Background: an optimization exercise with open tools, aiming at small area, a short achievable clock period and few clock cycles per item. Do not read the settings as production practice.
Function was checked by simulation only, so behaviour that the tests miss may differ from the original.
Not every run is shown, and edits may drop behaviour that the tests do not exercise.

==> flow/config.mk <==
export PLATFORM = sky130hd
export DESIGN_NAME = pollings
export DESIGN_NICKNAME = pollings
export VERILOG_FILES = /design/flow/design.v
export SDC_FILE = /design/flow/constraint.sdc
export NUM_CORES = 4
export LEC_CHECK = 0
export CAP_MARGIN = 20
export CORE_MARGIN = 2
export CORE_UTILIZATION = 40
export SLEW_MARGIN = 20
==> flow/constraint.sdc <==
create_clock -name core_clock -period 10.0 [get_ports {ap_clk}]
set_input_delay 2.0000 -clock core_clock [delete_from_list [all_inputs] [get_ports {ap_clk}]]
set_output_delay 2.0000 -clock core_clock [all_outputs]
set_load 0.01 [all_outputs]
==> flow/design.v <==
`timescale 1ns/1ps
module pollings_control_s_axi (
    input  wire        ACLK,
    input  wire        ARESET,
    input  wire [5:0]  AWADDR,
    input  wire        AWVALID,
    output wire        AWREADY,
    input  wire [31:0] WDATA,
    input  wire [3:0]  WSTRB,
    input  wire        WVALID,
    output wire        WREADY,
    output wire [1:0]  BRESP,
    output wire        BVALID,
    input  wire        BREADY,
    input  wire [5:0]  ARADDR,
    input  wire        ARVALID,
    output wire        ARREADY,
    output wire [31:0] RDATA,
    output wire [1:0]  RRESP,
    output wire        RVALID,
    input  wire        RREADY,
    output wire        interrupt,
    output wire [63:0] in_img,
    output wire [63:0] max_pool,
    output wire [63:0] min_pool,
    output wire [63:0] avg_pool,
    output wire        ap_start,
    input  wire        ap_done,
    input  wire        ap_ready,
    input  wire        ap_idle
);
localparam
    ADDR_AP_CTRL         = 6'h00,
    ADDR_GIE             = 6'h04,
    ADDR_IER             = 6'h08,
    ADDR_ISR             = 6'h0c,
    ADDR_IN_IMG_DATA_0   = 6'h10,
    ADDR_IN_IMG_DATA_1   = 6'h14,
    ADDR_MAX_POOL_DATA_0 = 6'h1c,
    ADDR_MAX_POOL_DATA_1 = 6'h20,
    ADDR_MIN_POOL_DATA_0 = 6'h28,
    ADDR_MIN_POOL_DATA_1 = 6'h2c,
    ADDR_AVG_POOL_DATA_0 = 6'h34,
    ADDR_AVG_POOL_DATA_1 = 6'h38;
reg        wst_idle, wst_data, wst_resp;
reg  [5:0] waddr;
wire       aw_hs = AWVALID & wst_idle;
wire       w_hs  = WVALID & wst_data;
assign AWREADY = wst_idle;
assign WREADY  = wst_data;
assign BVALID  = wst_resp;
assign BRESP   = 2'b00;
always @(posedge ACLK) begin
    if (ARESET) begin
        wst_idle <= 1'b0;    
        wst_data <= 1'b0;
        wst_resp <= 1'b0;
    end else begin
        wst_idle <= (wst_idle & ~AWVALID) | (wst_resp & BREADY) | (~wst_idle & ~wst_data & ~wst_resp);
        wst_data <= (wst_idle & AWVALID) | (wst_data & ~WVALID);
        wst_resp <= (wst_data & WVALID) | (wst_resp & ~BREADY);
    end
end
always @(posedge ACLK) if (aw_hs) waddr <= {AWADDR[5:2], 2'b00};
reg        rst_idle, rst_data;
reg [31:0] rdata;
wire       ar_hs = ARVALID & rst_idle;
assign ARREADY = rst_idle;
assign RVALID  = rst_data;
assign RDATA   = rdata;
assign RRESP   = 2'b00;
always @(posedge ACLK) begin
    if (ARESET) begin
        rst_idle <= 1'b0;
        rst_data <= 1'b0;
    end else begin
        rst_idle <= (rst_idle & ~ARVALID) | (rst_data & RREADY) | (~rst_idle & ~rst_data);
        rst_data <= (rst_idle & ARVALID) | (rst_data & ~RREADY);
    end
end
reg        int_ap_idle, int_ap_ready, int_task_ap_done, int_ap_start, int_interrupt;
reg        int_auto_restart, auto_restart_status, int_gie;
reg  [1:0] int_ier, int_isr;
reg [63:0] int_in_img, int_max_pool, int_min_pool, int_avg_pool;
wire [5:0] raddr = ARADDR;
always @(posedge ACLK) begin
    if (ar_hs) begin
        case (raddr)
            ADDR_AP_CTRL:         rdata <= {22'd0, int_interrupt, 1'b0, int_auto_restart, 3'd0,
                                            int_ap_ready, int_ap_idle, int_task_ap_done, int_ap_start};
            ADDR_GIE:             rdata <= {31'd0, int_gie};
            ADDR_IER:             rdata <= {30'd0, int_ier};
            ADDR_ISR:             rdata <= {30'd0, int_isr};
            ADDR_IN_IMG_DATA_0:   rdata <= int_in_img[31:0];
            ADDR_IN_IMG_DATA_1:   rdata <= int_in_img[63:32];
            ADDR_MAX_POOL_DATA_0: rdata <= int_max_pool[31:0];
            ADDR_MAX_POOL_DATA_1: rdata <= int_max_pool[63:32];
            ADDR_MIN_POOL_DATA_0: rdata <= int_min_pool[31:0];
            ADDR_MIN_POOL_DATA_1: rdata <= int_min_pool[63:32];
            ADDR_AVG_POOL_DATA_0: rdata <= int_avg_pool[31:0];
            ADDR_AVG_POOL_DATA_1: rdata <= int_avg_pool[63:32];
            default:              rdata <= 32'd0;
        endcase
    end
end
wire auto_restart_done = auto_restart_status & ap_idle & ~int_ap_idle;
wire task_ap_done      = (ap_done & ~auto_restart_status) | auto_restart_done;
wire task_ap_ready     = ap_ready & ~int_auto_restart;
wire ctrl_rd           = ar_hs && raddr == ADDR_AP_CTRL;
wire wr_ctrl           = w_hs && waddr == ADDR_AP_CTRL && WSTRB[0];
wire wr_gie            = w_hs && waddr == ADDR_GIE && WSTRB[0];
wire wr_ier            = w_hs && waddr == ADDR_IER && WSTRB[0];
wire wr_isr            = w_hs && waddr == ADDR_ISR && WSTRB[0];
assign interrupt = int_interrupt;
assign ap_start  = int_ap_start;
assign in_img    = int_in_img;
assign max_pool  = int_max_pool;
assign min_pool  = int_min_pool;
assign avg_pool  = int_avg_pool;
always @(posedge ACLK) begin
    if (ARESET) begin
        int_interrupt       <= 1'b0;
        int_ap_start        <= 1'b0;
        int_task_ap_done    <= 1'b0;
        int_ap_idle         <= 1'b0;
        int_ap_ready        <= 1'b0;
        int_auto_restart    <= 1'b0;
        auto_restart_status <= 1'b0;
        int_gie             <= 1'b0;
        int_ier             <= 2'b0;
        int_isr             <= 2'b0;
    end else begin
        int_interrupt <= int_gie & (|int_isr);
        if (w_hs && waddr == ADDR_AP_CTRL && WSTRB[0] && WDATA[0])
            int_ap_start <= 1'b1;
        else if (ap_ready)
            int_ap_start <= int_auto_restart;
        if (task_ap_done)
            int_task_ap_done <= 1'b1;
        else if (ctrl_rd)
            int_task_ap_done <= 1'b0;
        int_ap_idle <= ap_idle;
        if (task_ap_ready)
            int_ap_ready <= 1'b1;
        else if (ctrl_rd)
            int_ap_ready <= 1'b0;
        if (wr_ctrl)
            int_auto_restart <= WDATA[7];
        if (int_auto_restart)
            auto_restart_status <= 1'b1;
        else if (ap_idle)
            auto_restart_status <= 1'b0;
        if (wr_gie)
            int_gie <= WDATA[0];
        if (wr_ier)
            int_ier <= WDATA[1:0];
        if (int_ier[0] & ap_done)
            int_isr[0] <= 1'b1;
        else if (wr_isr)
            int_isr[0] <= int_isr[0] ^ WDATA[0];
        if (int_ier[1] & ap_ready)
            int_isr[1] <= 1'b1;
        else if (wr_isr)
            int_isr[1] <= int_isr[1] ^ WDATA[1];
    end
end
genvar b;
generate
    for (b = 0; b < 4; b = b + 1) begin : lane
        always @(posedge ACLK) begin
            if (ARESET) begin
                int_in_img[8*b +: 8]       <= 8'd0;
                int_in_img[32+8*b +: 8]    <= 8'd0;
                int_max_pool[8*b +: 8]     <= 8'd0;
                int_max_pool[32+8*b +: 8]  <= 8'd0;
                int_min_pool[8*b +: 8]     <= 8'd0;
                int_min_pool[32+8*b +: 8]  <= 8'd0;
                int_avg_pool[8*b +: 8]     <= 8'd0;
                int_avg_pool[32+8*b +: 8]  <= 8'd0;
            end else if (w_hs && WSTRB[b]) begin
                if (waddr == ADDR_IN_IMG_DATA_0)   int_in_img[8*b +: 8]      <= WDATA[8*b +: 8];
                if (waddr == ADDR_IN_IMG_DATA_1)   int_in_img[32+8*b +: 8]   <= WDATA[8*b +: 8];
                if (waddr == ADDR_MAX_POOL_DATA_0) int_max_pool[8*b +: 8]    <= WDATA[8*b +: 8];
                if (waddr == ADDR_MAX_POOL_DATA_1) int_max_pool[32+8*b +: 8] <= WDATA[8*b +: 8];
                if (waddr == ADDR_MIN_POOL_DATA_0) int_min_pool[8*b +: 8]    <= WDATA[8*b +: 8];
                if (waddr == ADDR_MIN_POOL_DATA_1) int_min_pool[32+8*b +: 8] <= WDATA[8*b +: 8];
                if (waddr == ADDR_AVG_POOL_DATA_0) int_avg_pool[8*b +: 8]    <= WDATA[8*b +: 8];
                if (waddr == ADDR_AVG_POOL_DATA_1) int_avg_pool[32+8*b +: 8] <= WDATA[8*b +: 8];
            end
        end
    end
endgenerate
endmodule
`timescale 1 ns / 1 ps 
module pollings (
        ap_clk,
        ap_rst_n,
        m_axi_gmem_AWVALID,
        m_axi_gmem_AWREADY,
        m_axi_gmem_AWADDR,
        m_axi_gmem_AWID,
        m_axi_gmem_AWLEN,
        m_axi_gmem_AWSIZE,
        m_axi_gmem_AWBURST,
        m_axi_gmem_AWLOCK,
        m_axi_gmem_AWCACHE,
        m_axi_gmem_AWPROT,
        m_axi_gmem_AWQOS,
        m_axi_gmem_AWREGION,
        m_axi_gmem_AWUSER,
        m_axi_gmem_WVALID,
        m_axi_gmem_WREADY,
        m_axi_gmem_WDATA,
        m_axi_gmem_WSTRB,
        m_axi_gmem_WLAST,
        m_axi_gmem_WID,
        m_axi_gmem_WUSER,
        m_axi_gmem_ARVALID,
        m_axi_gmem_ARREADY,
        m_axi_gmem_ARADDR,
        m_axi_gmem_ARID,
        m_axi_gmem_ARLEN,
        m_axi_gmem_ARSIZE,
        m_axi_gmem_ARBURST,
        m_axi_gmem_ARLOCK,
        m_axi_gmem_ARCACHE,
        m_axi_gmem_ARPROT,
        m_axi_gmem_ARQOS,
        m_axi_gmem_ARREGION,
        m_axi_gmem_ARUSER,
        m_axi_gmem_RVALID,
        m_axi_gmem_RREADY,
        m_axi_gmem_RDATA,
        m_axi_gmem_RLAST,
        m_axi_gmem_RID,
        m_axi_gmem_RUSER,
        m_axi_gmem_RRESP,
        m_axi_gmem_BVALID,
        m_axi_gmem_BREADY,
        m_axi_gmem_BRESP,
        m_axi_gmem_BID,
        m_axi_gmem_BUSER,
        s_axi_control_AWVALID,
        s_axi_control_AWREADY,
        s_axi_control_AWADDR,
        s_axi_control_WVALID,
        s_axi_control_WREADY,
        s_axi_control_WDATA,
        s_axi_control_WSTRB,
        s_axi_control_ARVALID,
        s_axi_control_ARREADY,
        s_axi_control_ARADDR,
        s_axi_control_RVALID,
        s_axi_control_RREADY,
        s_axi_control_RDATA,
        s_axi_control_RRESP,
        s_axi_control_BVALID,
        s_axi_control_BREADY,
        s_axi_control_BRESP,
        interrupt
);
parameter    ap_ST_fsm_pp0_stage0 = 4'd1;
parameter    ap_ST_fsm_pp0_stage1 = 4'd2;
parameter    ap_ST_fsm_pp0_stage2 = 4'd4;
parameter    ap_ST_fsm_pp0_stage3 = 4'd8;
parameter    C_S_AXI_CONTROL_DATA_WIDTH = 32;
parameter    C_S_AXI_CONTROL_ADDR_WIDTH = 6;
parameter    C_S_AXI_DATA_WIDTH = 32;
parameter    C_M_AXI_GMEM_ID_WIDTH = 1;
parameter    C_M_AXI_GMEM_ADDR_WIDTH = 64;
parameter    C_M_AXI_GMEM_DATA_WIDTH = 32;
parameter    C_M_AXI_GMEM_AWUSER_WIDTH = 1;
parameter    C_M_AXI_GMEM_ARUSER_WIDTH = 1;
parameter    C_M_AXI_GMEM_WUSER_WIDTH = 1;
parameter    C_M_AXI_GMEM_RUSER_WIDTH = 1;
parameter    C_M_AXI_GMEM_BUSER_WIDTH = 1;
parameter    C_M_AXI_GMEM_USER_VALUE = 0;
parameter    C_M_AXI_GMEM_PROT_VALUE = 0;
parameter    C_M_AXI_GMEM_CACHE_VALUE = 3;
parameter    C_M_AXI_DATA_WIDTH = 32;
parameter C_S_AXI_CONTROL_WSTRB_WIDTH = (32 / 8);
parameter C_S_AXI_WSTRB_WIDTH = (32 / 8);
parameter C_M_AXI_GMEM_WSTRB_WIDTH = (32 / 8);
parameter C_M_AXI_WSTRB_WIDTH = (32 / 8);
input   ap_clk;
input   ap_rst_n;
output   m_axi_gmem_AWVALID;
input   m_axi_gmem_AWREADY;
output  [C_M_AXI_GMEM_ADDR_WIDTH - 1:0] m_axi_gmem_AWADDR;
output  [C_M_AXI_GMEM_ID_WIDTH - 1:0] m_axi_gmem_AWID;
output  [7:0] m_axi_gmem_AWLEN;
output  [2:0] m_axi_gmem_AWSIZE;
output  [1:0] m_axi_gmem_AWBURST;
output  [1:0] m_axi_gmem_AWLOCK;
output  [3:0] m_axi_gmem_AWCACHE;
output  [2:0] m_axi_gmem_AWPROT;
output  [3:0] m_axi_gmem_AWQOS;
output  [3:0] m_axi_gmem_AWREGION;
output  [C_M_AXI_GMEM_AWUSER_WIDTH - 1:0] m_axi_gmem_AWUSER;
output   m_axi_gmem_WVALID;
input   m_axi_gmem_WREADY;
output  [C_M_AXI_GMEM_DATA_WIDTH - 1:0] m_axi_gmem_WDATA;
output  [C_M_AXI_GMEM_WSTRB_WIDTH - 1:0] m_axi_gmem_WSTRB;
output   m_axi_gmem_WLAST;
output  [C_M_AXI_GMEM_ID_WIDTH - 1:0] m_axi_gmem_WID;
output  [C_M_AXI_GMEM_WUSER_WIDTH - 1:0] m_axi_gmem_WUSER;
output   m_axi_gmem_ARVALID;
input   m_axi_gmem_ARREADY;
output  [C_M_AXI_GMEM_ADDR_WIDTH - 1:0] m_axi_gmem_ARADDR;
output  [C_M_AXI_GMEM_ID_WIDTH - 1:0] m_axi_gmem_ARID;
output  [7:0] m_axi_gmem_ARLEN;
output  [2:0] m_axi_gmem_ARSIZE;
output  [1:0] m_axi_gmem_ARBURST;
output  [1:0] m_axi_gmem_ARLOCK;
output  [3:0] m_axi_gmem_ARCACHE;
output  [2:0] m_axi_gmem_ARPROT;
output  [3:0] m_axi_gmem_ARQOS;
output  [3:0] m_axi_gmem_ARREGION;
output  [C_M_AXI_GMEM_ARUSER_WIDTH - 1:0] m_axi_gmem_ARUSER;
input   m_axi_gmem_RVALID;
output   m_axi_gmem_RREADY;
input  [C_M_AXI_GMEM_DATA_WIDTH - 1:0] m_axi_gmem_RDATA;
input   m_axi_gmem_RLAST;
input  [C_M_AXI_GMEM_ID_WIDTH - 1:0] m_axi_gmem_RID;
input  [C_M_AXI_GMEM_RUSER_WIDTH - 1:0] m_axi_gmem_RUSER;
input  [1:0] m_axi_gmem_RRESP;
input   m_axi_gmem_BVALID;
output   m_axi_gmem_BREADY;
input  [1:0] m_axi_gmem_BRESP;
input  [C_M_AXI_GMEM_ID_WIDTH - 1:0] m_axi_gmem_BID;
input  [C_M_AXI_GMEM_BUSER_WIDTH - 1:0] m_axi_gmem_BUSER;
input   s_axi_control_AWVALID;
output   s_axi_control_AWREADY;
input  [C_S_AXI_CONTROL_ADDR_WIDTH - 1:0] s_axi_control_AWADDR;
input   s_axi_control_WVALID;
output   s_axi_control_WREADY;
input  [C_S_AXI_CONTROL_DATA_WIDTH - 1:0] s_axi_control_WDATA;
input  [C_S_AXI_CONTROL_WSTRB_WIDTH - 1:0] s_axi_control_WSTRB;
input   s_axi_control_ARVALID;
output   s_axi_control_ARREADY;
input  [C_S_AXI_CONTROL_ADDR_WIDTH - 1:0] s_axi_control_ARADDR;
output   s_axi_control_RVALID;
input   s_axi_control_RREADY;
output  [C_S_AXI_CONTROL_DATA_WIDTH - 1:0] s_axi_control_RDATA;
output  [1:0] s_axi_control_RRESP;
output   s_axi_control_BVALID;
input   s_axi_control_BREADY;
output  [1:0] s_axi_control_BRESP;
output   interrupt;
wire        rst = ~ap_rst_n;
wire [63:0] in_img, max_pool, min_pool, avg_pool;
wire        ap_start;
reg         ap_done;
wire        ap_ready = ap_done;
wire        ap_idle;
pollings_control_s_axi control_s_axi_U (
    .ACLK(ap_clk),
    .ARESET(rst),
    .AWADDR(s_axi_control_AWADDR),
    .AWVALID(s_axi_control_AWVALID),
    .AWREADY(s_axi_control_AWREADY),
    .WDATA(s_axi_control_WDATA),
    .WSTRB(s_axi_control_WSTRB),
    .WVALID(s_axi_control_WVALID),
    .WREADY(s_axi_control_WREADY),
    .BRESP(s_axi_control_BRESP),
    .BVALID(s_axi_control_BVALID),
    .BREADY(s_axi_control_BREADY),
    .ARADDR(s_axi_control_ARADDR),
    .ARVALID(s_axi_control_ARVALID),
    .ARREADY(s_axi_control_ARREADY),
    .RDATA(s_axi_control_RDATA),
    .RRESP(s_axi_control_RRESP),
    .RVALID(s_axi_control_RVALID),
    .RREADY(s_axi_control_RREADY),
    .interrupt(interrupt),
    .in_img(in_img),
    .max_pool(max_pool),
    .min_pool(min_pool),
    .avg_pool(avg_pool),
    .ap_start(ap_start),
    .ap_done(ap_done),
    .ap_ready(ap_ready),
    .ap_idle(ap_idle)
);
assign m_axi_gmem_AWID     = 1'b0;
assign m_axi_gmem_AWLEN    = 8'd0;
assign m_axi_gmem_AWSIZE   = 3'd2;
assign m_axi_gmem_AWBURST  = 2'd1;
assign m_axi_gmem_AWLOCK   = 2'd0;
assign m_axi_gmem_AWCACHE  = 4'd3;
assign m_axi_gmem_AWPROT   = 3'd0;
assign m_axi_gmem_AWQOS    = 4'd0;
assign m_axi_gmem_AWREGION = 4'd0;
assign m_axi_gmem_AWUSER   = 1'b0;
assign m_axi_gmem_WSTRB    = 4'hf;
assign m_axi_gmem_WLAST    = 1'b1;
assign m_axi_gmem_WID      = 1'b0;
assign m_axi_gmem_WUSER    = 1'b0;
assign m_axi_gmem_ARID     = 1'b0;
assign m_axi_gmem_ARLEN    = 8'd0;
assign m_axi_gmem_ARSIZE   = 3'd2;
assign m_axi_gmem_ARBURST  = 2'd1;
assign m_axi_gmem_ARLOCK   = 2'd0;
assign m_axi_gmem_ARCACHE  = 4'd3;
assign m_axi_gmem_ARPROT   = 3'd0;
assign m_axi_gmem_ARQOS    = 4'd0;
assign m_axi_gmem_ARREGION = 4'd0;
assign m_axi_gmem_ARUSER   = 1'b0;
assign m_axi_gmem_BREADY   = 1'b1;
reg        busy;
wire       start = ap_start & ~busy;
assign     ap_idle = ~busy & ~ap_start;
reg        arvalid;
reg [63:0] araddr;
reg  [9:0] ar_idx;           
wire       ar_hs = arvalid & m_axi_gmem_ARREADY;
wire [9:0] ar_nidx = start ? 10'd0 : ar_idx + 10'd1;
wire [11:0] ar_off = {ar_nidx[9:5], ar_nidx[0], ar_nidx[4:2], ar_nidx[1], 2'b00};
assign m_axi_gmem_ARVALID = arvalid;
assign m_axi_gmem_ARADDR  = araddr;
always @(posedge ap_clk) begin
    if (rst) begin
        arvalid <= 1'b0;
        ar_idx  <= 10'd0;
    end else if (start) begin
        arvalid <= 1'b1;
        ar_idx  <= 10'd0;
    end else if (ar_hs) begin
        arvalid <= ~&ar_idx;
        ar_idx  <= ar_nidx;
    end
end
always @(posedge ap_clk) if (start | ar_hs) araddr <= in_img + {52'd0, ar_off};
reg        awvalid;
reg [63:0] awaddr;
reg  [7:0] aw_g;             
reg  [1:0] aw_q;             
wire       aw_hs = awvalid & m_axi_gmem_AWREADY;
wire       aw_last = (aw_q == 2'd2) & (&aw_g);
wire [1:0] aw_nq = start ? 2'd0 : (aw_q == 2'd2) ? 2'd0 : aw_q + 2'd1;
wire [7:0] aw_ng = start ? 8'd0 : (aw_q == 2'd2) ? aw_g + 8'd1 : aw_g;
wire [63:0] aw_base = aw_nq[1] ? avg_pool : aw_nq[0] ? min_pool : max_pool;
assign m_axi_gmem_AWVALID = awvalid;
assign m_axi_gmem_AWADDR  = awaddr;
always @(posedge ap_clk) begin
    if (rst) begin
        awvalid <= 1'b0;
        aw_g    <= 8'd0;
        aw_q    <= 2'd0;
    end else if (start) begin
        awvalid <= 1'b1;
        aw_g    <= 8'd0;
        aw_q    <= 2'd0;
    end else if (aw_hs) begin
        awvalid <= ~aw_last;
        aw_g    <= aw_ng;
        aw_q    <= aw_nq;
    end
end
always @(posedge ap_clk) if (start | aw_hs) awaddr <= aw_base + {54'd0, aw_ng, 2'b00};
reg        rready;
reg [31:0] rreg;             
reg        rv;               
reg  [1:0] r_ph;             
reg  [1:0] c_ph;             
reg [31:0] top;              
reg [47:0] part;             
reg [95:0] slots;            
reg  [1:0] wcnt;
reg        wvalid;
wire       r_hs = rready & m_axi_gmem_RVALID;
wire       w_hs = wvalid & m_axi_gmem_WREADY;
wire       grp  = rv & (c_ph == 2'd3);
wire       load = grp & (wcnt == 2'd0);
wire       stall = grp & ~load;
assign m_axi_gmem_RREADY = rready;
assign m_axi_gmem_WVALID = wvalid;
assign m_axi_gmem_WDATA  = slots[31:0];
function [47:0] pool2;
    input [31:0] t;
    input [31:0] d;
    integer p;
    reg [7:0] a, b, c, e, mxt, mnt, mxb, mnb;
    reg [9:0] s;
    begin
        for (p = 0; p < 2; p = p + 1) begin
            a = t[16*p +: 8]; b = t[16*p+8 +: 8];
            c = d[16*p +: 8]; e = d[16*p+8 +: 8];
            mxt = (a > b) ? a : b;  mnt = (a > b) ? b : a;
            mxb = (c > e) ? c : e;  mnb = (c > e) ? e : c;
            s = {2'b00, a} + {2'b00, b} + {2'b00, c} + {2'b00, e};
            pool2[8*p +: 8]      = (mxt > mxb) ? mxt : mxb;
            pool2[16 + 8*p +: 8] = (mnt < mnb) ? mnt : mnb;
            pool2[32 + 8*p +: 8] = s[9:2];
        end
    end
endfunction
wire [47:0] pooled = pool2(top, rreg);
wire       rv_n    = r_hs | stall;
wire [1:0] wcnt_n  = load ? 2'd3 : wcnt - {1'b0, w_hs};
wire       next_b1 = r_hs ? (r_ph == 2'd3) : stall;
always @(posedge ap_clk) begin
    if (rst) begin
        rready <= 1'b0;
        rv     <= 1'b0;
        r_ph   <= 2'd0;
        c_ph   <= 2'd0;
        wcnt   <= 2'd0;
        wvalid <= 1'b0;
    end else begin
        rv     <= rv_n;
        if (r_hs) begin
            r_ph <= r_ph + 2'd1;
            c_ph <= r_ph;
        end
        wcnt   <= wcnt_n;
        wvalid <= wcnt_n != 2'd0;
        rready <= busy & ~(next_b1 & (wcnt_n != 2'd0));
        if (start) begin
            r_ph <= 2'd0;
        end
    end
end
always @(posedge ap_clk) begin
    if (r_hs) rreg <= m_axi_gmem_RDATA;
    if (rv & ~c_ph[0]) top <= rreg;
    if (rv & (c_ph == 2'd1)) part <= pooled;
    if (load)
        slots <= {pooled[47:32], part[47:32], pooled[31:16], part[31:16], pooled[15:0], part[15:0]};
    else if (w_hs)
        slots <= {32'd0, slots[95:32]};
end
reg  [9:0] bcnt;             
reg        last_b;           
wire       b_hs = m_axi_gmem_BVALID;
always @(*) ap_done = busy & last_b & b_hs;
always @(posedge ap_clk) begin
    if (rst) begin
        busy   <= 1'b0;
        bcnt   <= 10'd0;
        last_b <= 1'b0;
    end else if (start) begin
        busy   <= 1'b1;
        bcnt   <= 10'd0;
        last_b <= 1'b0;
    end else if (busy & b_hs) begin
        bcnt   <= bcnt + 10'd1;
        last_b <= bcnt == 10'd766;
        if (last_b) busy <= 1'b0;
    end
end
endmodule
==> flow/run.sh <==
#!/bin/bash
# synth_recipe.tcl (not shown) runs the flow's synth.tcl, then flattens the netlist and writes it again
# the make line also repeats each setting of config.mk as NAME=value (left out here)
make -C /OpenROAD-flow-scripts/flow DESIGN_CONFIG=/design/flow/config.mk WORK_HOME=/design/flow/orfs CLKGATE_MAP_FILE= SYNTH_SCRIPT=/design/flow/synth_recipe.tcl finish
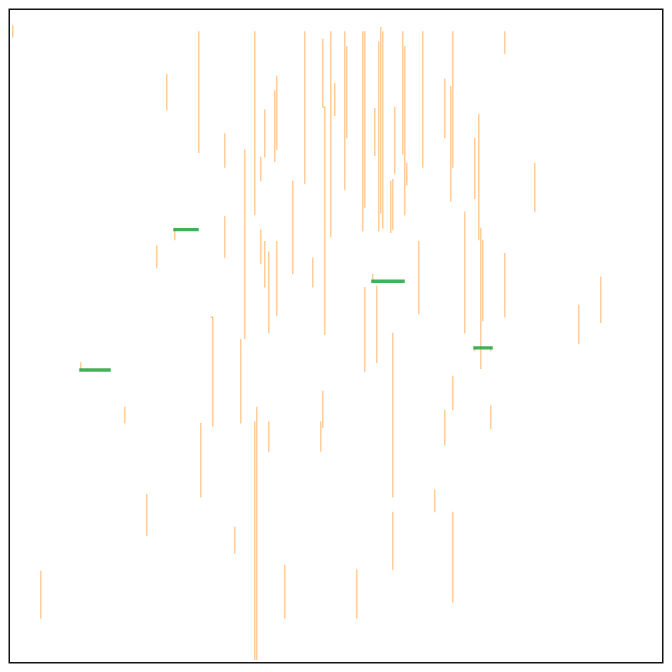
Figure 1: run 1, metal layers overlaid.
Two of the layers only.
[orange] M4 | wire length: 3040 microns
[green] M5 | wire length: 44.2 microns
total global-route track usage: 22.0%
routed length per placed instance: 21.5 microns
final wirelength: 102 mm
vias: 25600

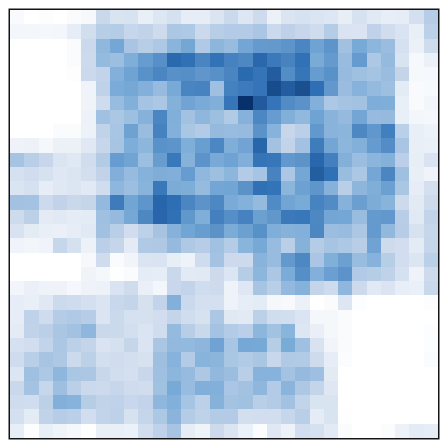
Figure 2: run 1, routed metal per tile.
30 x 30 tiles, from white (low) to dark blue (high), scaled to the fullest tile. Values are wire area over tile area, all layers added.
fullest tile: 0.62
tiles over half the peak: 17%
nearly empty tiles: 12%
mean over tiles: 0.18
densest ninth of the die: north
emptiest ninth of the die: south-east

==> flow_metrics.py, run 1 <==
metrics = {
    "outcome": {
        "outcome": "no timing/DRC/antenna violations",
    },
    "synth": {
        "yosys-top-cells-count": "nor2_1, mux2i_1, edfxtp_1, dfxtp_1, nand2_1",
        "ys_ff_latch": 688,
        "synthArstFlopShare_pct": 0,
        "synth_area_sq_mm": 0.0350,
        "yosys_warnings": 2,
        "synth.area.top_cells": "edfxtp_1, dfxtp_1, mux2i_1",
        "ys_seq_area_share_pct": 49.9,
        "synth-simple-area-share_pct": 14.4,
        "netlist_instances": 3319,
        "yosys.area_share.xor_xnor_pct": 3.72,
        "synth_fa_ha_area_share_pct": 5.52,
        "synth-edff-count": 372,
        "synth_top_area_share_pct": 31.9,
        "synth_cell_type_count": 96,
        "synth_top_family_by_area": "simple AND/OR/NAND/NOR gates",
        "synth-compound-area-share_pct": 8.90,
        "synth_flop_cell": "edfxtp_1",
        "avgSynthCellArea_sq_um": 10.6,
        "synth_top_area_cell": "edfxtp_1",
        "yosysMostFrequentCell": "nor2_1",
        "muxShareOfSynthArea_pct": 12.0,
    },
    "timing": {
        "setup_tns_ps": 0,
        "worstMarginPinSlew_ps": 1170,
        "slew_violations": 0,
        "hold_viol_final": 0,
        "fin_crit_ps": 5530,
        "finalCritPeriodShare_pct": 55.3,
        "fmax_ghz": 0.181,
        "setup_viol": 0,
        "rsz0062_at_grt": "no",
        "fin_skew_ps": 63.4,
        "relSlewSlack_pct": 21.9,
    },
    "min_path": {
        "hold_path_depth": 2,
        "min_path_type": "reg -> reg",
        "hold_end": "r_ph[1]",
        "min_from": "r_ph[1]",
    },
    "cells_and_area": {
        "fin_nets": 3753,
        "inv_count": 101,
        "clk_share_pct": 6.39,
        "nonClockBufferCount": 328,
        "nMultiInputCombCells": 2321,
        "diodes": 2,
        "multiInputGateArea_sq_mm": 0.0160,
        "fill_cells": 8063,
        "n_clock_buffer": 122,
        "seq_cells": 688,
        "area_dominant_class": "flip-flops and latches",
        "buf_share_pct": 7.78,
        "fin_area_sq_mm": 0.0412,
        "layout-drive-gt1-share_pct": 6.62,
        "syn2layout_area_growth_pct": 17.5,
    },
    "setup_path": {
        "crit_slowest_cell": "nor4_1",
        "worstSetupPathType": "reg -> reg",
        "end_kind": "flip-flop",
        "rr_worst_depth": 12,
        "cp_max_fo": 45,
        "critical_path.cell_chain": "inv_1, nand2_4, o21ai_0, ha_1, a211oi_1, nor2_1, o31ai_1, a211oi_2, or4b_1, nor4_1, nand4_1, xnor2_1",
        "critPathCapture": "awaddr[61]",
        "reg2reg_slack_ps": 4470,
        "arrival_ps": 5910,
        "worstReg2RegEnd": "awaddr[61]",
        "slowest_delay_ps": 950,
        "r2r_start": "aw_q[1]",
        "crit_path_start": "aw_q[1]",
        "start_kind": "flip-flop",
        "worstPathRequired_ps": 10380,
    },
    "clock_network": {
        "clock-sinks": 688,
        "cts_max_level": 3,
        "clock_latency_ps": 670,
        "max-clock-path-buffers": 3,
        "cts_buffers": 78,
        "holdBufCountCts": 0,
        "post_cts_resized": 0,
        "cts-root-buf": "clkbuf_16",
        "cts_setup_buffers": 0,
        "clk_pin_slew_ps": 60,
        "cts_tree": "yes",
    },
    "drt": {
        "antenna_left": 0,
        "drt-vias-per-instance": 5.39,
        "drc": 0,
        "first_pass_iters": 7,
        "drtIter0Drc": 2198,
    },
    "placement": {
        "portBuffers": 291,
        "postPlaceCellArea_sq_mm": 0.0385,
        "gp_congestion": 0.886,
        "hpwl_mm": 71.1,
    },
    "global_route": {
        "grt_max_degree": 122,
        "grt_pass1_wl_mm": 151,
        "grt-ovfl-total": 0,
        "grt_pass1_vias": 24400,
        "antenna_found_initial": 8,
    },
    "die": {
        "die-area_sq_mm": 0.0900,
        "initial_core_util_pct": 40.4,
        "rows": 108,
        "die_w_microns": 300,
        "nWellTaps": 1155,
        "core_area_sq_mm": 0.0868,
        "io_pins": 379,
        "die_h_microns": 300,
    },
    "flow_run": {
        "drv_cap": 0,
    },
}
Testbench counts for the RTL of run 1, summed over its fixed seeds: cycles 12,996, images 12.
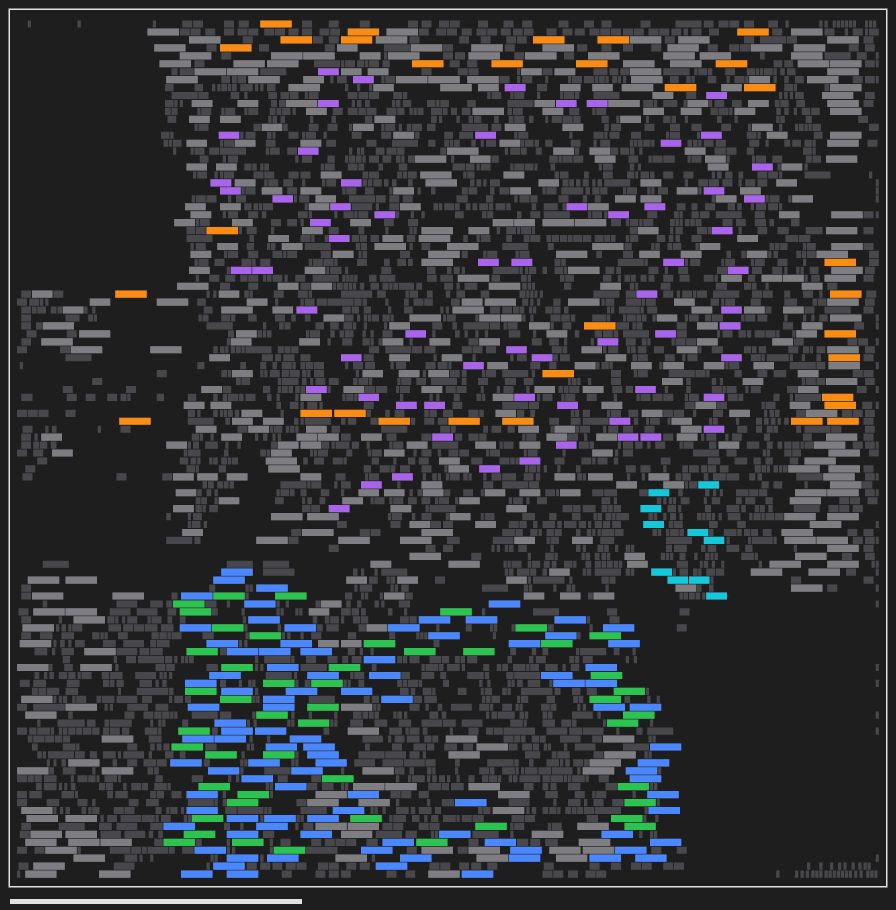
Figure 3: run 1, sequential cells grouped by signal name.
Bar = 100 microns.
[purple] control_s_axi_U.int_min_pool | placed flops: 64
[orange] control_s_axi_U.rdata | placed flops: 32
[blue] slots | placed flops: 96
[cyan] ar_idx | placed flops: 10 | where: east
[green] part | placed flops: 48
not colored: 438
register area: 0.0175 sq mm
sequential share of cell area: 42.5%
Finished Core Util: 47.5%

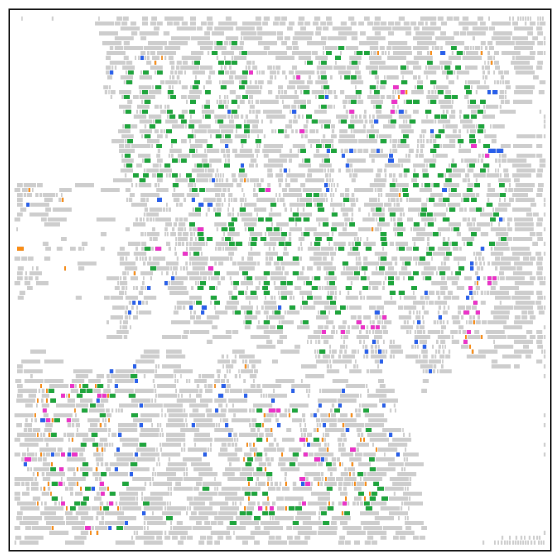
Figure 4: run 1, logic cells by family.
[blue] and/or cells | cells: 103 | most used: and2_1
[green] mux cells | cells: 416 | most used: mux2i_1
[orange] inv cells | cells: 101 | most used: inv_1
[magenta] non-inverting ao/oa cells | cells: 60 | most used: o21a_1 | where: all over the die
proportion of cell area occupied by multi-input gates: 38.9%
fin cells: 4738

## run 1: stage by stage
step	hold slack (ps)	cells	worst slack, ps	utilization [%]
2_1_floorplan	429	3393	5210	-
3_3_place_gp	460	4590	4580	44.4
3_5_place_dp	469	4591	4580	44.4
4_1_cts	478	4734	4600	47.4
5_1_grt	489	4737	4390	47.5
6_report	477	4738	4470	47.5
## run 1: critical path: cells and delay by family, from the launching register on
family	cells	cell delay [ps]
simple gates	5	2750
compound gates	4	1200
buf+inv	1	540
flops	1	310
fa+ha+maj	1	270
xor+xnor	1	170
## run 1: placed cells by master, fill, tap and decap left out, types with 11 or more instances in the layout
cell type and count:
clkdlybuf4s50_1 291, fa_1 34, or3_1 11, dfxtp_1 315
xnor2_1 94, o21ai_0 77, and2_1 41, buf_4 35
nor3_1 52, a222oi_1 57, edfxtp_1 372, nand2_1 293
nor2_1 418, xor2_1 53, nor2b_1 19, nor4_1 11
a22oi_1 38, o21a_1 22, mux2_2 27, clkbuf_16 82
nand2b_1 19, conb_1 76, nand4_1 31, a21o_1 17
o221ai_1 11, and3_1 21, a21oi_1 131, ha_1 100
nand3_1 100, a211oi_1 11, a31oi_1 11, mux2i_1 388
clkbuf_1 31, inv_1 98
## run 1: state kept, by name, summed over array words and instances, names as in the netlist, 4 cells and up
| signal | cells |
|---|---|
| control_s_axi_U.int_min_pool | 64 |
| control_s_axi_U.int_avg_pool | 64 |
| top | 32 |
| araddr | 64 |
| control_s_axi_U.rdata | 32 |
| rreg | 32 |
| ar_idx | 10 |
| part | 48 |
| aw_g | 8 |
| slots | 96 |
| control_s_axi_U.waddr | 4 |
| awaddr | 64 |
| control_s_axi_U.int_in_img | 64 |
| control_s_axi_U.int_max_pool | 64 |
| bcnt | 10 |
## run 1: metal layers
layer	vias up	part of all wire, %	track usage, %
met2	896	45	34.1
met4	8	3.0	7.83
met1	12400	45	30.8
li1	12100	-	-
met5	-	0.043	0
met3	169	7.0	3.94
## run 1: cells by family after synthesis
family / count (synthesis)
buffers and inverters: 384
muxes: 416
AOI/OAI and AO/OA: 452
adders and majority gates: 134
and+or+nand+nor: 1095
DFF: 688
xor gates and xnor gates: 148
other: 2
--- run 2 (diff from run 1) ---
--- a/flow/design.v
+++ b/flow/design.v
@@ -165,27 +165,29 @@
     end
 end
+wire [31:0] wd0 = WDATA & {32{~ARESET}};
+reg  [7:0]  wsel;
+always @(*) begin
+    wsel[0] = waddr == ADDR_IN_IMG_DATA_0;
+    wsel[1] = waddr == ADDR_IN_IMG_DATA_1;
+    wsel[2] = waddr == ADDR_MAX_POOL_DATA_0;
+    wsel[3] = waddr == ADDR_MAX_POOL_DATA_1;
+    wsel[4] = waddr == ADDR_MIN_POOL_DATA_0;
+    wsel[5] = waddr == ADDR_MIN_POOL_DATA_1;
+    wsel[6] = waddr == ADDR_AVG_POOL_DATA_0;
+    wsel[7] = waddr == ADDR_AVG_POOL_DATA_1;
+end
 genvar b;
 generate
     for (b = 0; b < 4; b = b + 1) begin : lane
+        wire we = w_hs & WSTRB[b];
         always @(posedge ACLK) begin
-            if (ARESET) begin
-                int_in_img[8*b +: 8]       <= 8'd0;
-                int_in_img[32+8*b +: 8]    <= 8'd0;
-                int_max_pool[8*b +: 8]     <= 8'd0;
-                int_max_pool[32+8*b +: 8]  <= 8'd0;
-                int_min_pool[8*b +: 8]     <= 8'd0;
-                int_min_pool[32+8*b +: 8]  <= 8'd0;
-                int_avg_pool[8*b +: 8]     <= 8'd0;
-                int_avg_pool[32+8*b +: 8]  <= 8'd0;
-            end else if (w_hs && WSTRB[b]) begin
-                if (waddr == ADDR_IN_IMG_DATA_0)   int_in_img[8*b +: 8]      <= WDATA[8*b +: 8];
-                if (waddr == ADDR_IN_IMG_DATA_1)   int_in_img[32+8*b +: 8]   <= WDATA[8*b +: 8];
-                if (waddr == ADDR_MAX_POOL_DATA_0) int_max_pool[8*b +: 8]    <= WDATA[8*b +: 8];
-                if (waddr == ADDR_MAX_POOL_DATA_1) int_max_pool[32+8*b +: 8] <= WDATA[8*b +: 8];
-                if (waddr == ADDR_MIN_POOL_DATA_0) int_min_pool[8*b +: 8]    <= WDATA[8*b +: 8];
-                if (waddr == ADDR_MIN_POOL_DATA_1) int_min_pool[32+8*b +: 8] <= WDATA[8*b +: 8];
-                if (waddr == ADDR_AVG_POOL_DATA_0) int_avg_pool[8*b +: 8]    <= WDATA[8*b +: 8];
-                if (waddr == ADDR_AVG_POOL_DATA_1) int_avg_pool[32+8*b +: 8] <= WDATA[8*b +: 8];
-            end
+            if (ARESET | (we & wsel[0])) int_in_img[8*b +: 8]       <= wd0[8*b +: 8];
+            if (ARESET | (we & wsel[1])) int_in_img[32+8*b +: 8]    <= wd0[8*b +: 8];
+            if (ARESET | (we & wsel[2])) int_max_pool[8*b +: 8]     <= wd0[8*b +: 8];
+            if (ARESET | (we & wsel[3])) int_max_pool[32+8*b +: 8]  <= wd0[8*b +: 8];
+            if (ARESET | (we & wsel[4])) int_min_pool[8*b +: 8]     <= wd0[8*b +: 8];
+            if (ARESET | (we & wsel[5])) int_min_pool[32+8*b +: 8]  <= wd0[8*b +: 8];
+            if (ARESET | (we & wsel[6])) int_avg_pool[8*b +: 8]     <= wd0[8*b +: 8];
+            if (ARESET | (we & wsel[7])) int_avg_pool[32+8*b +: 8]  <= wd0[8*b +: 8];
         end
     end
@@ -414,8 +416,7 @@
 reg        arvalid;
 reg [63:0] araddr;
-reg  [9:0] ar_idx;           
+reg  [9:0] ar_n;
 wire       ar_hs = arvalid & m_axi_gmem_ARREADY;
-wire [9:0] ar_nidx = start ? 10'd0 : ar_idx + 10'd1;
-wire [11:0] ar_off = {ar_nidx[9:5], ar_nidx[0], ar_nidx[4:2], ar_nidx[1], 2'b00};
+wire [11:0] ar_off = {ar_n[9:5], ar_n[0], ar_n[4:2], ar_n[1], 2'b00};
 assign m_axi_gmem_ARVALID = arvalid;
 assign m_axi_gmem_ARADDR  = araddr;
@@ -423,11 +424,8 @@
     if (rst) begin
         arvalid <= 1'b0;
-        ar_idx  <= 10'd0;
-    end else if (start) begin
-        arvalid <= 1'b1;
-        ar_idx  <= 10'd0;
-    end else if (ar_hs) begin
-        arvalid <= ~&ar_idx;
-        ar_idx  <= ar_nidx;
+        ar_n    <= 10'd0;
+    end else if (start | ar_hs) begin
+        arvalid <= start | (|ar_n);
+        if (start | (|ar_n)) ar_n <= ar_n + 10'd1;
     end
 end
@@ -435,11 +433,9 @@
 reg        awvalid;
 reg [63:0] awaddr;
-reg  [7:0] aw_g;             
-reg  [1:0] aw_q;             
+reg  [2:0] aw_nq;
+reg  [7:0] aw_ng;
 wire       aw_hs = awvalid & m_axi_gmem_AWREADY;
-wire       aw_last = (aw_q == 2'd2) & (&aw_g);
-wire [1:0] aw_nq = start ? 2'd0 : (aw_q == 2'd2) ? 2'd0 : aw_q + 2'd1;
-wire [7:0] aw_ng = start ? 8'd0 : (aw_q == 2'd2) ? aw_g + 8'd1 : aw_g;
-wire [63:0] aw_base = aw_nq[1] ? avg_pool : aw_nq[0] ? min_pool : max_pool;
+wire       aw_wrap = aw_nq[0] & (aw_ng == 8'd0);
+wire [63:0] aw_base = ({64{aw_nq[0]}} & max_pool) | ({64{aw_nq[1]}} & min_pool) | ({64{aw_nq[2]}} & avg_pool);
 assign m_axi_gmem_AWVALID = awvalid;
 assign m_axi_gmem_AWADDR  = awaddr;
@@ -447,14 +443,12 @@
     if (rst) begin
         awvalid <= 1'b0;
-        aw_g    <= 8'd0;
-        aw_q    <= 2'd0;
-    end else if (start) begin
-        awvalid <= 1'b1;
-        aw_g    <= 8'd0;
-        aw_q    <= 2'd0;
-    end else if (aw_hs) begin
-        awvalid <= ~aw_last;
-        aw_g    <= aw_ng;
-        aw_q    <= aw_nq;
+        aw_nq   <= 3'b001;
+        aw_ng   <= 8'd0;
+    end else if (start | aw_hs) begin
+        awvalid <= start | ~aw_wrap;
+        if (start | ~aw_wrap) begin
+            aw_nq <= {aw_nq[1:0], aw_nq[2]};
+            if (aw_nq[2]) aw_ng <= aw_ng + 8'd1;
+        end
     end
 end
@@ -467,5 +461,6 @@
 reg [31:0] top;              
 reg [47:0] part;             
-reg [95:0] slots;            
+reg [31:0] wd;               
+reg [63:0] hold;             
 reg  [1:0] wcnt;
 reg        wvalid;
@@ -477,5 +472,5 @@
 assign m_axi_gmem_RREADY = rready;
 assign m_axi_gmem_WVALID = wvalid;
-assign m_axi_gmem_WDATA  = slots[31:0];
+assign m_axi_gmem_WDATA  = wd;
 function [47:0] pool2;
     input [31:0] t;
@@ -527,8 +522,11 @@
     if (rv & ~c_ph[0]) top <= rreg;
     if (rv & (c_ph == 2'd1)) part <= pooled;
-    if (load)
-        slots <= {pooled[47:32], part[47:32], pooled[31:16], part[31:16], pooled[15:0], part[15:0]};
-    else if (w_hs)
-        slots <= {32'd0, slots[95:32]};
+    if (load) begin
+        wd   <= {pooled[15:0], part[15:0]};
+        hold <= {pooled[47:32], part[47:32], pooled[31:16], part[31:16]};
+    end else if (w_hs) begin
+        wd          <= hold[31:0];
+        hold[31:0]  <= hold[63:32];
+    end
 end
 reg  [9:0] bcnt;             
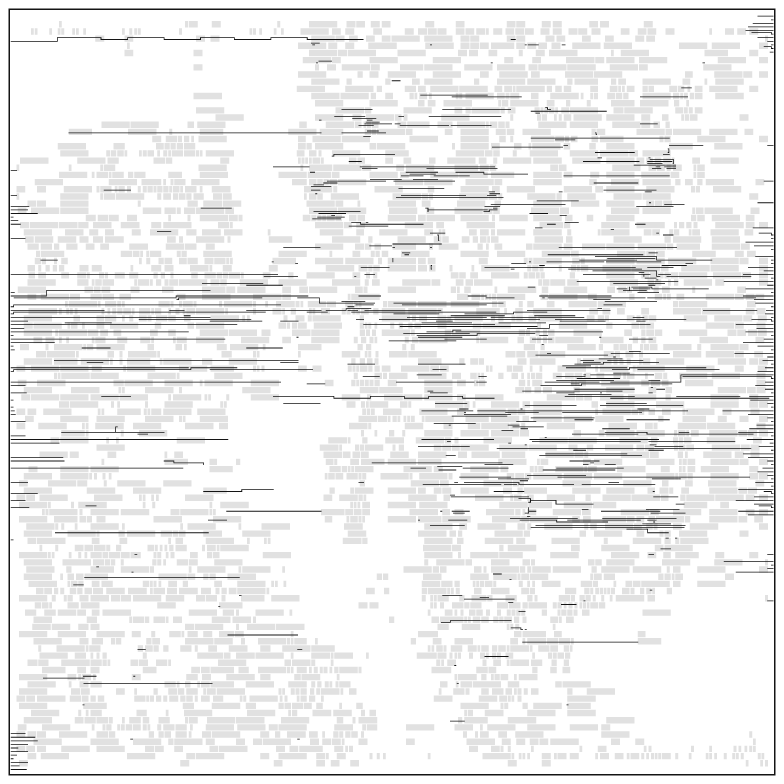
Figure 5: run 2, M3 wires.
nets with wire on the layer: 386
share of all routed wire: 9.3%
longest straight run: 102 microns
global routing met3 resource utilization: 5.50%
final wirelength: 92.8 mm

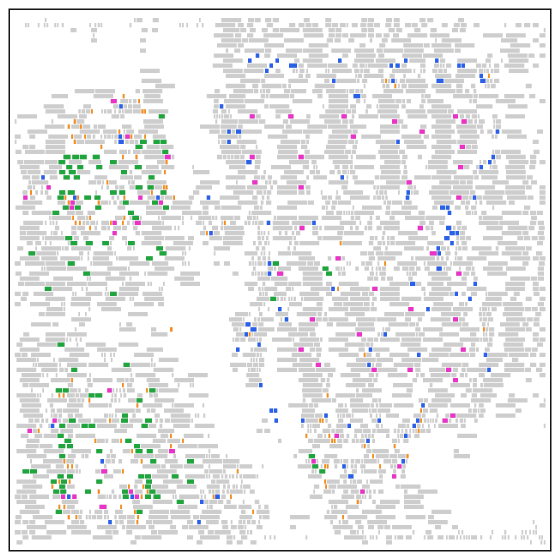
Figure 6: run 2, logic cells by family.
commonest non-fill, non-tap cell in the layout: edfxtp_1
proportion of cell area occupied by multi-input gates: 29.3%

==> flow_metrics.py, run 2 <==
metrics = {
    "outcome": {
        "outcome": "no timing/DRC/antenna violations",
    },
    "drt": {
        "drt-vias-per-instance": 5.51,
        "antenna_left": 0,
        "first_pass_iters": 8,
        "drc": 0,
        "drtIter0Drc": 2270,
    },
    "clock_network": {
        "post_cts_resized": 0,
        "cts_max_level": 3,
        "clk_pin_slew_ps": 60,
        "cts-root-buf": "clkbuf_16",
        "holdBufCountCts": 0,
        "max-clock-path-buffers": 3,
        "clock-sinks": 689,
        "cts_buffers": 76,
        "clock_latency_ps": 640,
        "cts_setup_buffers": 0,
        "cts_tree": "yes",
    },
    "synth": {
        "yosys-top-cells-count": "edfxtp_1, nand2_1, inv_1, nor2_1, ha_1",
        "netlist_instances": 2460,
        "synthArstFlopShare_pct": 0,
        "synth_top_area_share_pct": 57.8,
        "synth-edff-count": 628,
        "synth_flop_cell": "edfxtp_1",
        "synth.area.top_cells": "edfxtp_1, ha_1, dfxtp_1",
        "ys_seq_area_share_pct": 61.5,
        "ys_ff_latch": 689,
        "yosys_warnings": 2,
        "avgSynthCellArea_sq_um": 13.3,
        "synth_cell_type_count": 83,
        "synth_top_area_cell": "edfxtp_1",
        "synth_area_sq_mm": 0.0326,
        "yosysMostFrequentCell": "edfxtp_1",
    },
    "global_route": {
        "grt_pass1_wl_mm": 135,
        "antenna_found_initial": 14,
        "grt-ovfl-total": 0,
        "grt_max_degree": 73,
        "grt_pass1_vias": 21400,
    },
    "flow_run": {
        "drv_cap": 0,
    },
    "cells_and_area": {
        "fin_cells": 3899,
        "seq_area_sq_mm": 0.0201,
        "mostFrequentLayoutCells": "edfxtp_1, clkdlybuf4s50_1, nand2_1",
        "fill_cells": 7045,
        "fin_area_sq_mm": 0.0390,
        "syn2layout_area_growth_pct": 19.6,
        "layout-drive-gt1-share_pct": 8.74,
        "fin_nets": 3014,
        "multiInputGateArea_sq_mm": 0.0114,
    },
    "die": {
        "initial_core_util_pct": 40.5,
        "rows": 104,
        "io_pins": 379,
        "die_w_microns": 290,
        "die-area_sq_mm": 0.0839,
        "die_h_microns": 290,
        "core_area_sq_mm": 0.0807,
    },
    "timing": {
        "slew_violations": 0,
        "finalWorstSetupSlack_ps": 4590,
        "worstMarginPinSlew_ps": 1150,
        "hold_viol_final": 0,
        "fin_skew_ps": 36.8,
        "fin_crit_ps": 5410,
        "finalCritPeriodShare_pct": 54.1,
        "holdWs_ps": 410,
        "fmax_ghz": 0.185,
        "rsz0062_at_grt": "no",
        "setup_viol": 0,
        "relSlewSlack_pct": 22.9,
        "setup_tns_ps": 0,
    },
    "setup_path": {
        "reg2reg_slack_ps": 4590,
        "worstPathRequired_ps": 10360,
        "start_kind": "flip-flop",
        "cp_max_fo": 17,
        "worstSetupPathType": "reg -> reg",
        "arrival_ps": 5780,
        "end_kind": "flip-flop",
    },
    "placement": {
        "postPlaceCellArea_sq_mm": 0.0364,
        "hpwl_mm": 65.2,
        "pre_cts_ws_ps": 4690,
        "dp_cells": 3755,
        "gp_congestion": 0.884,
        "portBuffers": 291,
    },
    "min_path": {
        "min_path_type": "reg -> reg",
    },
}
Testbench counts for the RTL of run 2, summed over its fixed seeds: cycles 12,996, images 12.
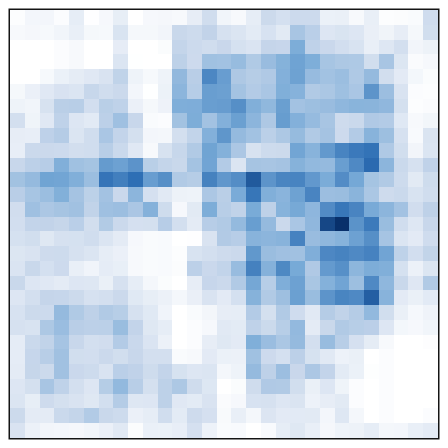
Figure 7: run 2, routed metal per tile.
29 x 29 tiles, from white (low) to dark blue (high), scaled to the fullest tile. Values are wire area over tile area, all layers added.
tiles over half the peak: 9.4%
fullest tile: 0.76
emptiest ninth of the die: north-west
nearly empty tiles: 8.6%
mean over tiles: 0.19
routed length per placed instance: 23.8 microns
total global-route track usage: 21.7%
vias: 21500

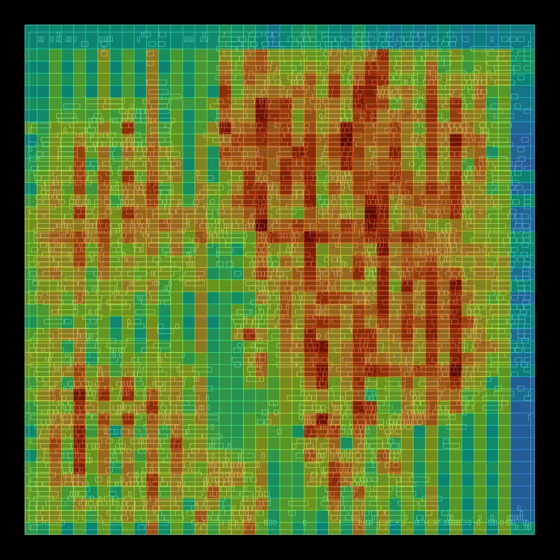
Figure 8: run 2, congestion heat map.
GRT busiest layer: met2
Finished Core Util: 48.4%
met1 GRT Util: 26.7%

-- run 2: critical path, stage by stage, from the launching register on --
cell	delay, ps
edfxtp_1	460
ha_1	340
nor2b_1	130
o211ai_1	190
a21oi_1	140
o31ai_4	850
mux2_2	470
ha_1	310
a21o_1	110
a21oi_1	60
o21ai_1	490
a41oi_1	90
nor2_1	470
o21a_1	620
mux2_2	410
-- run 2: logic make-up (layout without fill, tap and decap cells) --
family	Yosys count	after routing	synth area share, %
muxes	115	115	3.70
other	2	77	0.0230
adders and majority gates	136	136	6.00
AOI/OAI and AO/OA	418	418	9.73
DFF	689	689	61.5
buffers and inverters	280	584	4.62
and+or+nand+nor	666	666	10.3
xor gates and xnor gates	154	154	4.13
-- run 2: final cells by class --
type	count	area share (%)
diodes	1	0.00641
flip-flops and latches	689	51.5
repair buffers	334	8.42
clock inverters	45	1.32
multi-input cells	1565	29.3
well taps	1060	3.40
inverters	111	1.07
clock buffers	94	5.07
-- run 2: path summary, 6_finish.rpt --
path	to	from	cells after the start
worst max-delay path	part[21]	top[1]	14
worst max register to register	part[21]	top[1]	14
worst min-delay path	hold[36]	part[36]	0
worst min register to register	hold[36]	part[36]	0
-- run 2: layer usage --
layer	global-route usage (%)	up-vias	wire [microns]
li1	-	9838	-
met1	26.7	10500	35600
met2	36.9	969	45800
met3	5.50	162	8660
met4	7.58	22	2650
met5	0	-	131
--- run 3 (diff from run 2) ---
--- a/flow/config.mk
+++ b/flow/config.mk
@@ -8,4 +8,6 @@
 export CAP_MARGIN = 20
 export CORE_MARGIN = 2
-export CORE_UTILIZATION = 40
+export CORE_UTILIZATION = 60
+export SETUP_SLACK_MARGIN = 5
 export SLEW_MARGIN = 20
+export TNS_END_PERCENT = 100
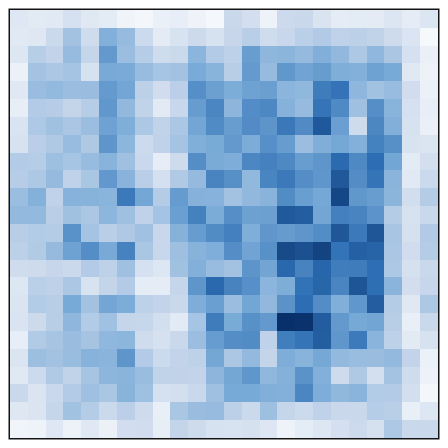
Figure 9: run 3, routed metal per tile.
24 x 24 tiles, from white (low) to dark blue (high), scaled to the fullest tile. Values are wire area over tile area, all layers added.
densest ninth of the die: east
mean over tiles: 0.26
fullest tile: 0.66
tiles over half the peak: 27%
final wirelength: 86.0 mm
routed length per placed instance: 24.3 microns
vias: 21900
total global-route track usage: 30.3%

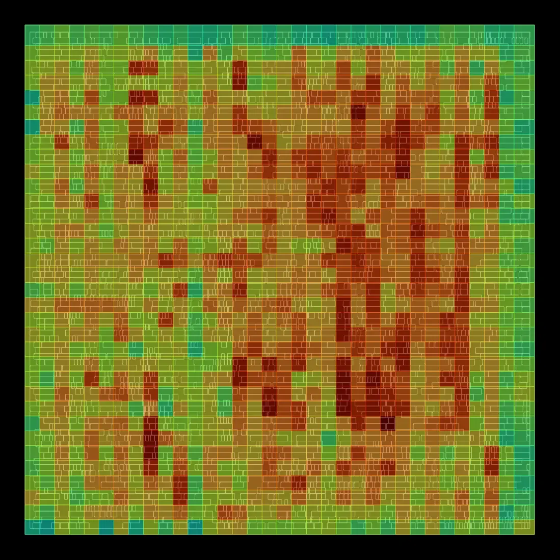
Figure 10: run 3, congestion heat map.
met2 Use GR: 49.7%
global routing met3 resource utilization: 5.67%
met1 GRT Util: 40.0%
Finished Core Util: 71.5%

==> flow_metrics.py, run 3 <==
metrics = {
    "synth": {
        "yosys-top-cells-count": "edfxtp_1, nand2_1, inv_1, nor2_1, ha_1",
        "yosys_warnings": 2,
        "synth_top_area_share_pct": 57.8,
        "synth_cell_type_count": 83,
        "netlist_instances": 2460,
        "yosysMostFrequentCell": "edfxtp_1",
        "ys_ff_latch": 689,
        "synthArstFlopShare_pct": 0,
        "synth_top_area_cell": "edfxtp_1",
        "synth.area.top_cells": "edfxtp_1, ha_1, dfxtp_1",
        "avgSynthCellArea_sq_um": 13.3,
        "ys_seq_area_share_pct": 61.5,
        "synth_flop_cell": "edfxtp_1",
        "synth_area_sq_mm": 0.0326,
        "synth-edff-count": 628,
    },
    "drt": {
        "drc": 0,
        "drt-vias-per-instance": 6.18,
        "drtIter0Drc": 2119,
        "antenna_left": 0,
        "first_pass_iters": 7,
    },
    "cells_and_area": {
        "fin_nets": 3016,
        "mostFrequentLayoutCells": "edfxtp_1, clkdlybuf4s50_1, nand2_1",
        "layout-drive-gt1-share_pct": 8.85,
        "final_common_cell": "edfxtp_1",
        "fin_area_sq_mm": 0.0385,
        "syn2layout_area_growth_pct": 17.9,
        "fill_cells": 3642,
    },
    "timing": {
        "slew_violations": 0,
        "fin_skew_ps": 25.5,
        "relSlewSlack_pct": 18.5,
        "hold_viol_final": 0,
        "worstMarginPinSlew_ps": 1220,
        "fmax_ghz": 0.212,
        "setup_tns_ps": 0,
        "finalCritPeriodShare_pct": 47.2,
        "rsz0062_at_grt": "no",
        "fin_crit_ps": 4720,
        "setup_viol": 0,
    },
    "clock_network": {
        "cts_tree": "yes",
        "clock_latency_ps": 620,
        "max-clock-path-buffers": 3,
        "cts-root-buf": "clkbuf_16",
        "clock-sinks": 689,
        "cts_max_level": 3,
        "clk_pin_slew_ps": 70,
        "cts_buffers": 72,
    },
    "global_route": {
        "grt-ovfl-total": 0,
        "grt_pass1_vias": 21600,
        "grt_pass1_wl_mm": 128,
        "grt_max_degree": 72,
        "antenna_found_initial": 7,
    },
    "die": {
        "io_pins": 379,
        "die_h_microns": 237,
        "die-area_sq_mm": 0.0563,
        "initial_core_util_pct": 60.7,
        "die_w_microns": 237,
        "core_area_sq_mm": 0.0538,
        "rows": 85,
    },
    "setup_path": {
        "worstPathRequired_ps": 10330,
        "start_kind": "flip-flop",
        "worstSetupPathType": "reg -> reg",
        "end_kind": "flip-flop",
        "arrival_ps": 5050,
        "cp_max_fo": 38,
    },
    "outcome": {
        "outcome": "no timing/DRC/antenna violations",
    },
    "placement": {
        "gp_congestion": 0.911,
        "postPlaceCellArea_sq_mm": 0.0360,
        "hpwl_mm": 59.9,
        "portBuffers": 291,
    },
    "flow_run": {
        "drv_cap": 0,
    },
    "min_path": {
        "min_path_type": "reg -> reg",
    },
}
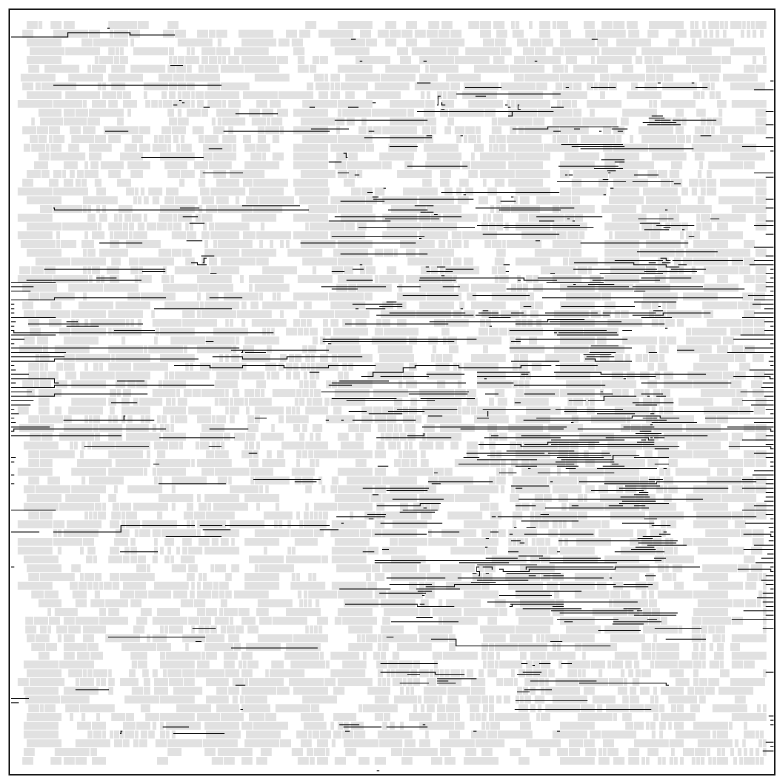
Figure 11: run 3, M3 wires.
main direction: horizontal
nets with wire on the layer: 422
longest straight run: 88.8 microns
wire length on this layer: 8080 microns
share of all routed wire: 9.4%

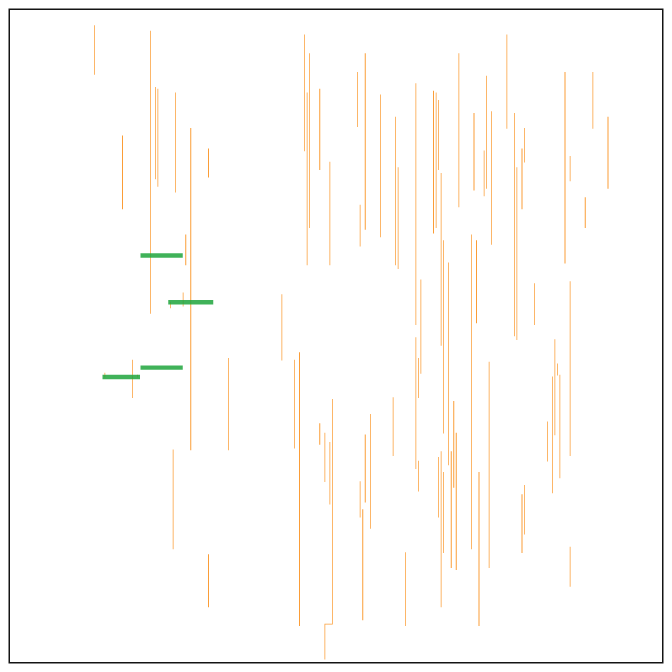
Figure 12: run 3, metal layers overlaid.
Two of the layers only.
[orange] M4 | wire length: 3270 microns
[green] M5 | wire length: 54.3 microns

==> run 3: cell counts after synthesis <==
Identical to the previous run, type by type.
==> run 3: per-layer routing <==
metal	GRT usage [%]	share of wire (%)
met4	12.9	3.8
met2	49.7	48
met1	40.0	39
met5	0	0.063
met3	5.67	9.4
==> run 3: repair_timing <==
item                                    in CTS  in global routing
pin swaps                                    1                  0
gates resized for setup                      1                  4
endpoints found under the setup margin      23                 27
hold buffers                                 0                  0
buffers inserted                             3                  0
==> run 3: kinds of logic after synthesis <==
family	synth area share, %
AO/OA/AOI/OAI	9.73
XOR/XNOR	4.13
buffers and inverters	4.62
AND/OR/NAND/NOR	10.3
flip-flops	61.5
adder cells (fa/ha/maj)	6.00
other	0.0230
multiplexers	3.70
==> run 3: path summary, 6_finish.rpt <==
path | from | endpoint | slack (ps) | cells after the start
setup / recovery | aw_nq[0] | awaddr[54] | 5280 | 12
hold / removal | part[37] | hold[37] | 410 | 0
setup reg to reg | aw_nq[0] | awaddr[54] | 5280 | 12
hold reg to reg | part[37] | hold[37] | 410 | 0
==> run 3: through the flow <==
stage	setup slack [ps]	utilization (%)	hold WS (ps)	cells
finish	5280	71.5	414	3536
global route	5110	71.5	436	3533
CTS	5010	71.4	414	3530
detailed placement	4630	66.9	405	3396
global placement	4590	66.9	400	3396
floorplan	5390	-	400	2534
==> run 3: area by class of cell <==
| cell class | instances | area, sq um | area share [%] |
|---|---|---|---|
| repair buffers | 340 | 3280 | 8.51 |
| clock inverters | 32 | 327 | 0.849 |
| flip-flops and latches | 689 | 20100 | 52.2 |
| clock buffers | 99 | 2070 | 5.38 |
| inverters | 111 | 418 | 1.09 |
| multi-input cells | 1565 | 11400 | 29.7 |
| diodes | 4 | 10.0 | 0.0260 |
| well taps | 696 | 871 | 2.26 |
==> run 3: worst max-delay path, cell delays in order (launching register included) <==
cell and delay [ps]:
dfxtp_2 550, buf_4 420, a222oi_1 590, inv_1 210
ha_1 270, fa_1 420, a21o_1 190, a21oi_1 210
nand2b_1 190, a211o_1 550, and3b_1 430, and2b_1 260
xnor2_1 130
--- run 4 (diff from run 3) ---
==> flow/flow/run.sh (new file) <==
#!/bin/bash
# Standard synthesis, then the standard layout steps with repair_timing aiming
# at a larger setup margin (each make run's full output in its own log here).
set -euo pipefail
MARGIN=$(cat flow/margin.txt)
bash standard.sh synth > synth.log 2>&1
bash standard.sh SETUP_SLACK_MARGIN=$MARGIN finish > layout.log 2>&1
==> flow/flow/margin.txt (new file) <==
7
==> flow/standard.sh (new file) <==
#!/bin/bash
# synth_recipe.tcl (not shown) runs the flow's synth.tcl, then flattens the netlist and writes it again
# the make line also repeats each setting of config.mk as NAME=value (left out here)
make -C /OpenROAD-flow-scripts/flow DESIGN_CONFIG=/design/flow/config.mk WORK_HOME=/design/flow/orfs CLKGATE_MAP_FILE= SYNTH_SCRIPT=/design/flow/synth_recipe.tcl "${@:-finish}"
--- a/flow/config.mk
+++ b/flow/config.mk
@@ -9,5 +9,3 @@
 export CORE_MARGIN = 2
 export CORE_UTILIZATION = 60
-export SETUP_SLACK_MARGIN = 5
 export SLEW_MARGIN = 20
-export TNS_END_PERCENT = 100
removed: flow/run.sh
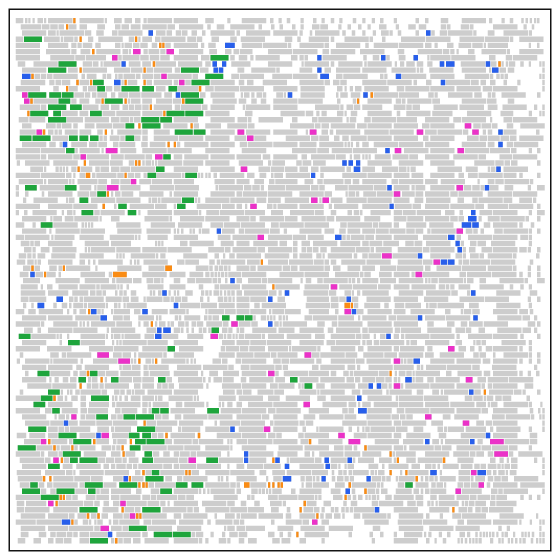
Figure 13: run 4, logic cells by family.
[orange] inv cells | cells: 112 | most used: inv_1
[blue] and/or cells | cells: 100 | most used: and2_1 | where: all over the die
[green] mux cells | cells: 115 | most used: mux2i_4
[magenta] non-inverting ao/oa cells | cells: 65 | most used: a22o_1 | where: all over the die
fin cells: 3791
proportion of cell area occupied by multi-input gates: 33.1%

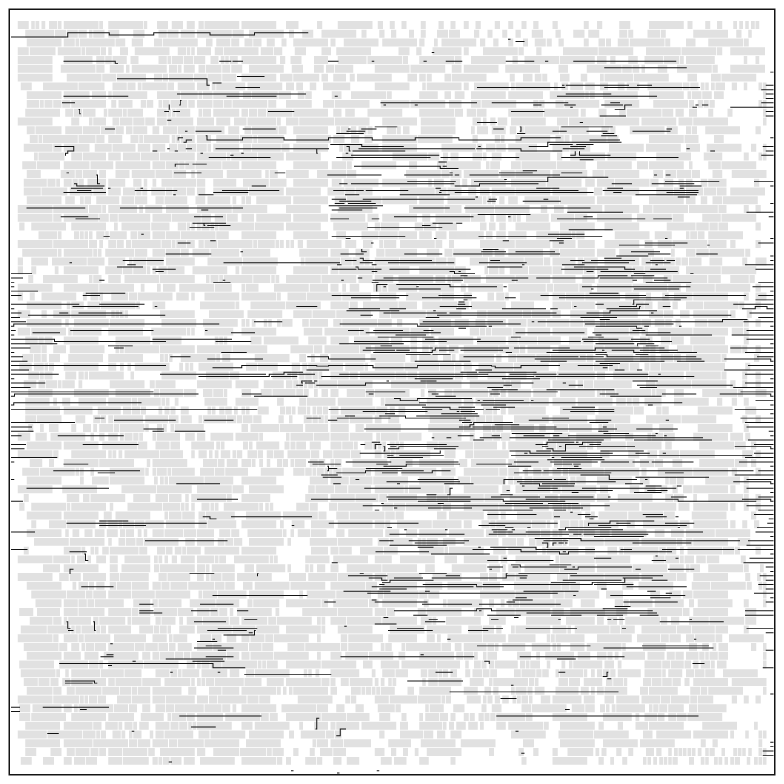
Figure 14: run 4, M3 wires.
main direction: horizontal
share of all routed wire: 11%
longest straight run: 91.1 microns
nets with wire on the layer: 569
final wirelength: 103 mm
global routing met3 resource utilization: 8.81%
vias: 24300

==> flow_metrics.py, run 4 <==
metrics = {
    "outcome": {
        "outcome": "no timing/DRC/antenna violations",
    },
    "synth": {
        "synth_cell_type_count": 83,
        "muxShareOfSynthArea_pct": 3.70,
        "synth-simple-area-share_pct": 10.3,
        "synth_top_family_by_area": "simple AND/OR/NAND/NOR gates",
        "ys_ff_latch": 689,
        "synth_top_area_share_pct": 57.8,
        "synth_flop_cell": "edfxtp_1",
        "synthArstFlopShare_pct": 0,
        "yosysMostFrequentCell": "edfxtp_1",
        "ys_seq_area_share_pct": 61.5,
        "synth-edff-count": 628,
        "synth-compound-area-share_pct": 9.73,
        "avgSynthCellArea_sq_um": 13.3,
        "yosys-top-cells-count": "edfxtp_1, nand2_1, inv_1, nor2_1, ha_1",
        "synth.area.top_cells": "edfxtp_1, ha_1, dfxtp_1",
        "synth_top_area_cell": "edfxtp_1",
        "yosys.area_share.xor_xnor_pct": 4.13,
        "synth_area_sq_mm": 0.0326,
        "netlist_instances": 2460,
        "yosys_warnings": 2,
        "synth_fa_ha_area_share_pct": 6.00,
    },
    "timing": {
        "rsz0062_at_grt": "yes",
        "hold_viol_final": 0,
        "setup_viol": 0,
        "finalCritPeriodShare_pct": 39.9,
        "fin_crit_ps": 3990,
        "slew_violations": 0,
        "relSlewSlack_pct": 14.7,
        "fmax_ghz": 0.251,
        "setup_tns_ps": 0,
        "worstMarginPinSlew_ps": 1280,
        "holdWs_ps": 417,
        "fin_skew_ps": 29.6,
    },
    "drt": {
        "route.met2.wl_mm": 49.7,
        "top_layer": "met5",
        "antenna_left": 0,
        "first_pass_iters": 9,
        "drc": 0,
        "met3_wirelength_mm": 11.2,
        "drt-vias-per-instance": 6.41,
        "wl_met1_mm": 36.0,
        "drtIter0Drc": 3008,
    },
    "clock_network": {
        "clk_pin_slew_ps": 70,
        "cts_max_level": 3,
        "cts_buffers": 72,
        "max-clock-path-buffers": 3,
        "clock_latency_ps": 630,
        "cts_tree": "yes",
        "cts-root-buf": "clkbuf_16",
        "clock-sinks": 689,
    },
    "global_route": {
        "grt_max_degree": 65,
        "grt_pass1_vias": 23600,
        "antenna_found_initial": 7,
        "grt-ovfl-total": 0,
        "busiest_layer": "met2",
        "grt_pass1_wl_mm": 144,
    },
    "setup_path": {
        "rr_worst_depth": 17,
        "arrival_ps": 4350,
        "cp_max_fo": 4,
        "worstPathRequired_ps": 10360,
        "worstSetupPathType": "reg -> reg",
        "start_kind": "flip-flop",
        "end_kind": "flip-flop",
    },
    "cells_and_area": {
        "layout-drive-gt1-share_pct": 34.4,
        "fin_area_sq_mm": 0.0434,
        "final_common_cell": "edfxtp_1",
        "fin_nets": 3271,
        "syn2layout_area_growth_pct": 32.8,
        "mostFrequentLayoutCells": "edfxtp_1, nand2_1, buf_2",
    },
    "die": {
        "die_w_microns": 237,
        "rows": 85,
        "die_h_microns": 237,
        "initial_core_util_pct": 60.7,
        "core_area_sq_mm": 0.0538,
        "die-area_sq_mm": 0.0563,
        "io_pins": 379,
    },
    "placement": {
        "portBuffers": 291,
        "gp_congestion": 0.893,
        "hpwl_mm": 59.8,
        "postPlaceCellArea_sq_mm": 0.0370,
    },
    "min_path": {
        "hold_path_depth": 0,
        "min_path_type": "reg -> reg",
    },
    "flow_run": {
        "drv_cap": 0,
    },
}
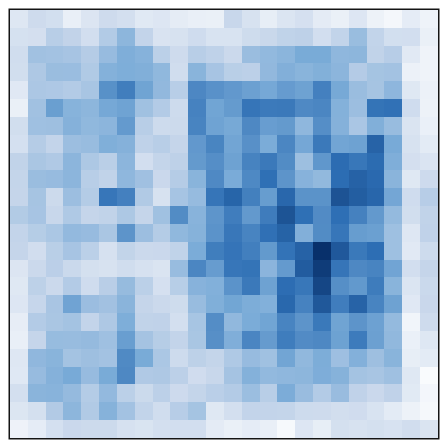
Figure 15: run 4, routed metal per tile.
24 x 24 tiles, from white (low) to dark blue (high), scaled to the fullest tile. Values are wire area over tile area, all layers added.
total global-route track usage: 34.5%
routed length per placed instance: 27.3 microns

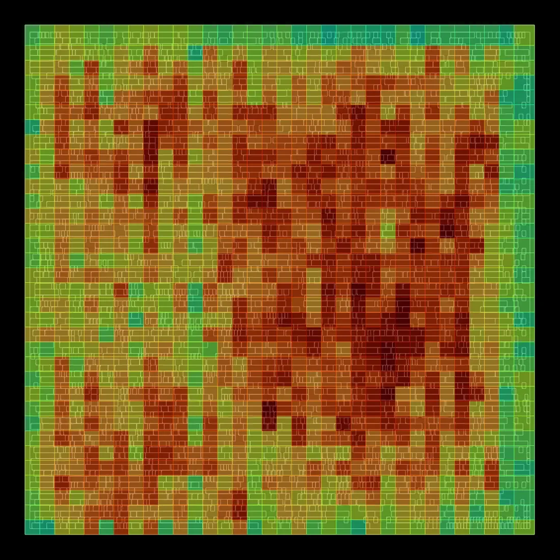
Figure 16: run 4, congestion heat map.
met2 Use GR: 56.9%
met1 GRT Util: 42.2%
Finished Core Util: 80.6%

==> run 4: changes by cell type in the layout (fill, tap and decap cells not counted), moves of 36 or more <==
cell and delta:
buf_4 +127, o21ai_4 +36, mux2i_4 +43, clkdlybuf4s50_1 -211, buf_12 +39, mux2i_1 -48, buf_6 +80, buf_2 +186
==> run 4: cell families (layout without fill, tap and decap cells) <==
group	after synthesis	in the layout
multiplexers	115	115
AO/OA/AOI/OAI	418	420
flip-flops	689	689
AND/OR/NAND/NOR	666	670
other	2	80
buffers and inverters	280	831
adder cells (fa/ha/maj)	136	136
XOR/XNOR	154	154
==> run 4: layout make-up <==
type,instances,area (sq um)
Multi-Input combinational cell,1571,14400
Antenna cell,4,10.0
Clock buffer,95,1990
Tap cell,696,871
Fill cell,2912,10500
Timing Repair inverter,1,7.51
Clock inverter,36,329
Sequential cell,689,20100
Inverter,111,442
Timing Repair Buffer,588,5240
==> run 4: repair_timing <==
item | 4_1_cts | 5_1_grt
setup buffers | 188 | 78
gates resized for setup | 1131 | 204
endpoints found under the setup margin | 938 | 482
pin swaps | 114 | 92
hold buffers | 0 | 0
gates cloned | 13 | 2
==> run 4: metrics by stage <==
step | util (%) | cells | setup slack (ps)
floorplan | - | 2534 | 5980
global placement | 68.7 | 3373 | 5170
detailed placement | 68.7 | 3373 | 5080
CTS | 77.2 | 3705 | 6190
global route | 80.6 | 3789 | 5870
finish | 80.6 | 3791 | 6010
==> run 4: worst max-delay path, stage by stage, from the launching register on <==
cell      delay [ps]
edfxtp_1         450
inv_2            100
ha_4             200
nor2b_4          120
o211ai_1         290
a21oi_2          130
o31ai_4          360
buf_6            160
buf_16           120
mux2i_4          260
ha_4             240
a21o_1           190
a21o_1           210
o21ai_2          200
a21oi_4           60
buf_6            150
mux2i_4          200
mux2_4           280
==> run 4: path summary, 6_finish.rpt <==
| kind | slack, ps | end | from |
|---|---|---|---|
| hold reg to reg | 420 | hold[47] | part[47] |
| setup reg to reg | 6010 | wd[26] | rreg[25] |
| hold / removal | 420 | hold[47] | part[47] |
| setup / recovery | 6010 | wd[26] | rreg[25] |
--- run 5 (diff from run 4) ---
--- a/flow/design.v
+++ b/flow/design.v
@@ -420,5 +420,5 @@
 wire [11:0] ar_off = {ar_n[9:5], ar_n[0], ar_n[4:2], ar_n[1], 2'b00};
 assign m_axi_gmem_ARVALID = arvalid;
-assign m_axi_gmem_ARADDR  = araddr;
+assign m_axi_gmem_ARADDR  = {araddr[63:2], 2'b00};    
 always @(posedge ap_clk) begin
     if (rst) begin
@@ -439,5 +439,5 @@
 wire [63:0] aw_base = ({64{aw_nq[0]}} & max_pool) | ({64{aw_nq[1]}} & min_pool) | ({64{aw_nq[2]}} & avg_pool);
 assign m_axi_gmem_AWVALID = awvalid;
-assign m_axi_gmem_AWADDR  = awaddr;
+assign m_axi_gmem_AWADDR  = {awaddr[63:2], 2'b00};
 always @(posedge ap_clk) begin
     if (rst) begin
@@ -455,8 +455,5 @@
 always @(posedge ap_clk) if (start | aw_hs) awaddr <= aw_base + {54'd0, aw_ng, 2'b00};
 reg        rready;
-reg [31:0] rreg;             
-reg        rv;               
 reg  [1:0] r_ph;             
-reg  [1:0] c_ph;             
 reg [31:0] top;              
 reg [47:0] part;             
@@ -467,7 +464,5 @@
 wire       r_hs = rready & m_axi_gmem_RVALID;
 wire       w_hs = wvalid & m_axi_gmem_WREADY;
-wire       grp  = rv & (c_ph == 2'd3);
-wire       load = grp & (wcnt == 2'd0);
-wire       stall = grp & ~load;
+wire       load = r_hs & (r_ph == 2'd3);
 assign m_axi_gmem_RREADY = rready;
 assign m_axi_gmem_WVALID = wvalid;
@@ -492,34 +487,23 @@
     end
 endfunction
-wire [47:0] pooled = pool2(top, rreg);
-wire       rv_n    = r_hs | stall;
-wire [1:0] wcnt_n  = load ? 2'd3 : wcnt - {1'b0, w_hs};
-wire       next_b1 = r_hs ? (r_ph == 2'd3) : stall;
+wire [47:0] pooled = pool2(top, m_axi_gmem_RDATA);
+wire [1:0]  r_ph_n = r_ph + {1'b0, r_hs};
+wire [1:0]  wcnt_n = load ? 2'd3 : wcnt - {1'b0, w_hs};
 always @(posedge ap_clk) begin
     if (rst) begin
         rready <= 1'b0;
-        rv     <= 1'b0;
         r_ph   <= 2'd0;
-        c_ph   <= 2'd0;
         wcnt   <= 2'd0;
         wvalid <= 1'b0;
     end else begin
-        rv     <= rv_n;
-        if (r_hs) begin
-            r_ph <= r_ph + 2'd1;
-            c_ph <= r_ph;
-        end
+        r_ph   <= start ? 2'd0 : r_ph_n;
         wcnt   <= wcnt_n;
         wvalid <= wcnt_n != 2'd0;
-        rready <= busy & ~(next_b1 & (wcnt_n != 2'd0));
-        if (start) begin
-            r_ph <= 2'd0;
-        end
+        rready <= (busy | start) & ((r_ph_n != 2'd3) | (wcnt_n == 2'd0));
     end
 end
 always @(posedge ap_clk) begin
-    if (r_hs) rreg <= m_axi_gmem_RDATA;
-    if (rv & ~c_ph[0]) top <= rreg;
-    if (rv & (c_ph == 2'd1)) part <= pooled;
+    if (r_hs & ~r_ph[0]) top <= m_axi_gmem_RDATA;
+    if (r_hs & (r_ph == 2'd1)) part <= pooled;
     if (load) begin
         wd   <= {pooled[15:0], part[15:0]};
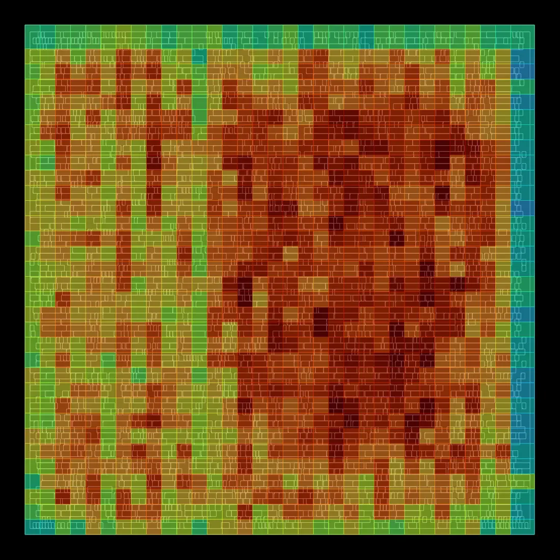
Figure 17: run 5, congestion heat map.
met1 GRT Util: 43.3%
Finished Core Util: 82.8%
routed length per placed instance: 28.3 microns
global routing met3 resource utilization: 8.88%

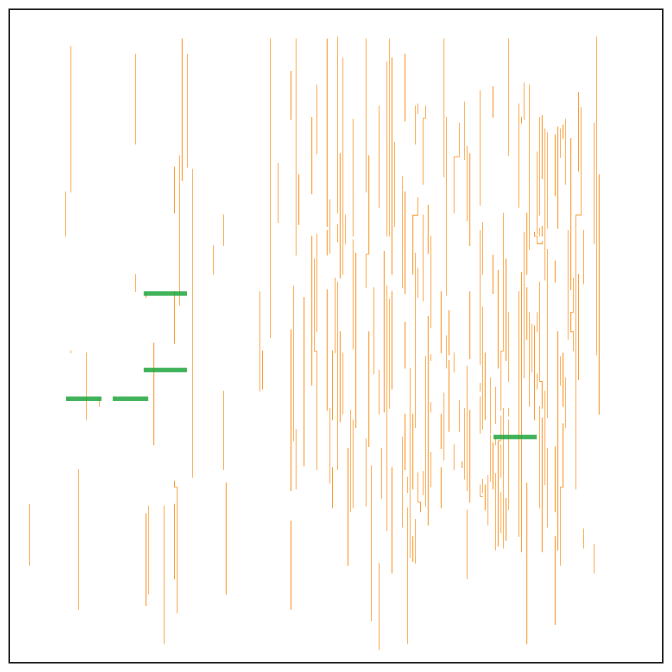
Figure 18: run 5, metal layers overlaid.
Two of the layers only.
final wirelength: 106 mm
total global-route track usage: 35.7%
vias: 23900

==> flow_metrics.py, run 5 <==
metrics = {
    "cells_and_area": {
        "fill_cells": 2616,
        "syn2layout_area_growth_pct": 36.7,
        "layout-drive-gt1-share_pct": 35.8,
        "fin_nets": 3253,
        "multiInputGateArea_sq_mm": 0.0140,
        "final_common_cell": "edfxtp_1",
        "mostFrequentLayoutCells": "edfxtp_1, nand2_1, buf_2",
    },
    "clock_network": {
        "max-clock-path-buffers": 3,
        "cts_max_level": 3,
        "cts_tree": "yes",
        "clk_pin_slew_ps": 60,
        "clock_latency_ps": 630,
        "cts-root-buf": "clkbuf_16",
        "cts_buffers": 69,
        "clock-sinks": 650,
    },
    "timing": {
        "fin_skew_ps": 24.1,
        "worstMarginPinSlew_ps": 1580,
        "hold_viol_final": 0,
        "fin_crit_ps": 4970,
        "finalWorstSetupSlack_ps": 5030,
        "fmax_ghz": 0.201,
        "setup_viol": 0,
        "setup_tns_ps": 0,
        "relSlewSlack_pct": -5.62,
        "slew_violations": 4,
        "rsz0062_at_grt": "yes",
        "finalCritPeriodShare_pct": 49.7,
    },
    "synth": {
        "yosys_warnings": 2,
        "synthArstFlopShare_pct": 0,
        "ys_seq_area_share_pct": 60.9,
        "synth_flop_cell": "edfxtp_1",
        "synth-edff-count": 592,
        "avgSynthCellArea_sq_um": 12.9,
        "netlist_instances": 2410,
        "yosys-top-cells-count": "edfxtp_1, nand2_1, o21ai_0, xnor2_1, ha_1",
        "synth.area.top_cells": "edfxtp_1, ha_1, dfxtp_1",
        "synth_area_sq_mm": 0.0311,
        "yosysMostFrequentCell": "edfxtp_1",
        "ys_ff_latch": 650,
        "synth_top_area_cell": "edfxtp_1",
        "synth_top_area_share_pct": 57.2,
        "synth_cell_type_count": 69,
    },
    "die": {
        "die-area_sq_mm": 0.0536,
        "core_area_sq_mm": 0.0513,
        "rows": 83,
        "io_pins": 379,
        "die_h_microns": 232,
        "die_w_microns": 232,
        "initial_core_util_pct": 60.6,
    },
    "global_route": {
        "grt_pass1_vias": 22900,
        "grt-ovfl-total": 0,
        "grt_pass1_wl_mm": 141,
        "grt_max_degree": 68,
        "antenna_found_initial": 8,
    },
    "setup_path": {
        "cpLargestDelayFamily": "compound AO/OA/AOI/OAI gates",
        "path_buf_inv": 5,
        "rr_worst_depth": 18,
        "worstPathRequired_ps": 10370,
        "worstSetupPathType": "in -> reg",
        "crit_slowest_cell": "a2111o_1",
        "arrival_ps": 5330,
        "critical_path.cell_chain": "buf_12, inv_12, ha_4, nor2b_1, o211ai_1, buf_4, a21oi_4, o31ai_4, buf_6, nor2_1, a21oi_4, ha_4, a2111o_1, nor2_2, o211ai_1, buf_4, a21o_1, and2_4, mux2_2",
        "reg2reg_slack_ps": 5310,
        "worstReg2RegEnd": "wd[16]",
        "start_kind": "primary input",
        "slowest_delay_ps": 440,
        "cp_max_fo": 7,
        "r2r_start": "top[1]",
        "end_kind": "flip-flop",
    },
    "drt": {
        "first_pass_iters": 10,
        "drt-vias-per-instance": 6.38,
        "drtIter0Drc": 3354,
        "drc": 0,
        "antenna_left": 0,
    },
    "min_path": {
        "hold_end": "hold[35]",
        "min_from": "part[35]",
        "hold_path_depth": 0,
        "min_path_type": "reg -> reg",
    },
    "placement": {
        "portBuffers": 287,
        "hpwl_mm": 55.5,
        "gp_congestion": 0.912,
        "pre_cts_ws_ps": 3120,
    },
    "flow_run": {
        "drv_cap": 0,
    },
    "outcome": {
        "outcome": "complete, but fails checks",
        "so_faults": "slew limit",
    },
}
Testbench counts for the RTL of run 5, summed over its fixed seeds: cycles 12,984, images 12.
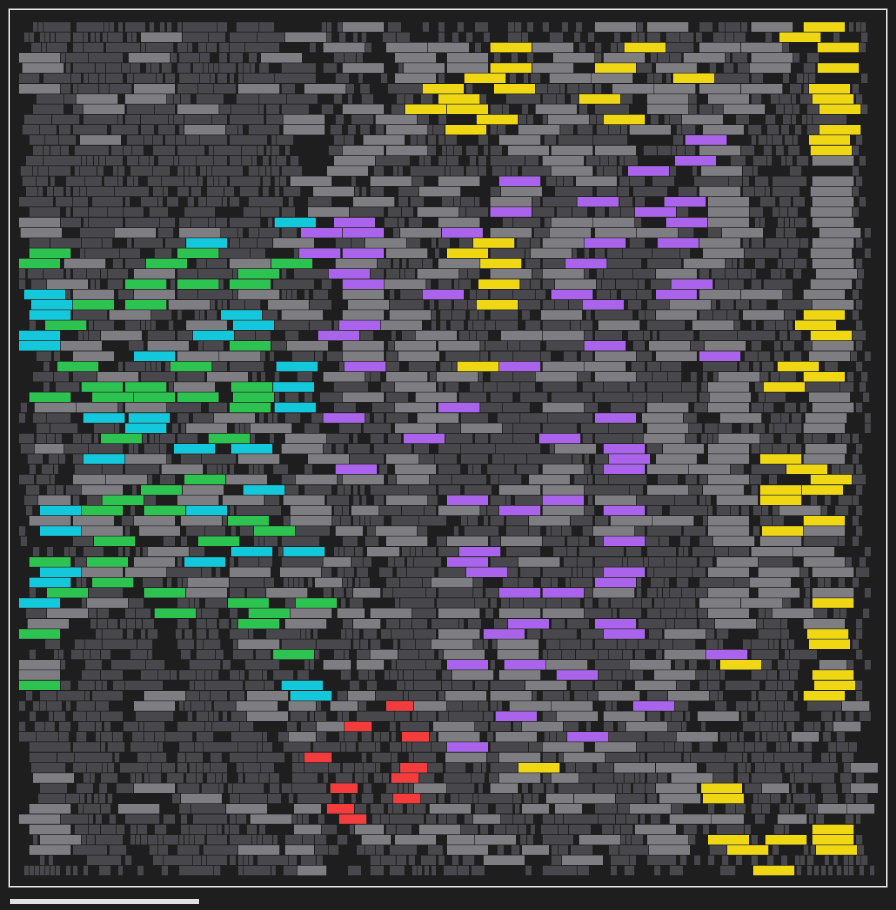
Figure 19: run 5, sequential cells grouped by signal name.
Bar = 50 microns.
[cyan] wd | placed flops: 32 | where: west
[green] part | placed flops: 48 | where: west
[yellow] araddr | placed flops: 62
[red] bcnt | placed flops: 10 | where: south
[purple] control_s_axi_U.int_min_pool | placed flops: 64
register area: 0.0190 sq mm
sequential share of cell area: 44.7%

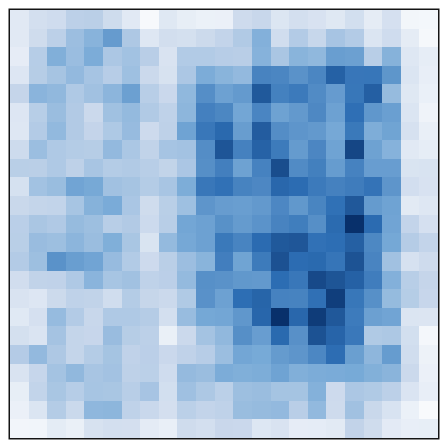
Figure 20: run 5, routed metal per tile.
23 x 23 tiles, from white (low) to dark blue (high), scaled to the fullest tile. Values are wire area over tile area, all layers added.
emptiest ninth of the die: south-west
tiles over half the peak: 33%
mean over tiles: 0.35
fullest tile: 0.86

-- run 5: cell count changes after synthesis, sizes merged, moves of 18 or more --
cell,delta
nor2,-23
and2,+31
a22oi,-50
xor2,-33
o21ai,+50
nand2,+52
xnor2,+33
edfxtp,-36
nor3,-18
a22o,-31
-- run 5: how the worst max path moves through the flow --
stage	cells after the start	start	end	slack (ps)
after detailed placement	17	m_axi_gmem_RDATA[25]	hold[31]	3120
after CTS	17	m_axi_gmem_RDATA[7]	hold[22]	5140
after floorplan	17	m_axi_gmem_RDATA[25]	hold[25]	4640
after global routing	20	m_axi_gmem_RDATA[9]	wd[16]	4850
after global placement	17	m_axi_gmem_RDATA[25]	hold[31]	3290
final	19	m_axi_gmem_RDATA[9]	hold[22]	5030
-- run 5: metal layers --
layer,GRT usage (%),part of all wire [%]
met5,0.827,0.059
met4,18.7,6.7
met3,8.88,12
met2,59.1,48
met1,43.3,33
-- run 5: kinds of logic after synthesis --
logic type,Yosys count,share of synthesized area [%]
other cells,2,0.0242
mux,124,4.15
compound gates,386,8.92
buf+inv,271,4.43
simple gates,686,10.9
fa+ha+maj,137,6.34
xor+xnor,154,4.34
flops,650,60.9
-- run 5: timing repair --
item | in CTS | in global routing
resized for setup | 1423 | 199
pin swaps | 142 | 110
cloned | 32 | 12
buffers inserted | 175 | 100
hold buffers | 0 | 0
endpoints found under the setup margin | 1097 | 708
-- run 5: metrics by stage --
| stage | std cells | hold WS (ps) | instance area (sq um) |
|---|---|---|---|
| global route | 3744 | 422 | 42500 |
| detailed placement | 3302 | 405 | 35200 |
| CTS | 3629 | 418 | 40600 |
| global placement | 3302 | 402 | 35200 |
| finish | 3745 | 419 | 42500 |
| floorplan | 2488 | 400 | 32600 |
-- run 5: cell type report --
type / count / area share (%)
Timing Repair Buffer: 614 / 14.2
Clock inverter: 35 / 0.654
Clock buffer: 85 / 4.35
Sequential cell: 650 / 44.7
Multi-Input combinational cell: 1580 / 33.0
Inverter: 98 / 1.05
Antenna cell: 1 / 0.00589
Timing Repair inverter: 2 / 0.0559
Tap cell: 680 / 2.00
--- run 6 (diff from run 5) ---
--- a/flow/design.v
+++ b/flow/design.v
@@ -455,62 +455,100 @@
 always @(posedge ap_clk) if (start | aw_hs) awaddr <= aw_base + {54'd0, aw_ng, 2'b00};
 reg        rready;
+reg [31:0] rreg;             
+reg        rv;               
 reg  [1:0] r_ph;             
+reg  [1:0] c_ph;             
 reg [31:0] top;              
-reg [47:0] part;             
+reg [15:0] part_mx;          
 reg [31:0] wd;               
 reg [63:0] hold;             
-reg  [1:0] wcnt;
+reg  [1:0] wcnt;             
 reg        wvalid;
 wire       r_hs = rready & m_axi_gmem_RVALID;
 wire       w_hs = wvalid & m_axi_gmem_WREADY;
-wire       load = r_hs & (r_ph == 2'd3);
+wire       b0   = rv & (c_ph == 2'd1);
+wire       b1   = rv & (c_ph == 2'd3);
+wire       b0_go = b0 & (wcnt != 2'd3);      
+wire       load  = b1 & (wcnt == 2'd0);
+wire       stall = (b0 & ~b0_go) | (b1 & ~load);
 assign m_axi_gmem_RREADY = rready;
 assign m_axi_gmem_WVALID = wvalid;
 assign m_axi_gmem_WDATA  = wd;
+function [31:0] pairs;
+    input [31:0] t;
+    integer p;
+    reg [7:0] a, b;
+    begin
+        for (p = 0; p < 2; p = p + 1) begin
+            a = t[16*p +: 8]; b = t[16*p+8 +: 8];
+            pairs[16*p +: 8]   = (a > b) ? a : b;
+            pairs[16*p+8 +: 8] = (a > b) ? b : a;
+        end
+    end
+endfunction
 function [47:0] pool2;
     input [31:0] t;
     input [31:0] d;
     integer p;
-    reg [7:0] a, b, c, e, mxt, mnt, mxb, mnb;
+    reg [7:0] mx, mn, c, e;
+    reg       ce;
     reg [9:0] s;
     begin
         for (p = 0; p < 2; p = p + 1) begin
-            a = t[16*p +: 8]; b = t[16*p+8 +: 8];
-            c = d[16*p +: 8]; e = d[16*p+8 +: 8];
-            mxt = (a > b) ? a : b;  mnt = (a > b) ? b : a;
-            mxb = (c > e) ? c : e;  mnb = (c > e) ? e : c;
-            s = {2'b00, a} + {2'b00, b} + {2'b00, c} + {2'b00, e};
-            pool2[8*p +: 8]      = (mxt > mxb) ? mxt : mxb;
-            pool2[16 + 8*p +: 8] = (mnt < mnb) ? mnt : mnb;
+            mx = t[16*p +: 8]; mn = t[16*p+8 +: 8];
+            c = d[16*p +: 8];  e = d[16*p+8 +: 8];
+            ce = c >= e;
+            s = {2'b00, mx} + {2'b00, mn} + {2'b00, c} + {2'b00, e};
+            pool2[8*p +: 8]      = (mx >= c && mx >= e) ? mx : (ce ? c : e);
+            pool2[16 + 8*p +: 8] = (mn <= c && mn <= e) ? mn : (ce ? e : c);
             pool2[32 + 8*p +: 8] = s[9:2];
         end
     end
 endfunction
-wire [47:0] pooled = pool2(top, m_axi_gmem_RDATA);
-wire [1:0]  r_ph_n = r_ph + {1'b0, r_hs};
-wire [1:0]  wcnt_n = load ? 2'd3 : wcnt - {1'b0, w_hs};
+wire [47:0] pooled = pool2(top, rreg);
+wire       rv_n    = r_hs | stall;
+wire [1:0] wcnt_n  = load ? 2'd3 : wcnt - {1'b0, w_hs};
+wire [1:0] ph_n    = r_hs ? r_ph : c_ph;
+wire       may_stall = rv_n & (((ph_n == 2'd3) & (wcnt_n != 2'd0)) | ((ph_n == 2'd1) & (wcnt_n == 2'd3)));
 always @(posedge ap_clk) begin
     if (rst) begin
         rready <= 1'b0;
+        rv     <= 1'b0;
         r_ph   <= 2'd0;
+        c_ph   <= 2'd0;
         wcnt   <= 2'd0;
         wvalid <= 1'b0;
     end else begin
-        r_ph   <= start ? 2'd0 : r_ph_n;
+        rv     <= rv_n;
+        if (r_hs) begin
+            r_ph <= r_ph + 2'd1;
+            c_ph <= r_ph;
+        end
         wcnt   <= wcnt_n;
         wvalid <= wcnt_n != 2'd0;
-        rready <= (busy | start) & ((r_ph_n != 2'd3) | (wcnt_n == 2'd0));
+        rready <= busy & ~may_stall;
+        if (start) begin
+            r_ph <= 2'd0;
+        end
     end
 end
 always @(posedge ap_clk) begin
-    if (r_hs & ~r_ph[0]) top <= m_axi_gmem_RDATA;
-    if (r_hs & (r_ph == 2'd1)) part <= pooled;
-    if (load) begin
-        wd   <= {pooled[15:0], part[15:0]};
-        hold <= {pooled[47:32], part[47:32], pooled[31:16], part[31:16]};
-    end else if (w_hs) begin
-        wd          <= hold[31:0];
-        hold[31:0]  <= hold[63:32];
-    end
+    if (r_hs) rreg <= m_axi_gmem_RDATA;
+    if (rv & ~c_ph[0]) top <= pairs(rreg);
+    if (b0_go) part_mx <= pooled[15:0];
+    if (load)
+        wd <= {pooled[15:0], part_mx};
+    else if (w_hs)
+        wd <= hold[31:0];
+    if (load)
+        hold[31:0] <= {pooled[31:16], hold[63:48]};
+    else if (w_hs)
+        hold[31:0] <= hold[63:32];
+    if (load)
+        hold[63:48] <= pooled[47:32];
+    else if (b0_go)
+        hold[63:48] <= pooled[31:16];
+    if (b0_go)
+        hold[47:32] <= pooled[47:32];
 end
 reg  [9:0] bcnt;             
==> flow/flow/margin.txt (replaced) <==
6.7
--- a/flow/config.mk
+++ b/flow/config.mk
@@ -9,3 +9,6 @@
 export CORE_MARGIN = 2
 export CORE_UTILIZATION = 60
+export CTS_BUF_LIST = sky130_fd_sc_hd__clkbuf_16
+export CTS_CLUSTER_DIAMETER = 80
+export CTS_CLUSTER_SIZE = 22
 export SLEW_MARGIN = 20
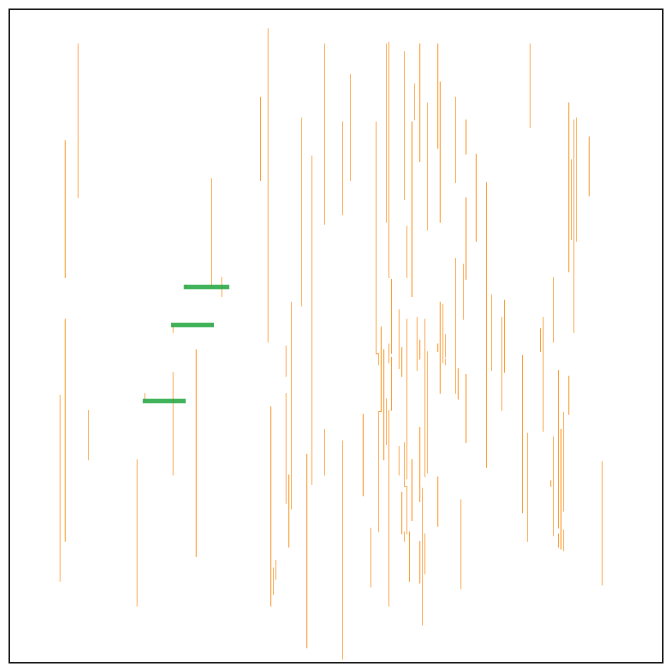
Figure 21: run 6, metal layers overlaid.
Two of the layers only.
[orange] M4 | wire length: 3810 microns
[green] M5 | wire length: 42.3 microns
routed length per placed instance: 25.2 microns
vias: 22300
total global-route track usage: 31.9%
final wirelength: 89.4 mm

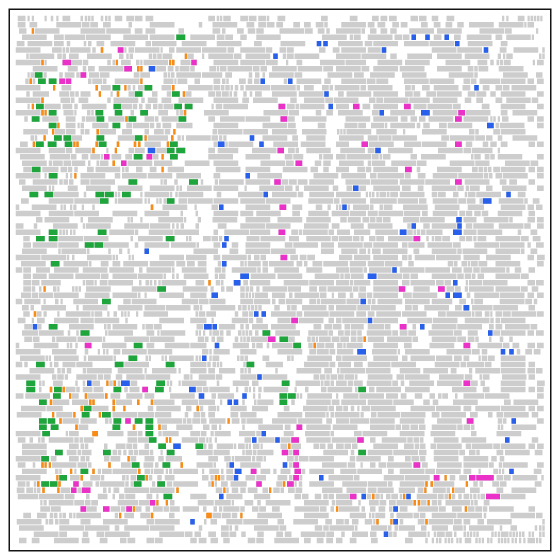
Figure 22: run 6, logic cells by family.
[orange] inv cells | cells: 127 | most used: inv_1 | where: all over the die
[magenta] non-inverting ao/oa cells | cells: 62 | most used: a22o_1 | where: all over the die
[blue] and/or cells | cells: 89 | most used: and2_1
[green] mux cells | cells: 112 | most used: mux2i_1
proportion of cell area occupied by multi-input gates: 32.8%
fin cells: 3553

==> flow_metrics.py, run 6 <==
metrics = {
    "outcome": {
        "outcome": "no timing/DRC/antenna violations",
    },
    "synth": {
        "yosysMostFrequentCell": "edfxtp_1",
        "synth_cell_type_count": 76,
        "yosys-top-cells-count": "edfxtp_1, nand2_1, inv_1, ha_1",
        "netlist_instances": 2461,
        "yosys_warnings": 2,
        "synth_area_sq_mm": 0.0316,
        "synth-edff-count": 592,
        "avgSynthCellArea_sq_um": 12.8,
        "ys_seq_area_share_pct": 60.1,
        "ys_ff_latch": 653,
        "synth_top_area_share_pct": 56.3,
        "synth_flop_cell": "edfxtp_1",
        "synthArstFlopShare_pct": 0,
        "synth.area.top_cells": "edfxtp_1, ha_1, dfxtp_1",
        "synth_top_area_cell": "edfxtp_1",
    },
    "clock_network": {
        "cts-root-buf": "clkbuf_16",
        "clock_latency_ps": 580,
        "clk_pin_slew_ps": 90,
        "cts_max_level": 2,
        "cts_tree": "yes",
        "holdBufCountCts": 0,
        "cts_buffers": 37,
        "max-clock-path-buffers": 3,
        "clock-sinks": 653,
    },
    "global_route": {
        "grt_max_degree": 74,
        "busiest_layer": "met2",
        "grt_pass1_wl_mm": 129,
        "grt-ovfl-total": 0,
        "grt_util_met1_pct": 40.1,
        "antenna_found_initial": 10,
        "grtUsageMet3_pct": 6.99,
        "grt_pass1_vias": 21400,
    },
    "die": {
        "initial_core_util_pct": 60.4,
        "die_h_microns": 234,
        "die_w_microns": 234,
        "die-area_sq_mm": 0.0545,
        "rows": 84,
        "core_area_sq_mm": 0.0523,
        "io_pins": 379,
    },
    "cells_and_area": {
        "fin_area_sq_mm": 0.0381,
        "final_common_cell": "edfxtp_1",
        "fin_nets": 3093,
        "mostFrequentLayoutCells": "edfxtp_1, nand2_1, dlygate4sd2_1",
        "syn2layout_area_growth_pct": 20.5,
        "layout-drive-gt1-share_pct": 16.0,
    },
    "drt": {
        "antenna_left": 0,
        "drtIter0Drc": 2860,
        "top_layer": "met5",
        "route.met2.wl_mm": 44.0,
        "wl_met1_mm": 32.0,
        "met3_wirelength_mm": 9.42,
        "drt-vias-per-instance": 6.27,
        "drc": 0,
        "first_pass_iters": 9,
    },
    "setup_path": {
        "worstSetupPathType": "reg -> reg",
        "crit_path_frequent_cell": "o21a_1",
        "end_kind": "flip-flop",
        "worstPathRequired_ps": 10340,
        "path_buf_inv": 2,
        "cp_max_fo": 2,
        "crit_slowest_cell": "fa_1",
        "arrival_ps": 3850,
        "slowest_delay_ps": 550,
        "cpLargestDelayFamily": "adder cells",
        "critical_path.cell_chain": "inv_2, fa_1, fa_1, inv_1, ha_1, and4b_1, o21a_1, o21a_1, o21a_1, o41ai_2, xnor2_1, mux2_2",
        "start_kind": "flip-flop",
    },
    "timing": {
        "fmax_ghz": 0.285,
        "rsz0062_at_grt": "yes",
        "finalWorstSetupSlack_ps": 6490,
        "hold_viol_final": 0,
        "setup_tns_ps": 0,
        "worstMarginPinSlew_ps": 1200,
        "relSlewSlack_pct": 20.0,
        "slew_violations": 0,
        "setup_viol": 0,
        "fin_crit_ps": 3510,
        "finalCritPeriodShare_pct": 35.1,
        "holdWs_ps": 490,
        "fin_skew_ps": 18.6,
    },
    "placement": {
        "portBuffers": 287,
        "dp_cells": 3373,
        "pre_cts_ws_ps": 5210,
        "postPlaceCellArea_sq_mm": 0.0351,
        "hpwl_mm": 57.6,
        "gp_congestion": 0.923,
    },
    "flow_run": {
        "drv_cap": 0,
    },
    "min_path": {
        "min_path_type": "reg -> reg",
    },
}
Testbench counts for the RTL of run 6, summed over its fixed seeds: cycles 12,996, images 12.
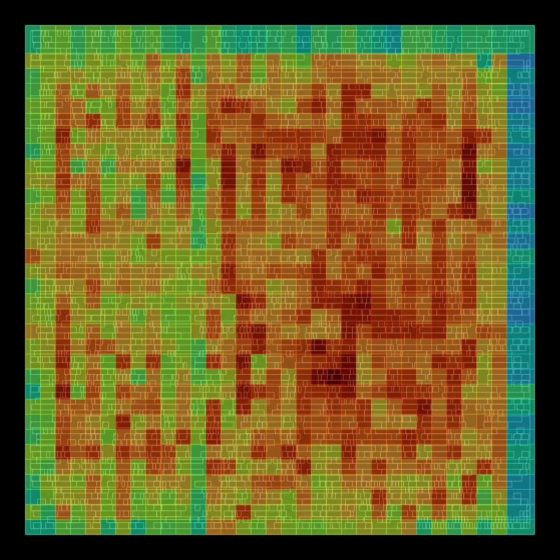
Figure 23: run 6, congestion heat map.
met2 Use GR: 53.9%
Finished Core Util: 72.8%

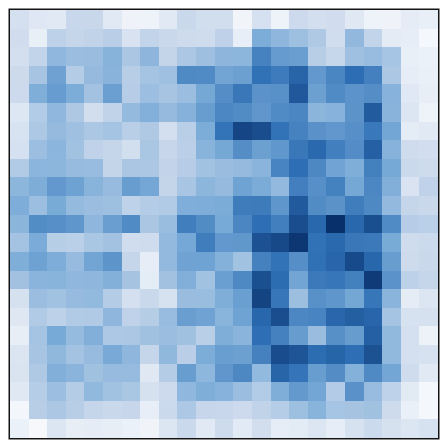
Figure 24: run 6, routed metal per tile.
23 x 23 tiles, from white (low) to dark blue (high), scaled to the fullest tile. Values are wire area over tile area, all layers added.

[run 6: cell types whose count changed after synthesis, moves of 17 or more]
| cell | before | now |
|---|---|---|
| a222oi_1 | 88 | 63 |
| a22o_1 | 0 | 26 |
| a22oi_1 | 8 | 67 |
| and2_1 | 68 | 39 |
| and3_1 | 34 | 13 |
| inv_1 | 98 | 125 |
| nand2_1 | 276 | 212 |
| nor2_1 | 80 | 102 |
| nor3_1 | 20 | 45 |
| xnor2_1 | 109 | 91 |
| xor2_1 | 45 | 62 |
[run 6: cell type report]
| type | instances | area (sq um) |
|---|---|---|
| Fill cell | 3568 | 14300 |
| Multi-Input combinational cell | 1590 | 12500 |
| Clock inverter | 20 | 111 |
| Timing Repair Buffer | 430 | 4130 |
| Tap cell | 688 | 861 |
| Clock buffer | 38 | 951 |
| Antenna cell | 7 | 17.5 |
| Sequential cell | 653 | 19000 |
| Timing Repair inverter | 1 | 7.51 |
| Inverter | 126 | 477 |
[run 6: path summary, 6_finish.rpt]
check / from / endpoint / slack (ps) / cells past startpoint
setup / recovery: top[10] / hold[54] / 6490 / 12
hold / removal: control_s_axi_U.int_ier[1] / control_s_axi_U.int_ier[1] / 490 / 2
setup reg to reg: top[10] / hold[54] / 6490 / 12
hold reg to reg: control_s_axi_U.int_ier[1] / control_s_axi_U.int_ier[1] / 490 / 2
[run 6: worst register-to-register path, stage by stage (launching register included)]
cell	delay, ps
edfxtp_1	430
inv_2	100
fa_1	440
fa_1	550
inv_1	50
ha_1	270
and4b_1	200
o21a_1	190
o21a_1	190
o21a_1	200
o41ai_2	240
xnor2_1	150
mux2_2	280
[run 6: logic make-up after synthesis]
logic type	Yosys count	share of synthesized area (%)
muxes	112	3.70
DFF	653	60.1
adders and majority gates	155	6.93
other	2	0.0238
AOI/OAI and AO/OA	433	9.72
and+or+nand+nor	653	10.6
buffers and inverters	300	4.66
xor gates and xnor gates	153	4.24
[run 6: repair_timing]
action,CTS,global route
pin swaps,27,57
endpoints found under the setup margin,554,339
gates resized for setup,400,170
endpoints found under the hold margin,0,0
cloned,10,2
setup buffers,53,50
--- run 7 (diff from run 6) ---
--- a/flow/config.mk
+++ b/flow/config.mk
@@ -10,5 +10,5 @@
 export CORE_UTILIZATION = 60
 export CTS_BUF_LIST = sky130_fd_sc_hd__clkbuf_16
-export CTS_CLUSTER_DIAMETER = 80
-export CTS_CLUSTER_SIZE = 22
+export CTS_CLUSTER_DIAMETER = 100
+export CTS_CLUSTER_SIZE = 30
 export SLEW_MARGIN = 20
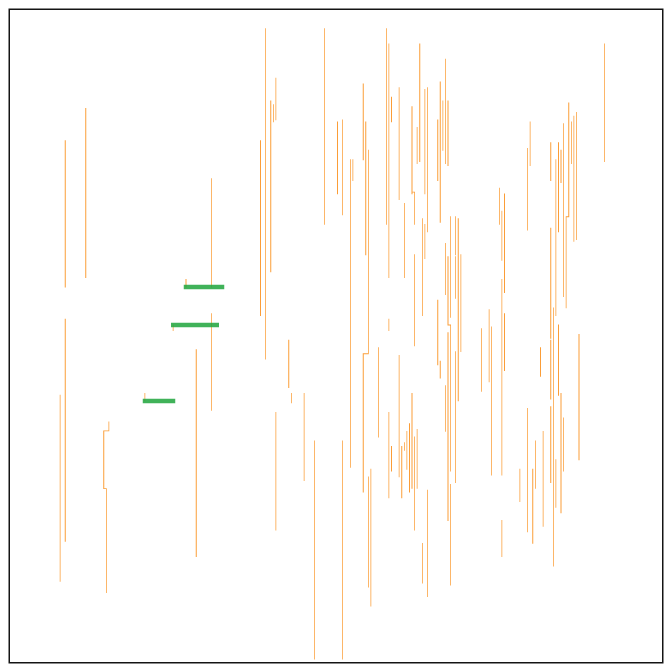
Figure 25: run 7, metal layers overlaid.
Two of the layers only.
[orange] M4 | wire length: 4130 microns
[green] M5 | wire length: 38.6 microns
routed length per placed instance: 25.4 microns
total global-route track usage: 32.0%
final wirelength: 89.8 mm

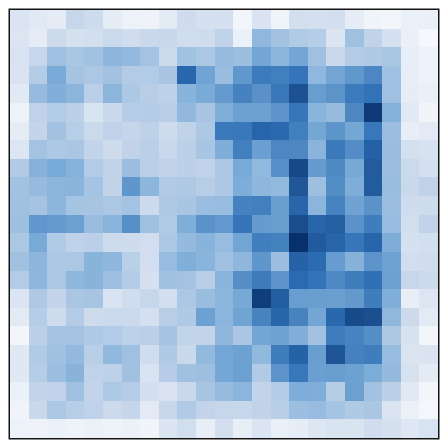
Figure 26: run 7, routed metal per tile.
23 x 23 tiles, from white (low) to dark blue (high), scaled to the fullest tile. Values are wire area over tile area, all layers added.
vias: 22100

==> flow_metrics.py, run 7 <==
metrics = {
    "clock_network": {
        "cts_max_level": 1,
        "clock_latency_ps": 630,
        "clock-sinks": 653,
        "cts-root-buf": "clkbuf_16",
        "max-clock-path-buffers": 3,
        "cts_buffers": 25,
        "clk_pin_slew_ps": 120,
        "holdBufCountCts": 0,
        "cts_tree": "yes",
    },
    "die": {
        "initial_core_util_pct": 60.4,
        "die_h_microns": 234,
        "core_area_sq_mm": 0.0523,
        "die-area_sq_mm": 0.0545,
        "die_w_microns": 234,
        "io_pins": 379,
        "rows": 84,
    },
    "cells_and_area": {
        "mostFrequentLayoutCells": "edfxtp_1, nand2_1, inv_1",
        "multiInputGateArea_sq_mm": 0.0125,
        "layout-drive-gt1-share_pct": 16.4,
        "syn2layout_area_growth_pct": 19.2,
        "fin_nets": 3072,
        "fill_cells": 3584,
        "final_common_cell": "edfxtp_1",
    },
    "min_path": {
        "min_from": "arvalid",
        "hold_path_depth": 2,
        "min_path_type": "reg -> reg",
        "hold_end": "arvalid",
    },
    "timing": {
        "finalCritPeriodShare_pct": 35.2,
        "setup_viol": 0,
        "fin_crit_ps": 3520,
        "relSlewSlack_pct": 15.5,
        "slew_violations": 0,
        "rsz0062_at_grt": "yes",
        "hold_viol_final": 0,
        "fin_skew_ps": 34.9,
        "worstMarginPinSlew_ps": 1270,
        "finalWorstSetupSlack_ps": 6480,
        "fmax_ghz": 0.284,
        "setup_tns_ps": 0,
    },
    "drt": {
        "first_pass_iters": 7,
        "antenna_left": 0,
        "drt-vias-per-instance": 6.26,
        "drc": 0,
        "drtIter0Drc": 2588,
    },
    "synth": {
        "synth_top_area_share_pct": 56.3,
        "synth_top_area_cell": "edfxtp_1",
        "synthArstFlopShare_pct": 0,
        "avgSynthCellArea_sq_um": 12.8,
        "yosysMostFrequentCell": "edfxtp_1",
        "synth_cell_type_count": 76,
        "ys_seq_area_share_pct": 60.1,
        "synth-edff-count": 592,
        "yosys-top-cells-count": "edfxtp_1, nand2_1, inv_1, ha_1",
        "synth_area_sq_mm": 0.0316,
        "synth_flop_cell": "edfxtp_1",
        "synth.area.top_cells": "edfxtp_1, ha_1, dfxtp_1",
        "netlist_instances": 2461,
        "yosys_warnings": 2,
        "ys_ff_latch": 653,
    },
    "global_route": {
        "antenna_found_initial": 10,
        "grt_pass1_wl_mm": 130,
        "grt-ovfl-total": 0,
        "grt_max_degree": 74,
        "grt_pass1_vias": 21500,
    },
    "setup_path": {
        "worstSetupPathType": "reg -> reg",
        "end_kind": "flip-flop",
        "worstPathRequired_ps": 10360,
        "rr_worst_depth": 12,
        "worstReg2RegEnd": "hold[54]",
        "crit_path_start": "top[10]",
        "start_kind": "flip-flop",
        "reg2reg_slack_ps": 6480,
        "cp_max_fo": 2,
        "r2r_start": "top[10]",
        "arrival_ps": 3890,
    },
    "outcome": {
        "outcome": "no timing/DRC/antenna violations",
    },
    "placement": {
        "gp_congestion": 0.923,
        "dp_cells": 3373,
        "hpwl_mm": 57.6,
        "pre_cts_ws_ps": 5210,
        "portBuffers": 287,
    },
    "flow_run": {
        "drv_cap": 0,
    },
}
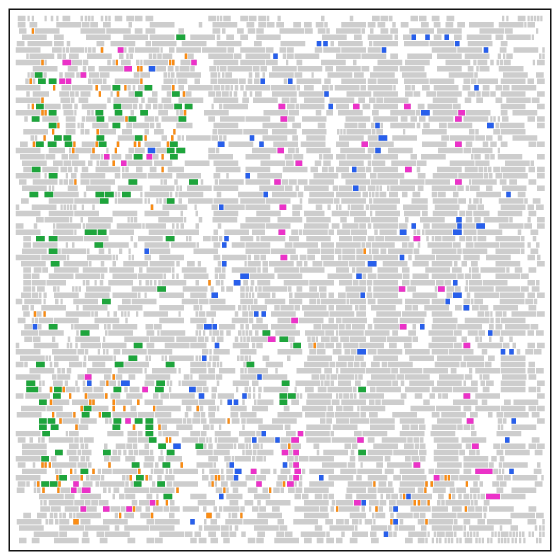
Figure 27: run 7, logic cells by family.
fin cells: 3532
proportion of cell area occupied by multi-input gates: 33.2%

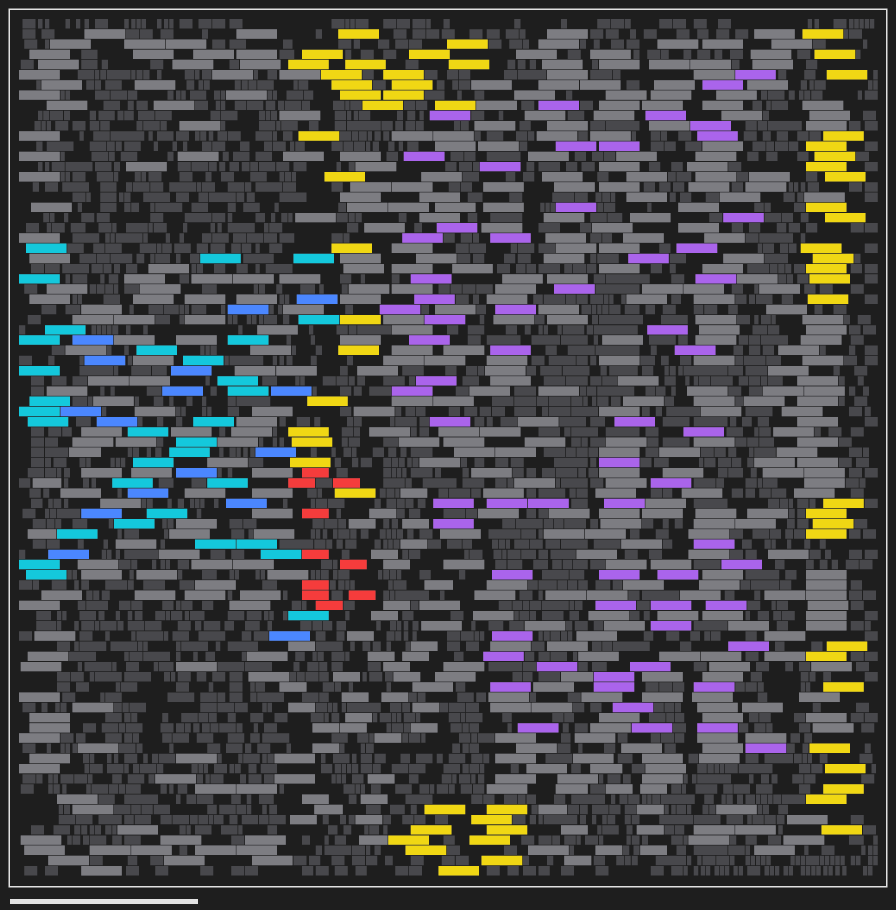
Figure 28: run 7, sequential cells grouped by signal name.
Bar = 50 microns.
[red] bcnt | placed flops: 10
[blue] part_mx | placed flops: 16 | where: west
[cyan] wd | placed flops: 32 | where: west
[purple] control_s_axi_U.int_min_pool | placed flops: 64
[yellow] araddr | placed flops: 62
not colored: 469
register area: 0.0190 sq mm
Finished Core Util: 72.0%
sequential share of cell area: 50.5%

## run 7: cell counts after synthesis
No cell type changed its count.
## run 7: layout make-up
cell class                 instances  share of cell area [%]
tap                              688                    2.28
sequential                       653                    50.5
clock buffer                      25                    1.66
timing repair inverter             1                  0.0199
clock inverter                    21                   0.305
antenna                            7                  0.0465
inverter                         126                    1.27
multi-input combinational       1591                    33.2
timing repair buffer             420                    10.7
## run 7: critical path: stages (launching register included)
cell      delay, ps
edfxtp_1        440
inv_2           100
fa_1            440
fa_1            540
inv_1            50
ha_1            270
and4b_1         200
o21a_1          190
o21a_1          190
o21a_1          200
o41ai_2         240
xnor2_1         150
mux2_2          280
## run 7: cells by family after synthesis
kind of cell | after synthesis | share of synthesized area (%)
buffers and inverters | 300 | 4.66
AND/OR/NAND/NOR | 653 | 10.6
AO/OA/AOI/OAI | 433 | 9.72
XOR/XNOR | 153 | 4.24
multiplexers | 112 | 3.70
other | 2 | 0.0238
flip-flops | 653 | 60.1
adder cells (fa/ha/maj) | 155 | 6.93
## run 7: worst max path at each step
stage	endpoint	slack [ps]	cells past startpoint
2_1_floorplan	control_s_axi_U.rdata[27]	6420	7
3_3_place_gp	control_s_axi_U.rdata[25]	5230	6
3_5_place_dp	control_s_axi_U.rdata[25]	5210	6
4_1_cts	hold[54]	6450	12
5_1_grt	hold[54]	6340	12
6_report	hold[54]	6480	12
## run 7: what timing repair did
action / CTS / global route
buffers inserted: 68 / 24
setup endpoints to repair: 521 / 454
endpoints found under the hold margin: 0 / 0
gates resized for setup: 521 / 207
pin swaps: 35 / 53
cloned: 11 / 3
## run 7: through the flow
step	cell area, sq um	hold WS, ps	util, %
2_1_floorplan	32200	443	-
3_3_place_gp	35100	464	67.0
3_5_place_dp	35100	473	67.0
4_1_cts	37000	490	70.8
5_1_grt	37700	509	72.0
6_report	37700	492	72.0
## run 7: layer usage
metal	global-route usage, %	part of all wire [%]
met1	40.6	36
met3	6.04	9.8
met5	0	0.042
met2	54.5	49
met4	12.8	4.6

[static timing again, ports no longer ideal]
The flow's constraints put no driver on any port. The routed layouts listed below were extracted and timed again, unchanged, in two steps.
Step 1 sets driving cells, clkbuf_16 on the clock port and buf_2 on the other inputs (assumed; they add their load-dependent delay and slew).
Step 2 adds t to the input delays and takes it off the output delays; t is the mean of the earliest and latest rising clock arrival at the registers after step 1. Input paths then give back, and output paths get back, about the clock's delay inside the block.
Slacks: no drivers / after step 1 / after step 2; pairs: no drivers / after step 1.
run	shift t [ns]	setup WS [ns]	hold WS [ns]	worst setup path at the end	worst register clock-pin slew, ns
run 1	0.702	4.468 / 4.468 / 4.468	0.477 / 0.477 / 0.477	register to register	0.06 / 0.06
run 2	0.682	4.587 / 4.587 / 4.587	0.410 / 0.410 / 0.410	register to register	0.06 / 0.06
run 3	0.667	5.283 / 5.283 / 5.038	0.414 / 0.414 / 0.414	input to register	0.07 / 0.07
run 4	0.678	6.009 / 6.009 / 6.009	0.417 / 0.417 / 0.417	register to register	0.07 / 0.07
run 5	0.680	5.035 / 5.040 / 4.359	0.419 / 0.419 / 0.419	input to register	0.08 / 0.08
run 6	0.636	6.494 / 6.494 / 6.075	0.490 / 0.490 / 0.490	input to register	0.09 / 0.09
run 7	0.674	6.475 / 6.475 / 6.013	0.492 / 0.492 / 0.492	input to register	0.12 / 0.12
For run 5, which loses most, drivers alone change the setup slack by +0.005 ns; drivers and shift together by -0.676 ns.
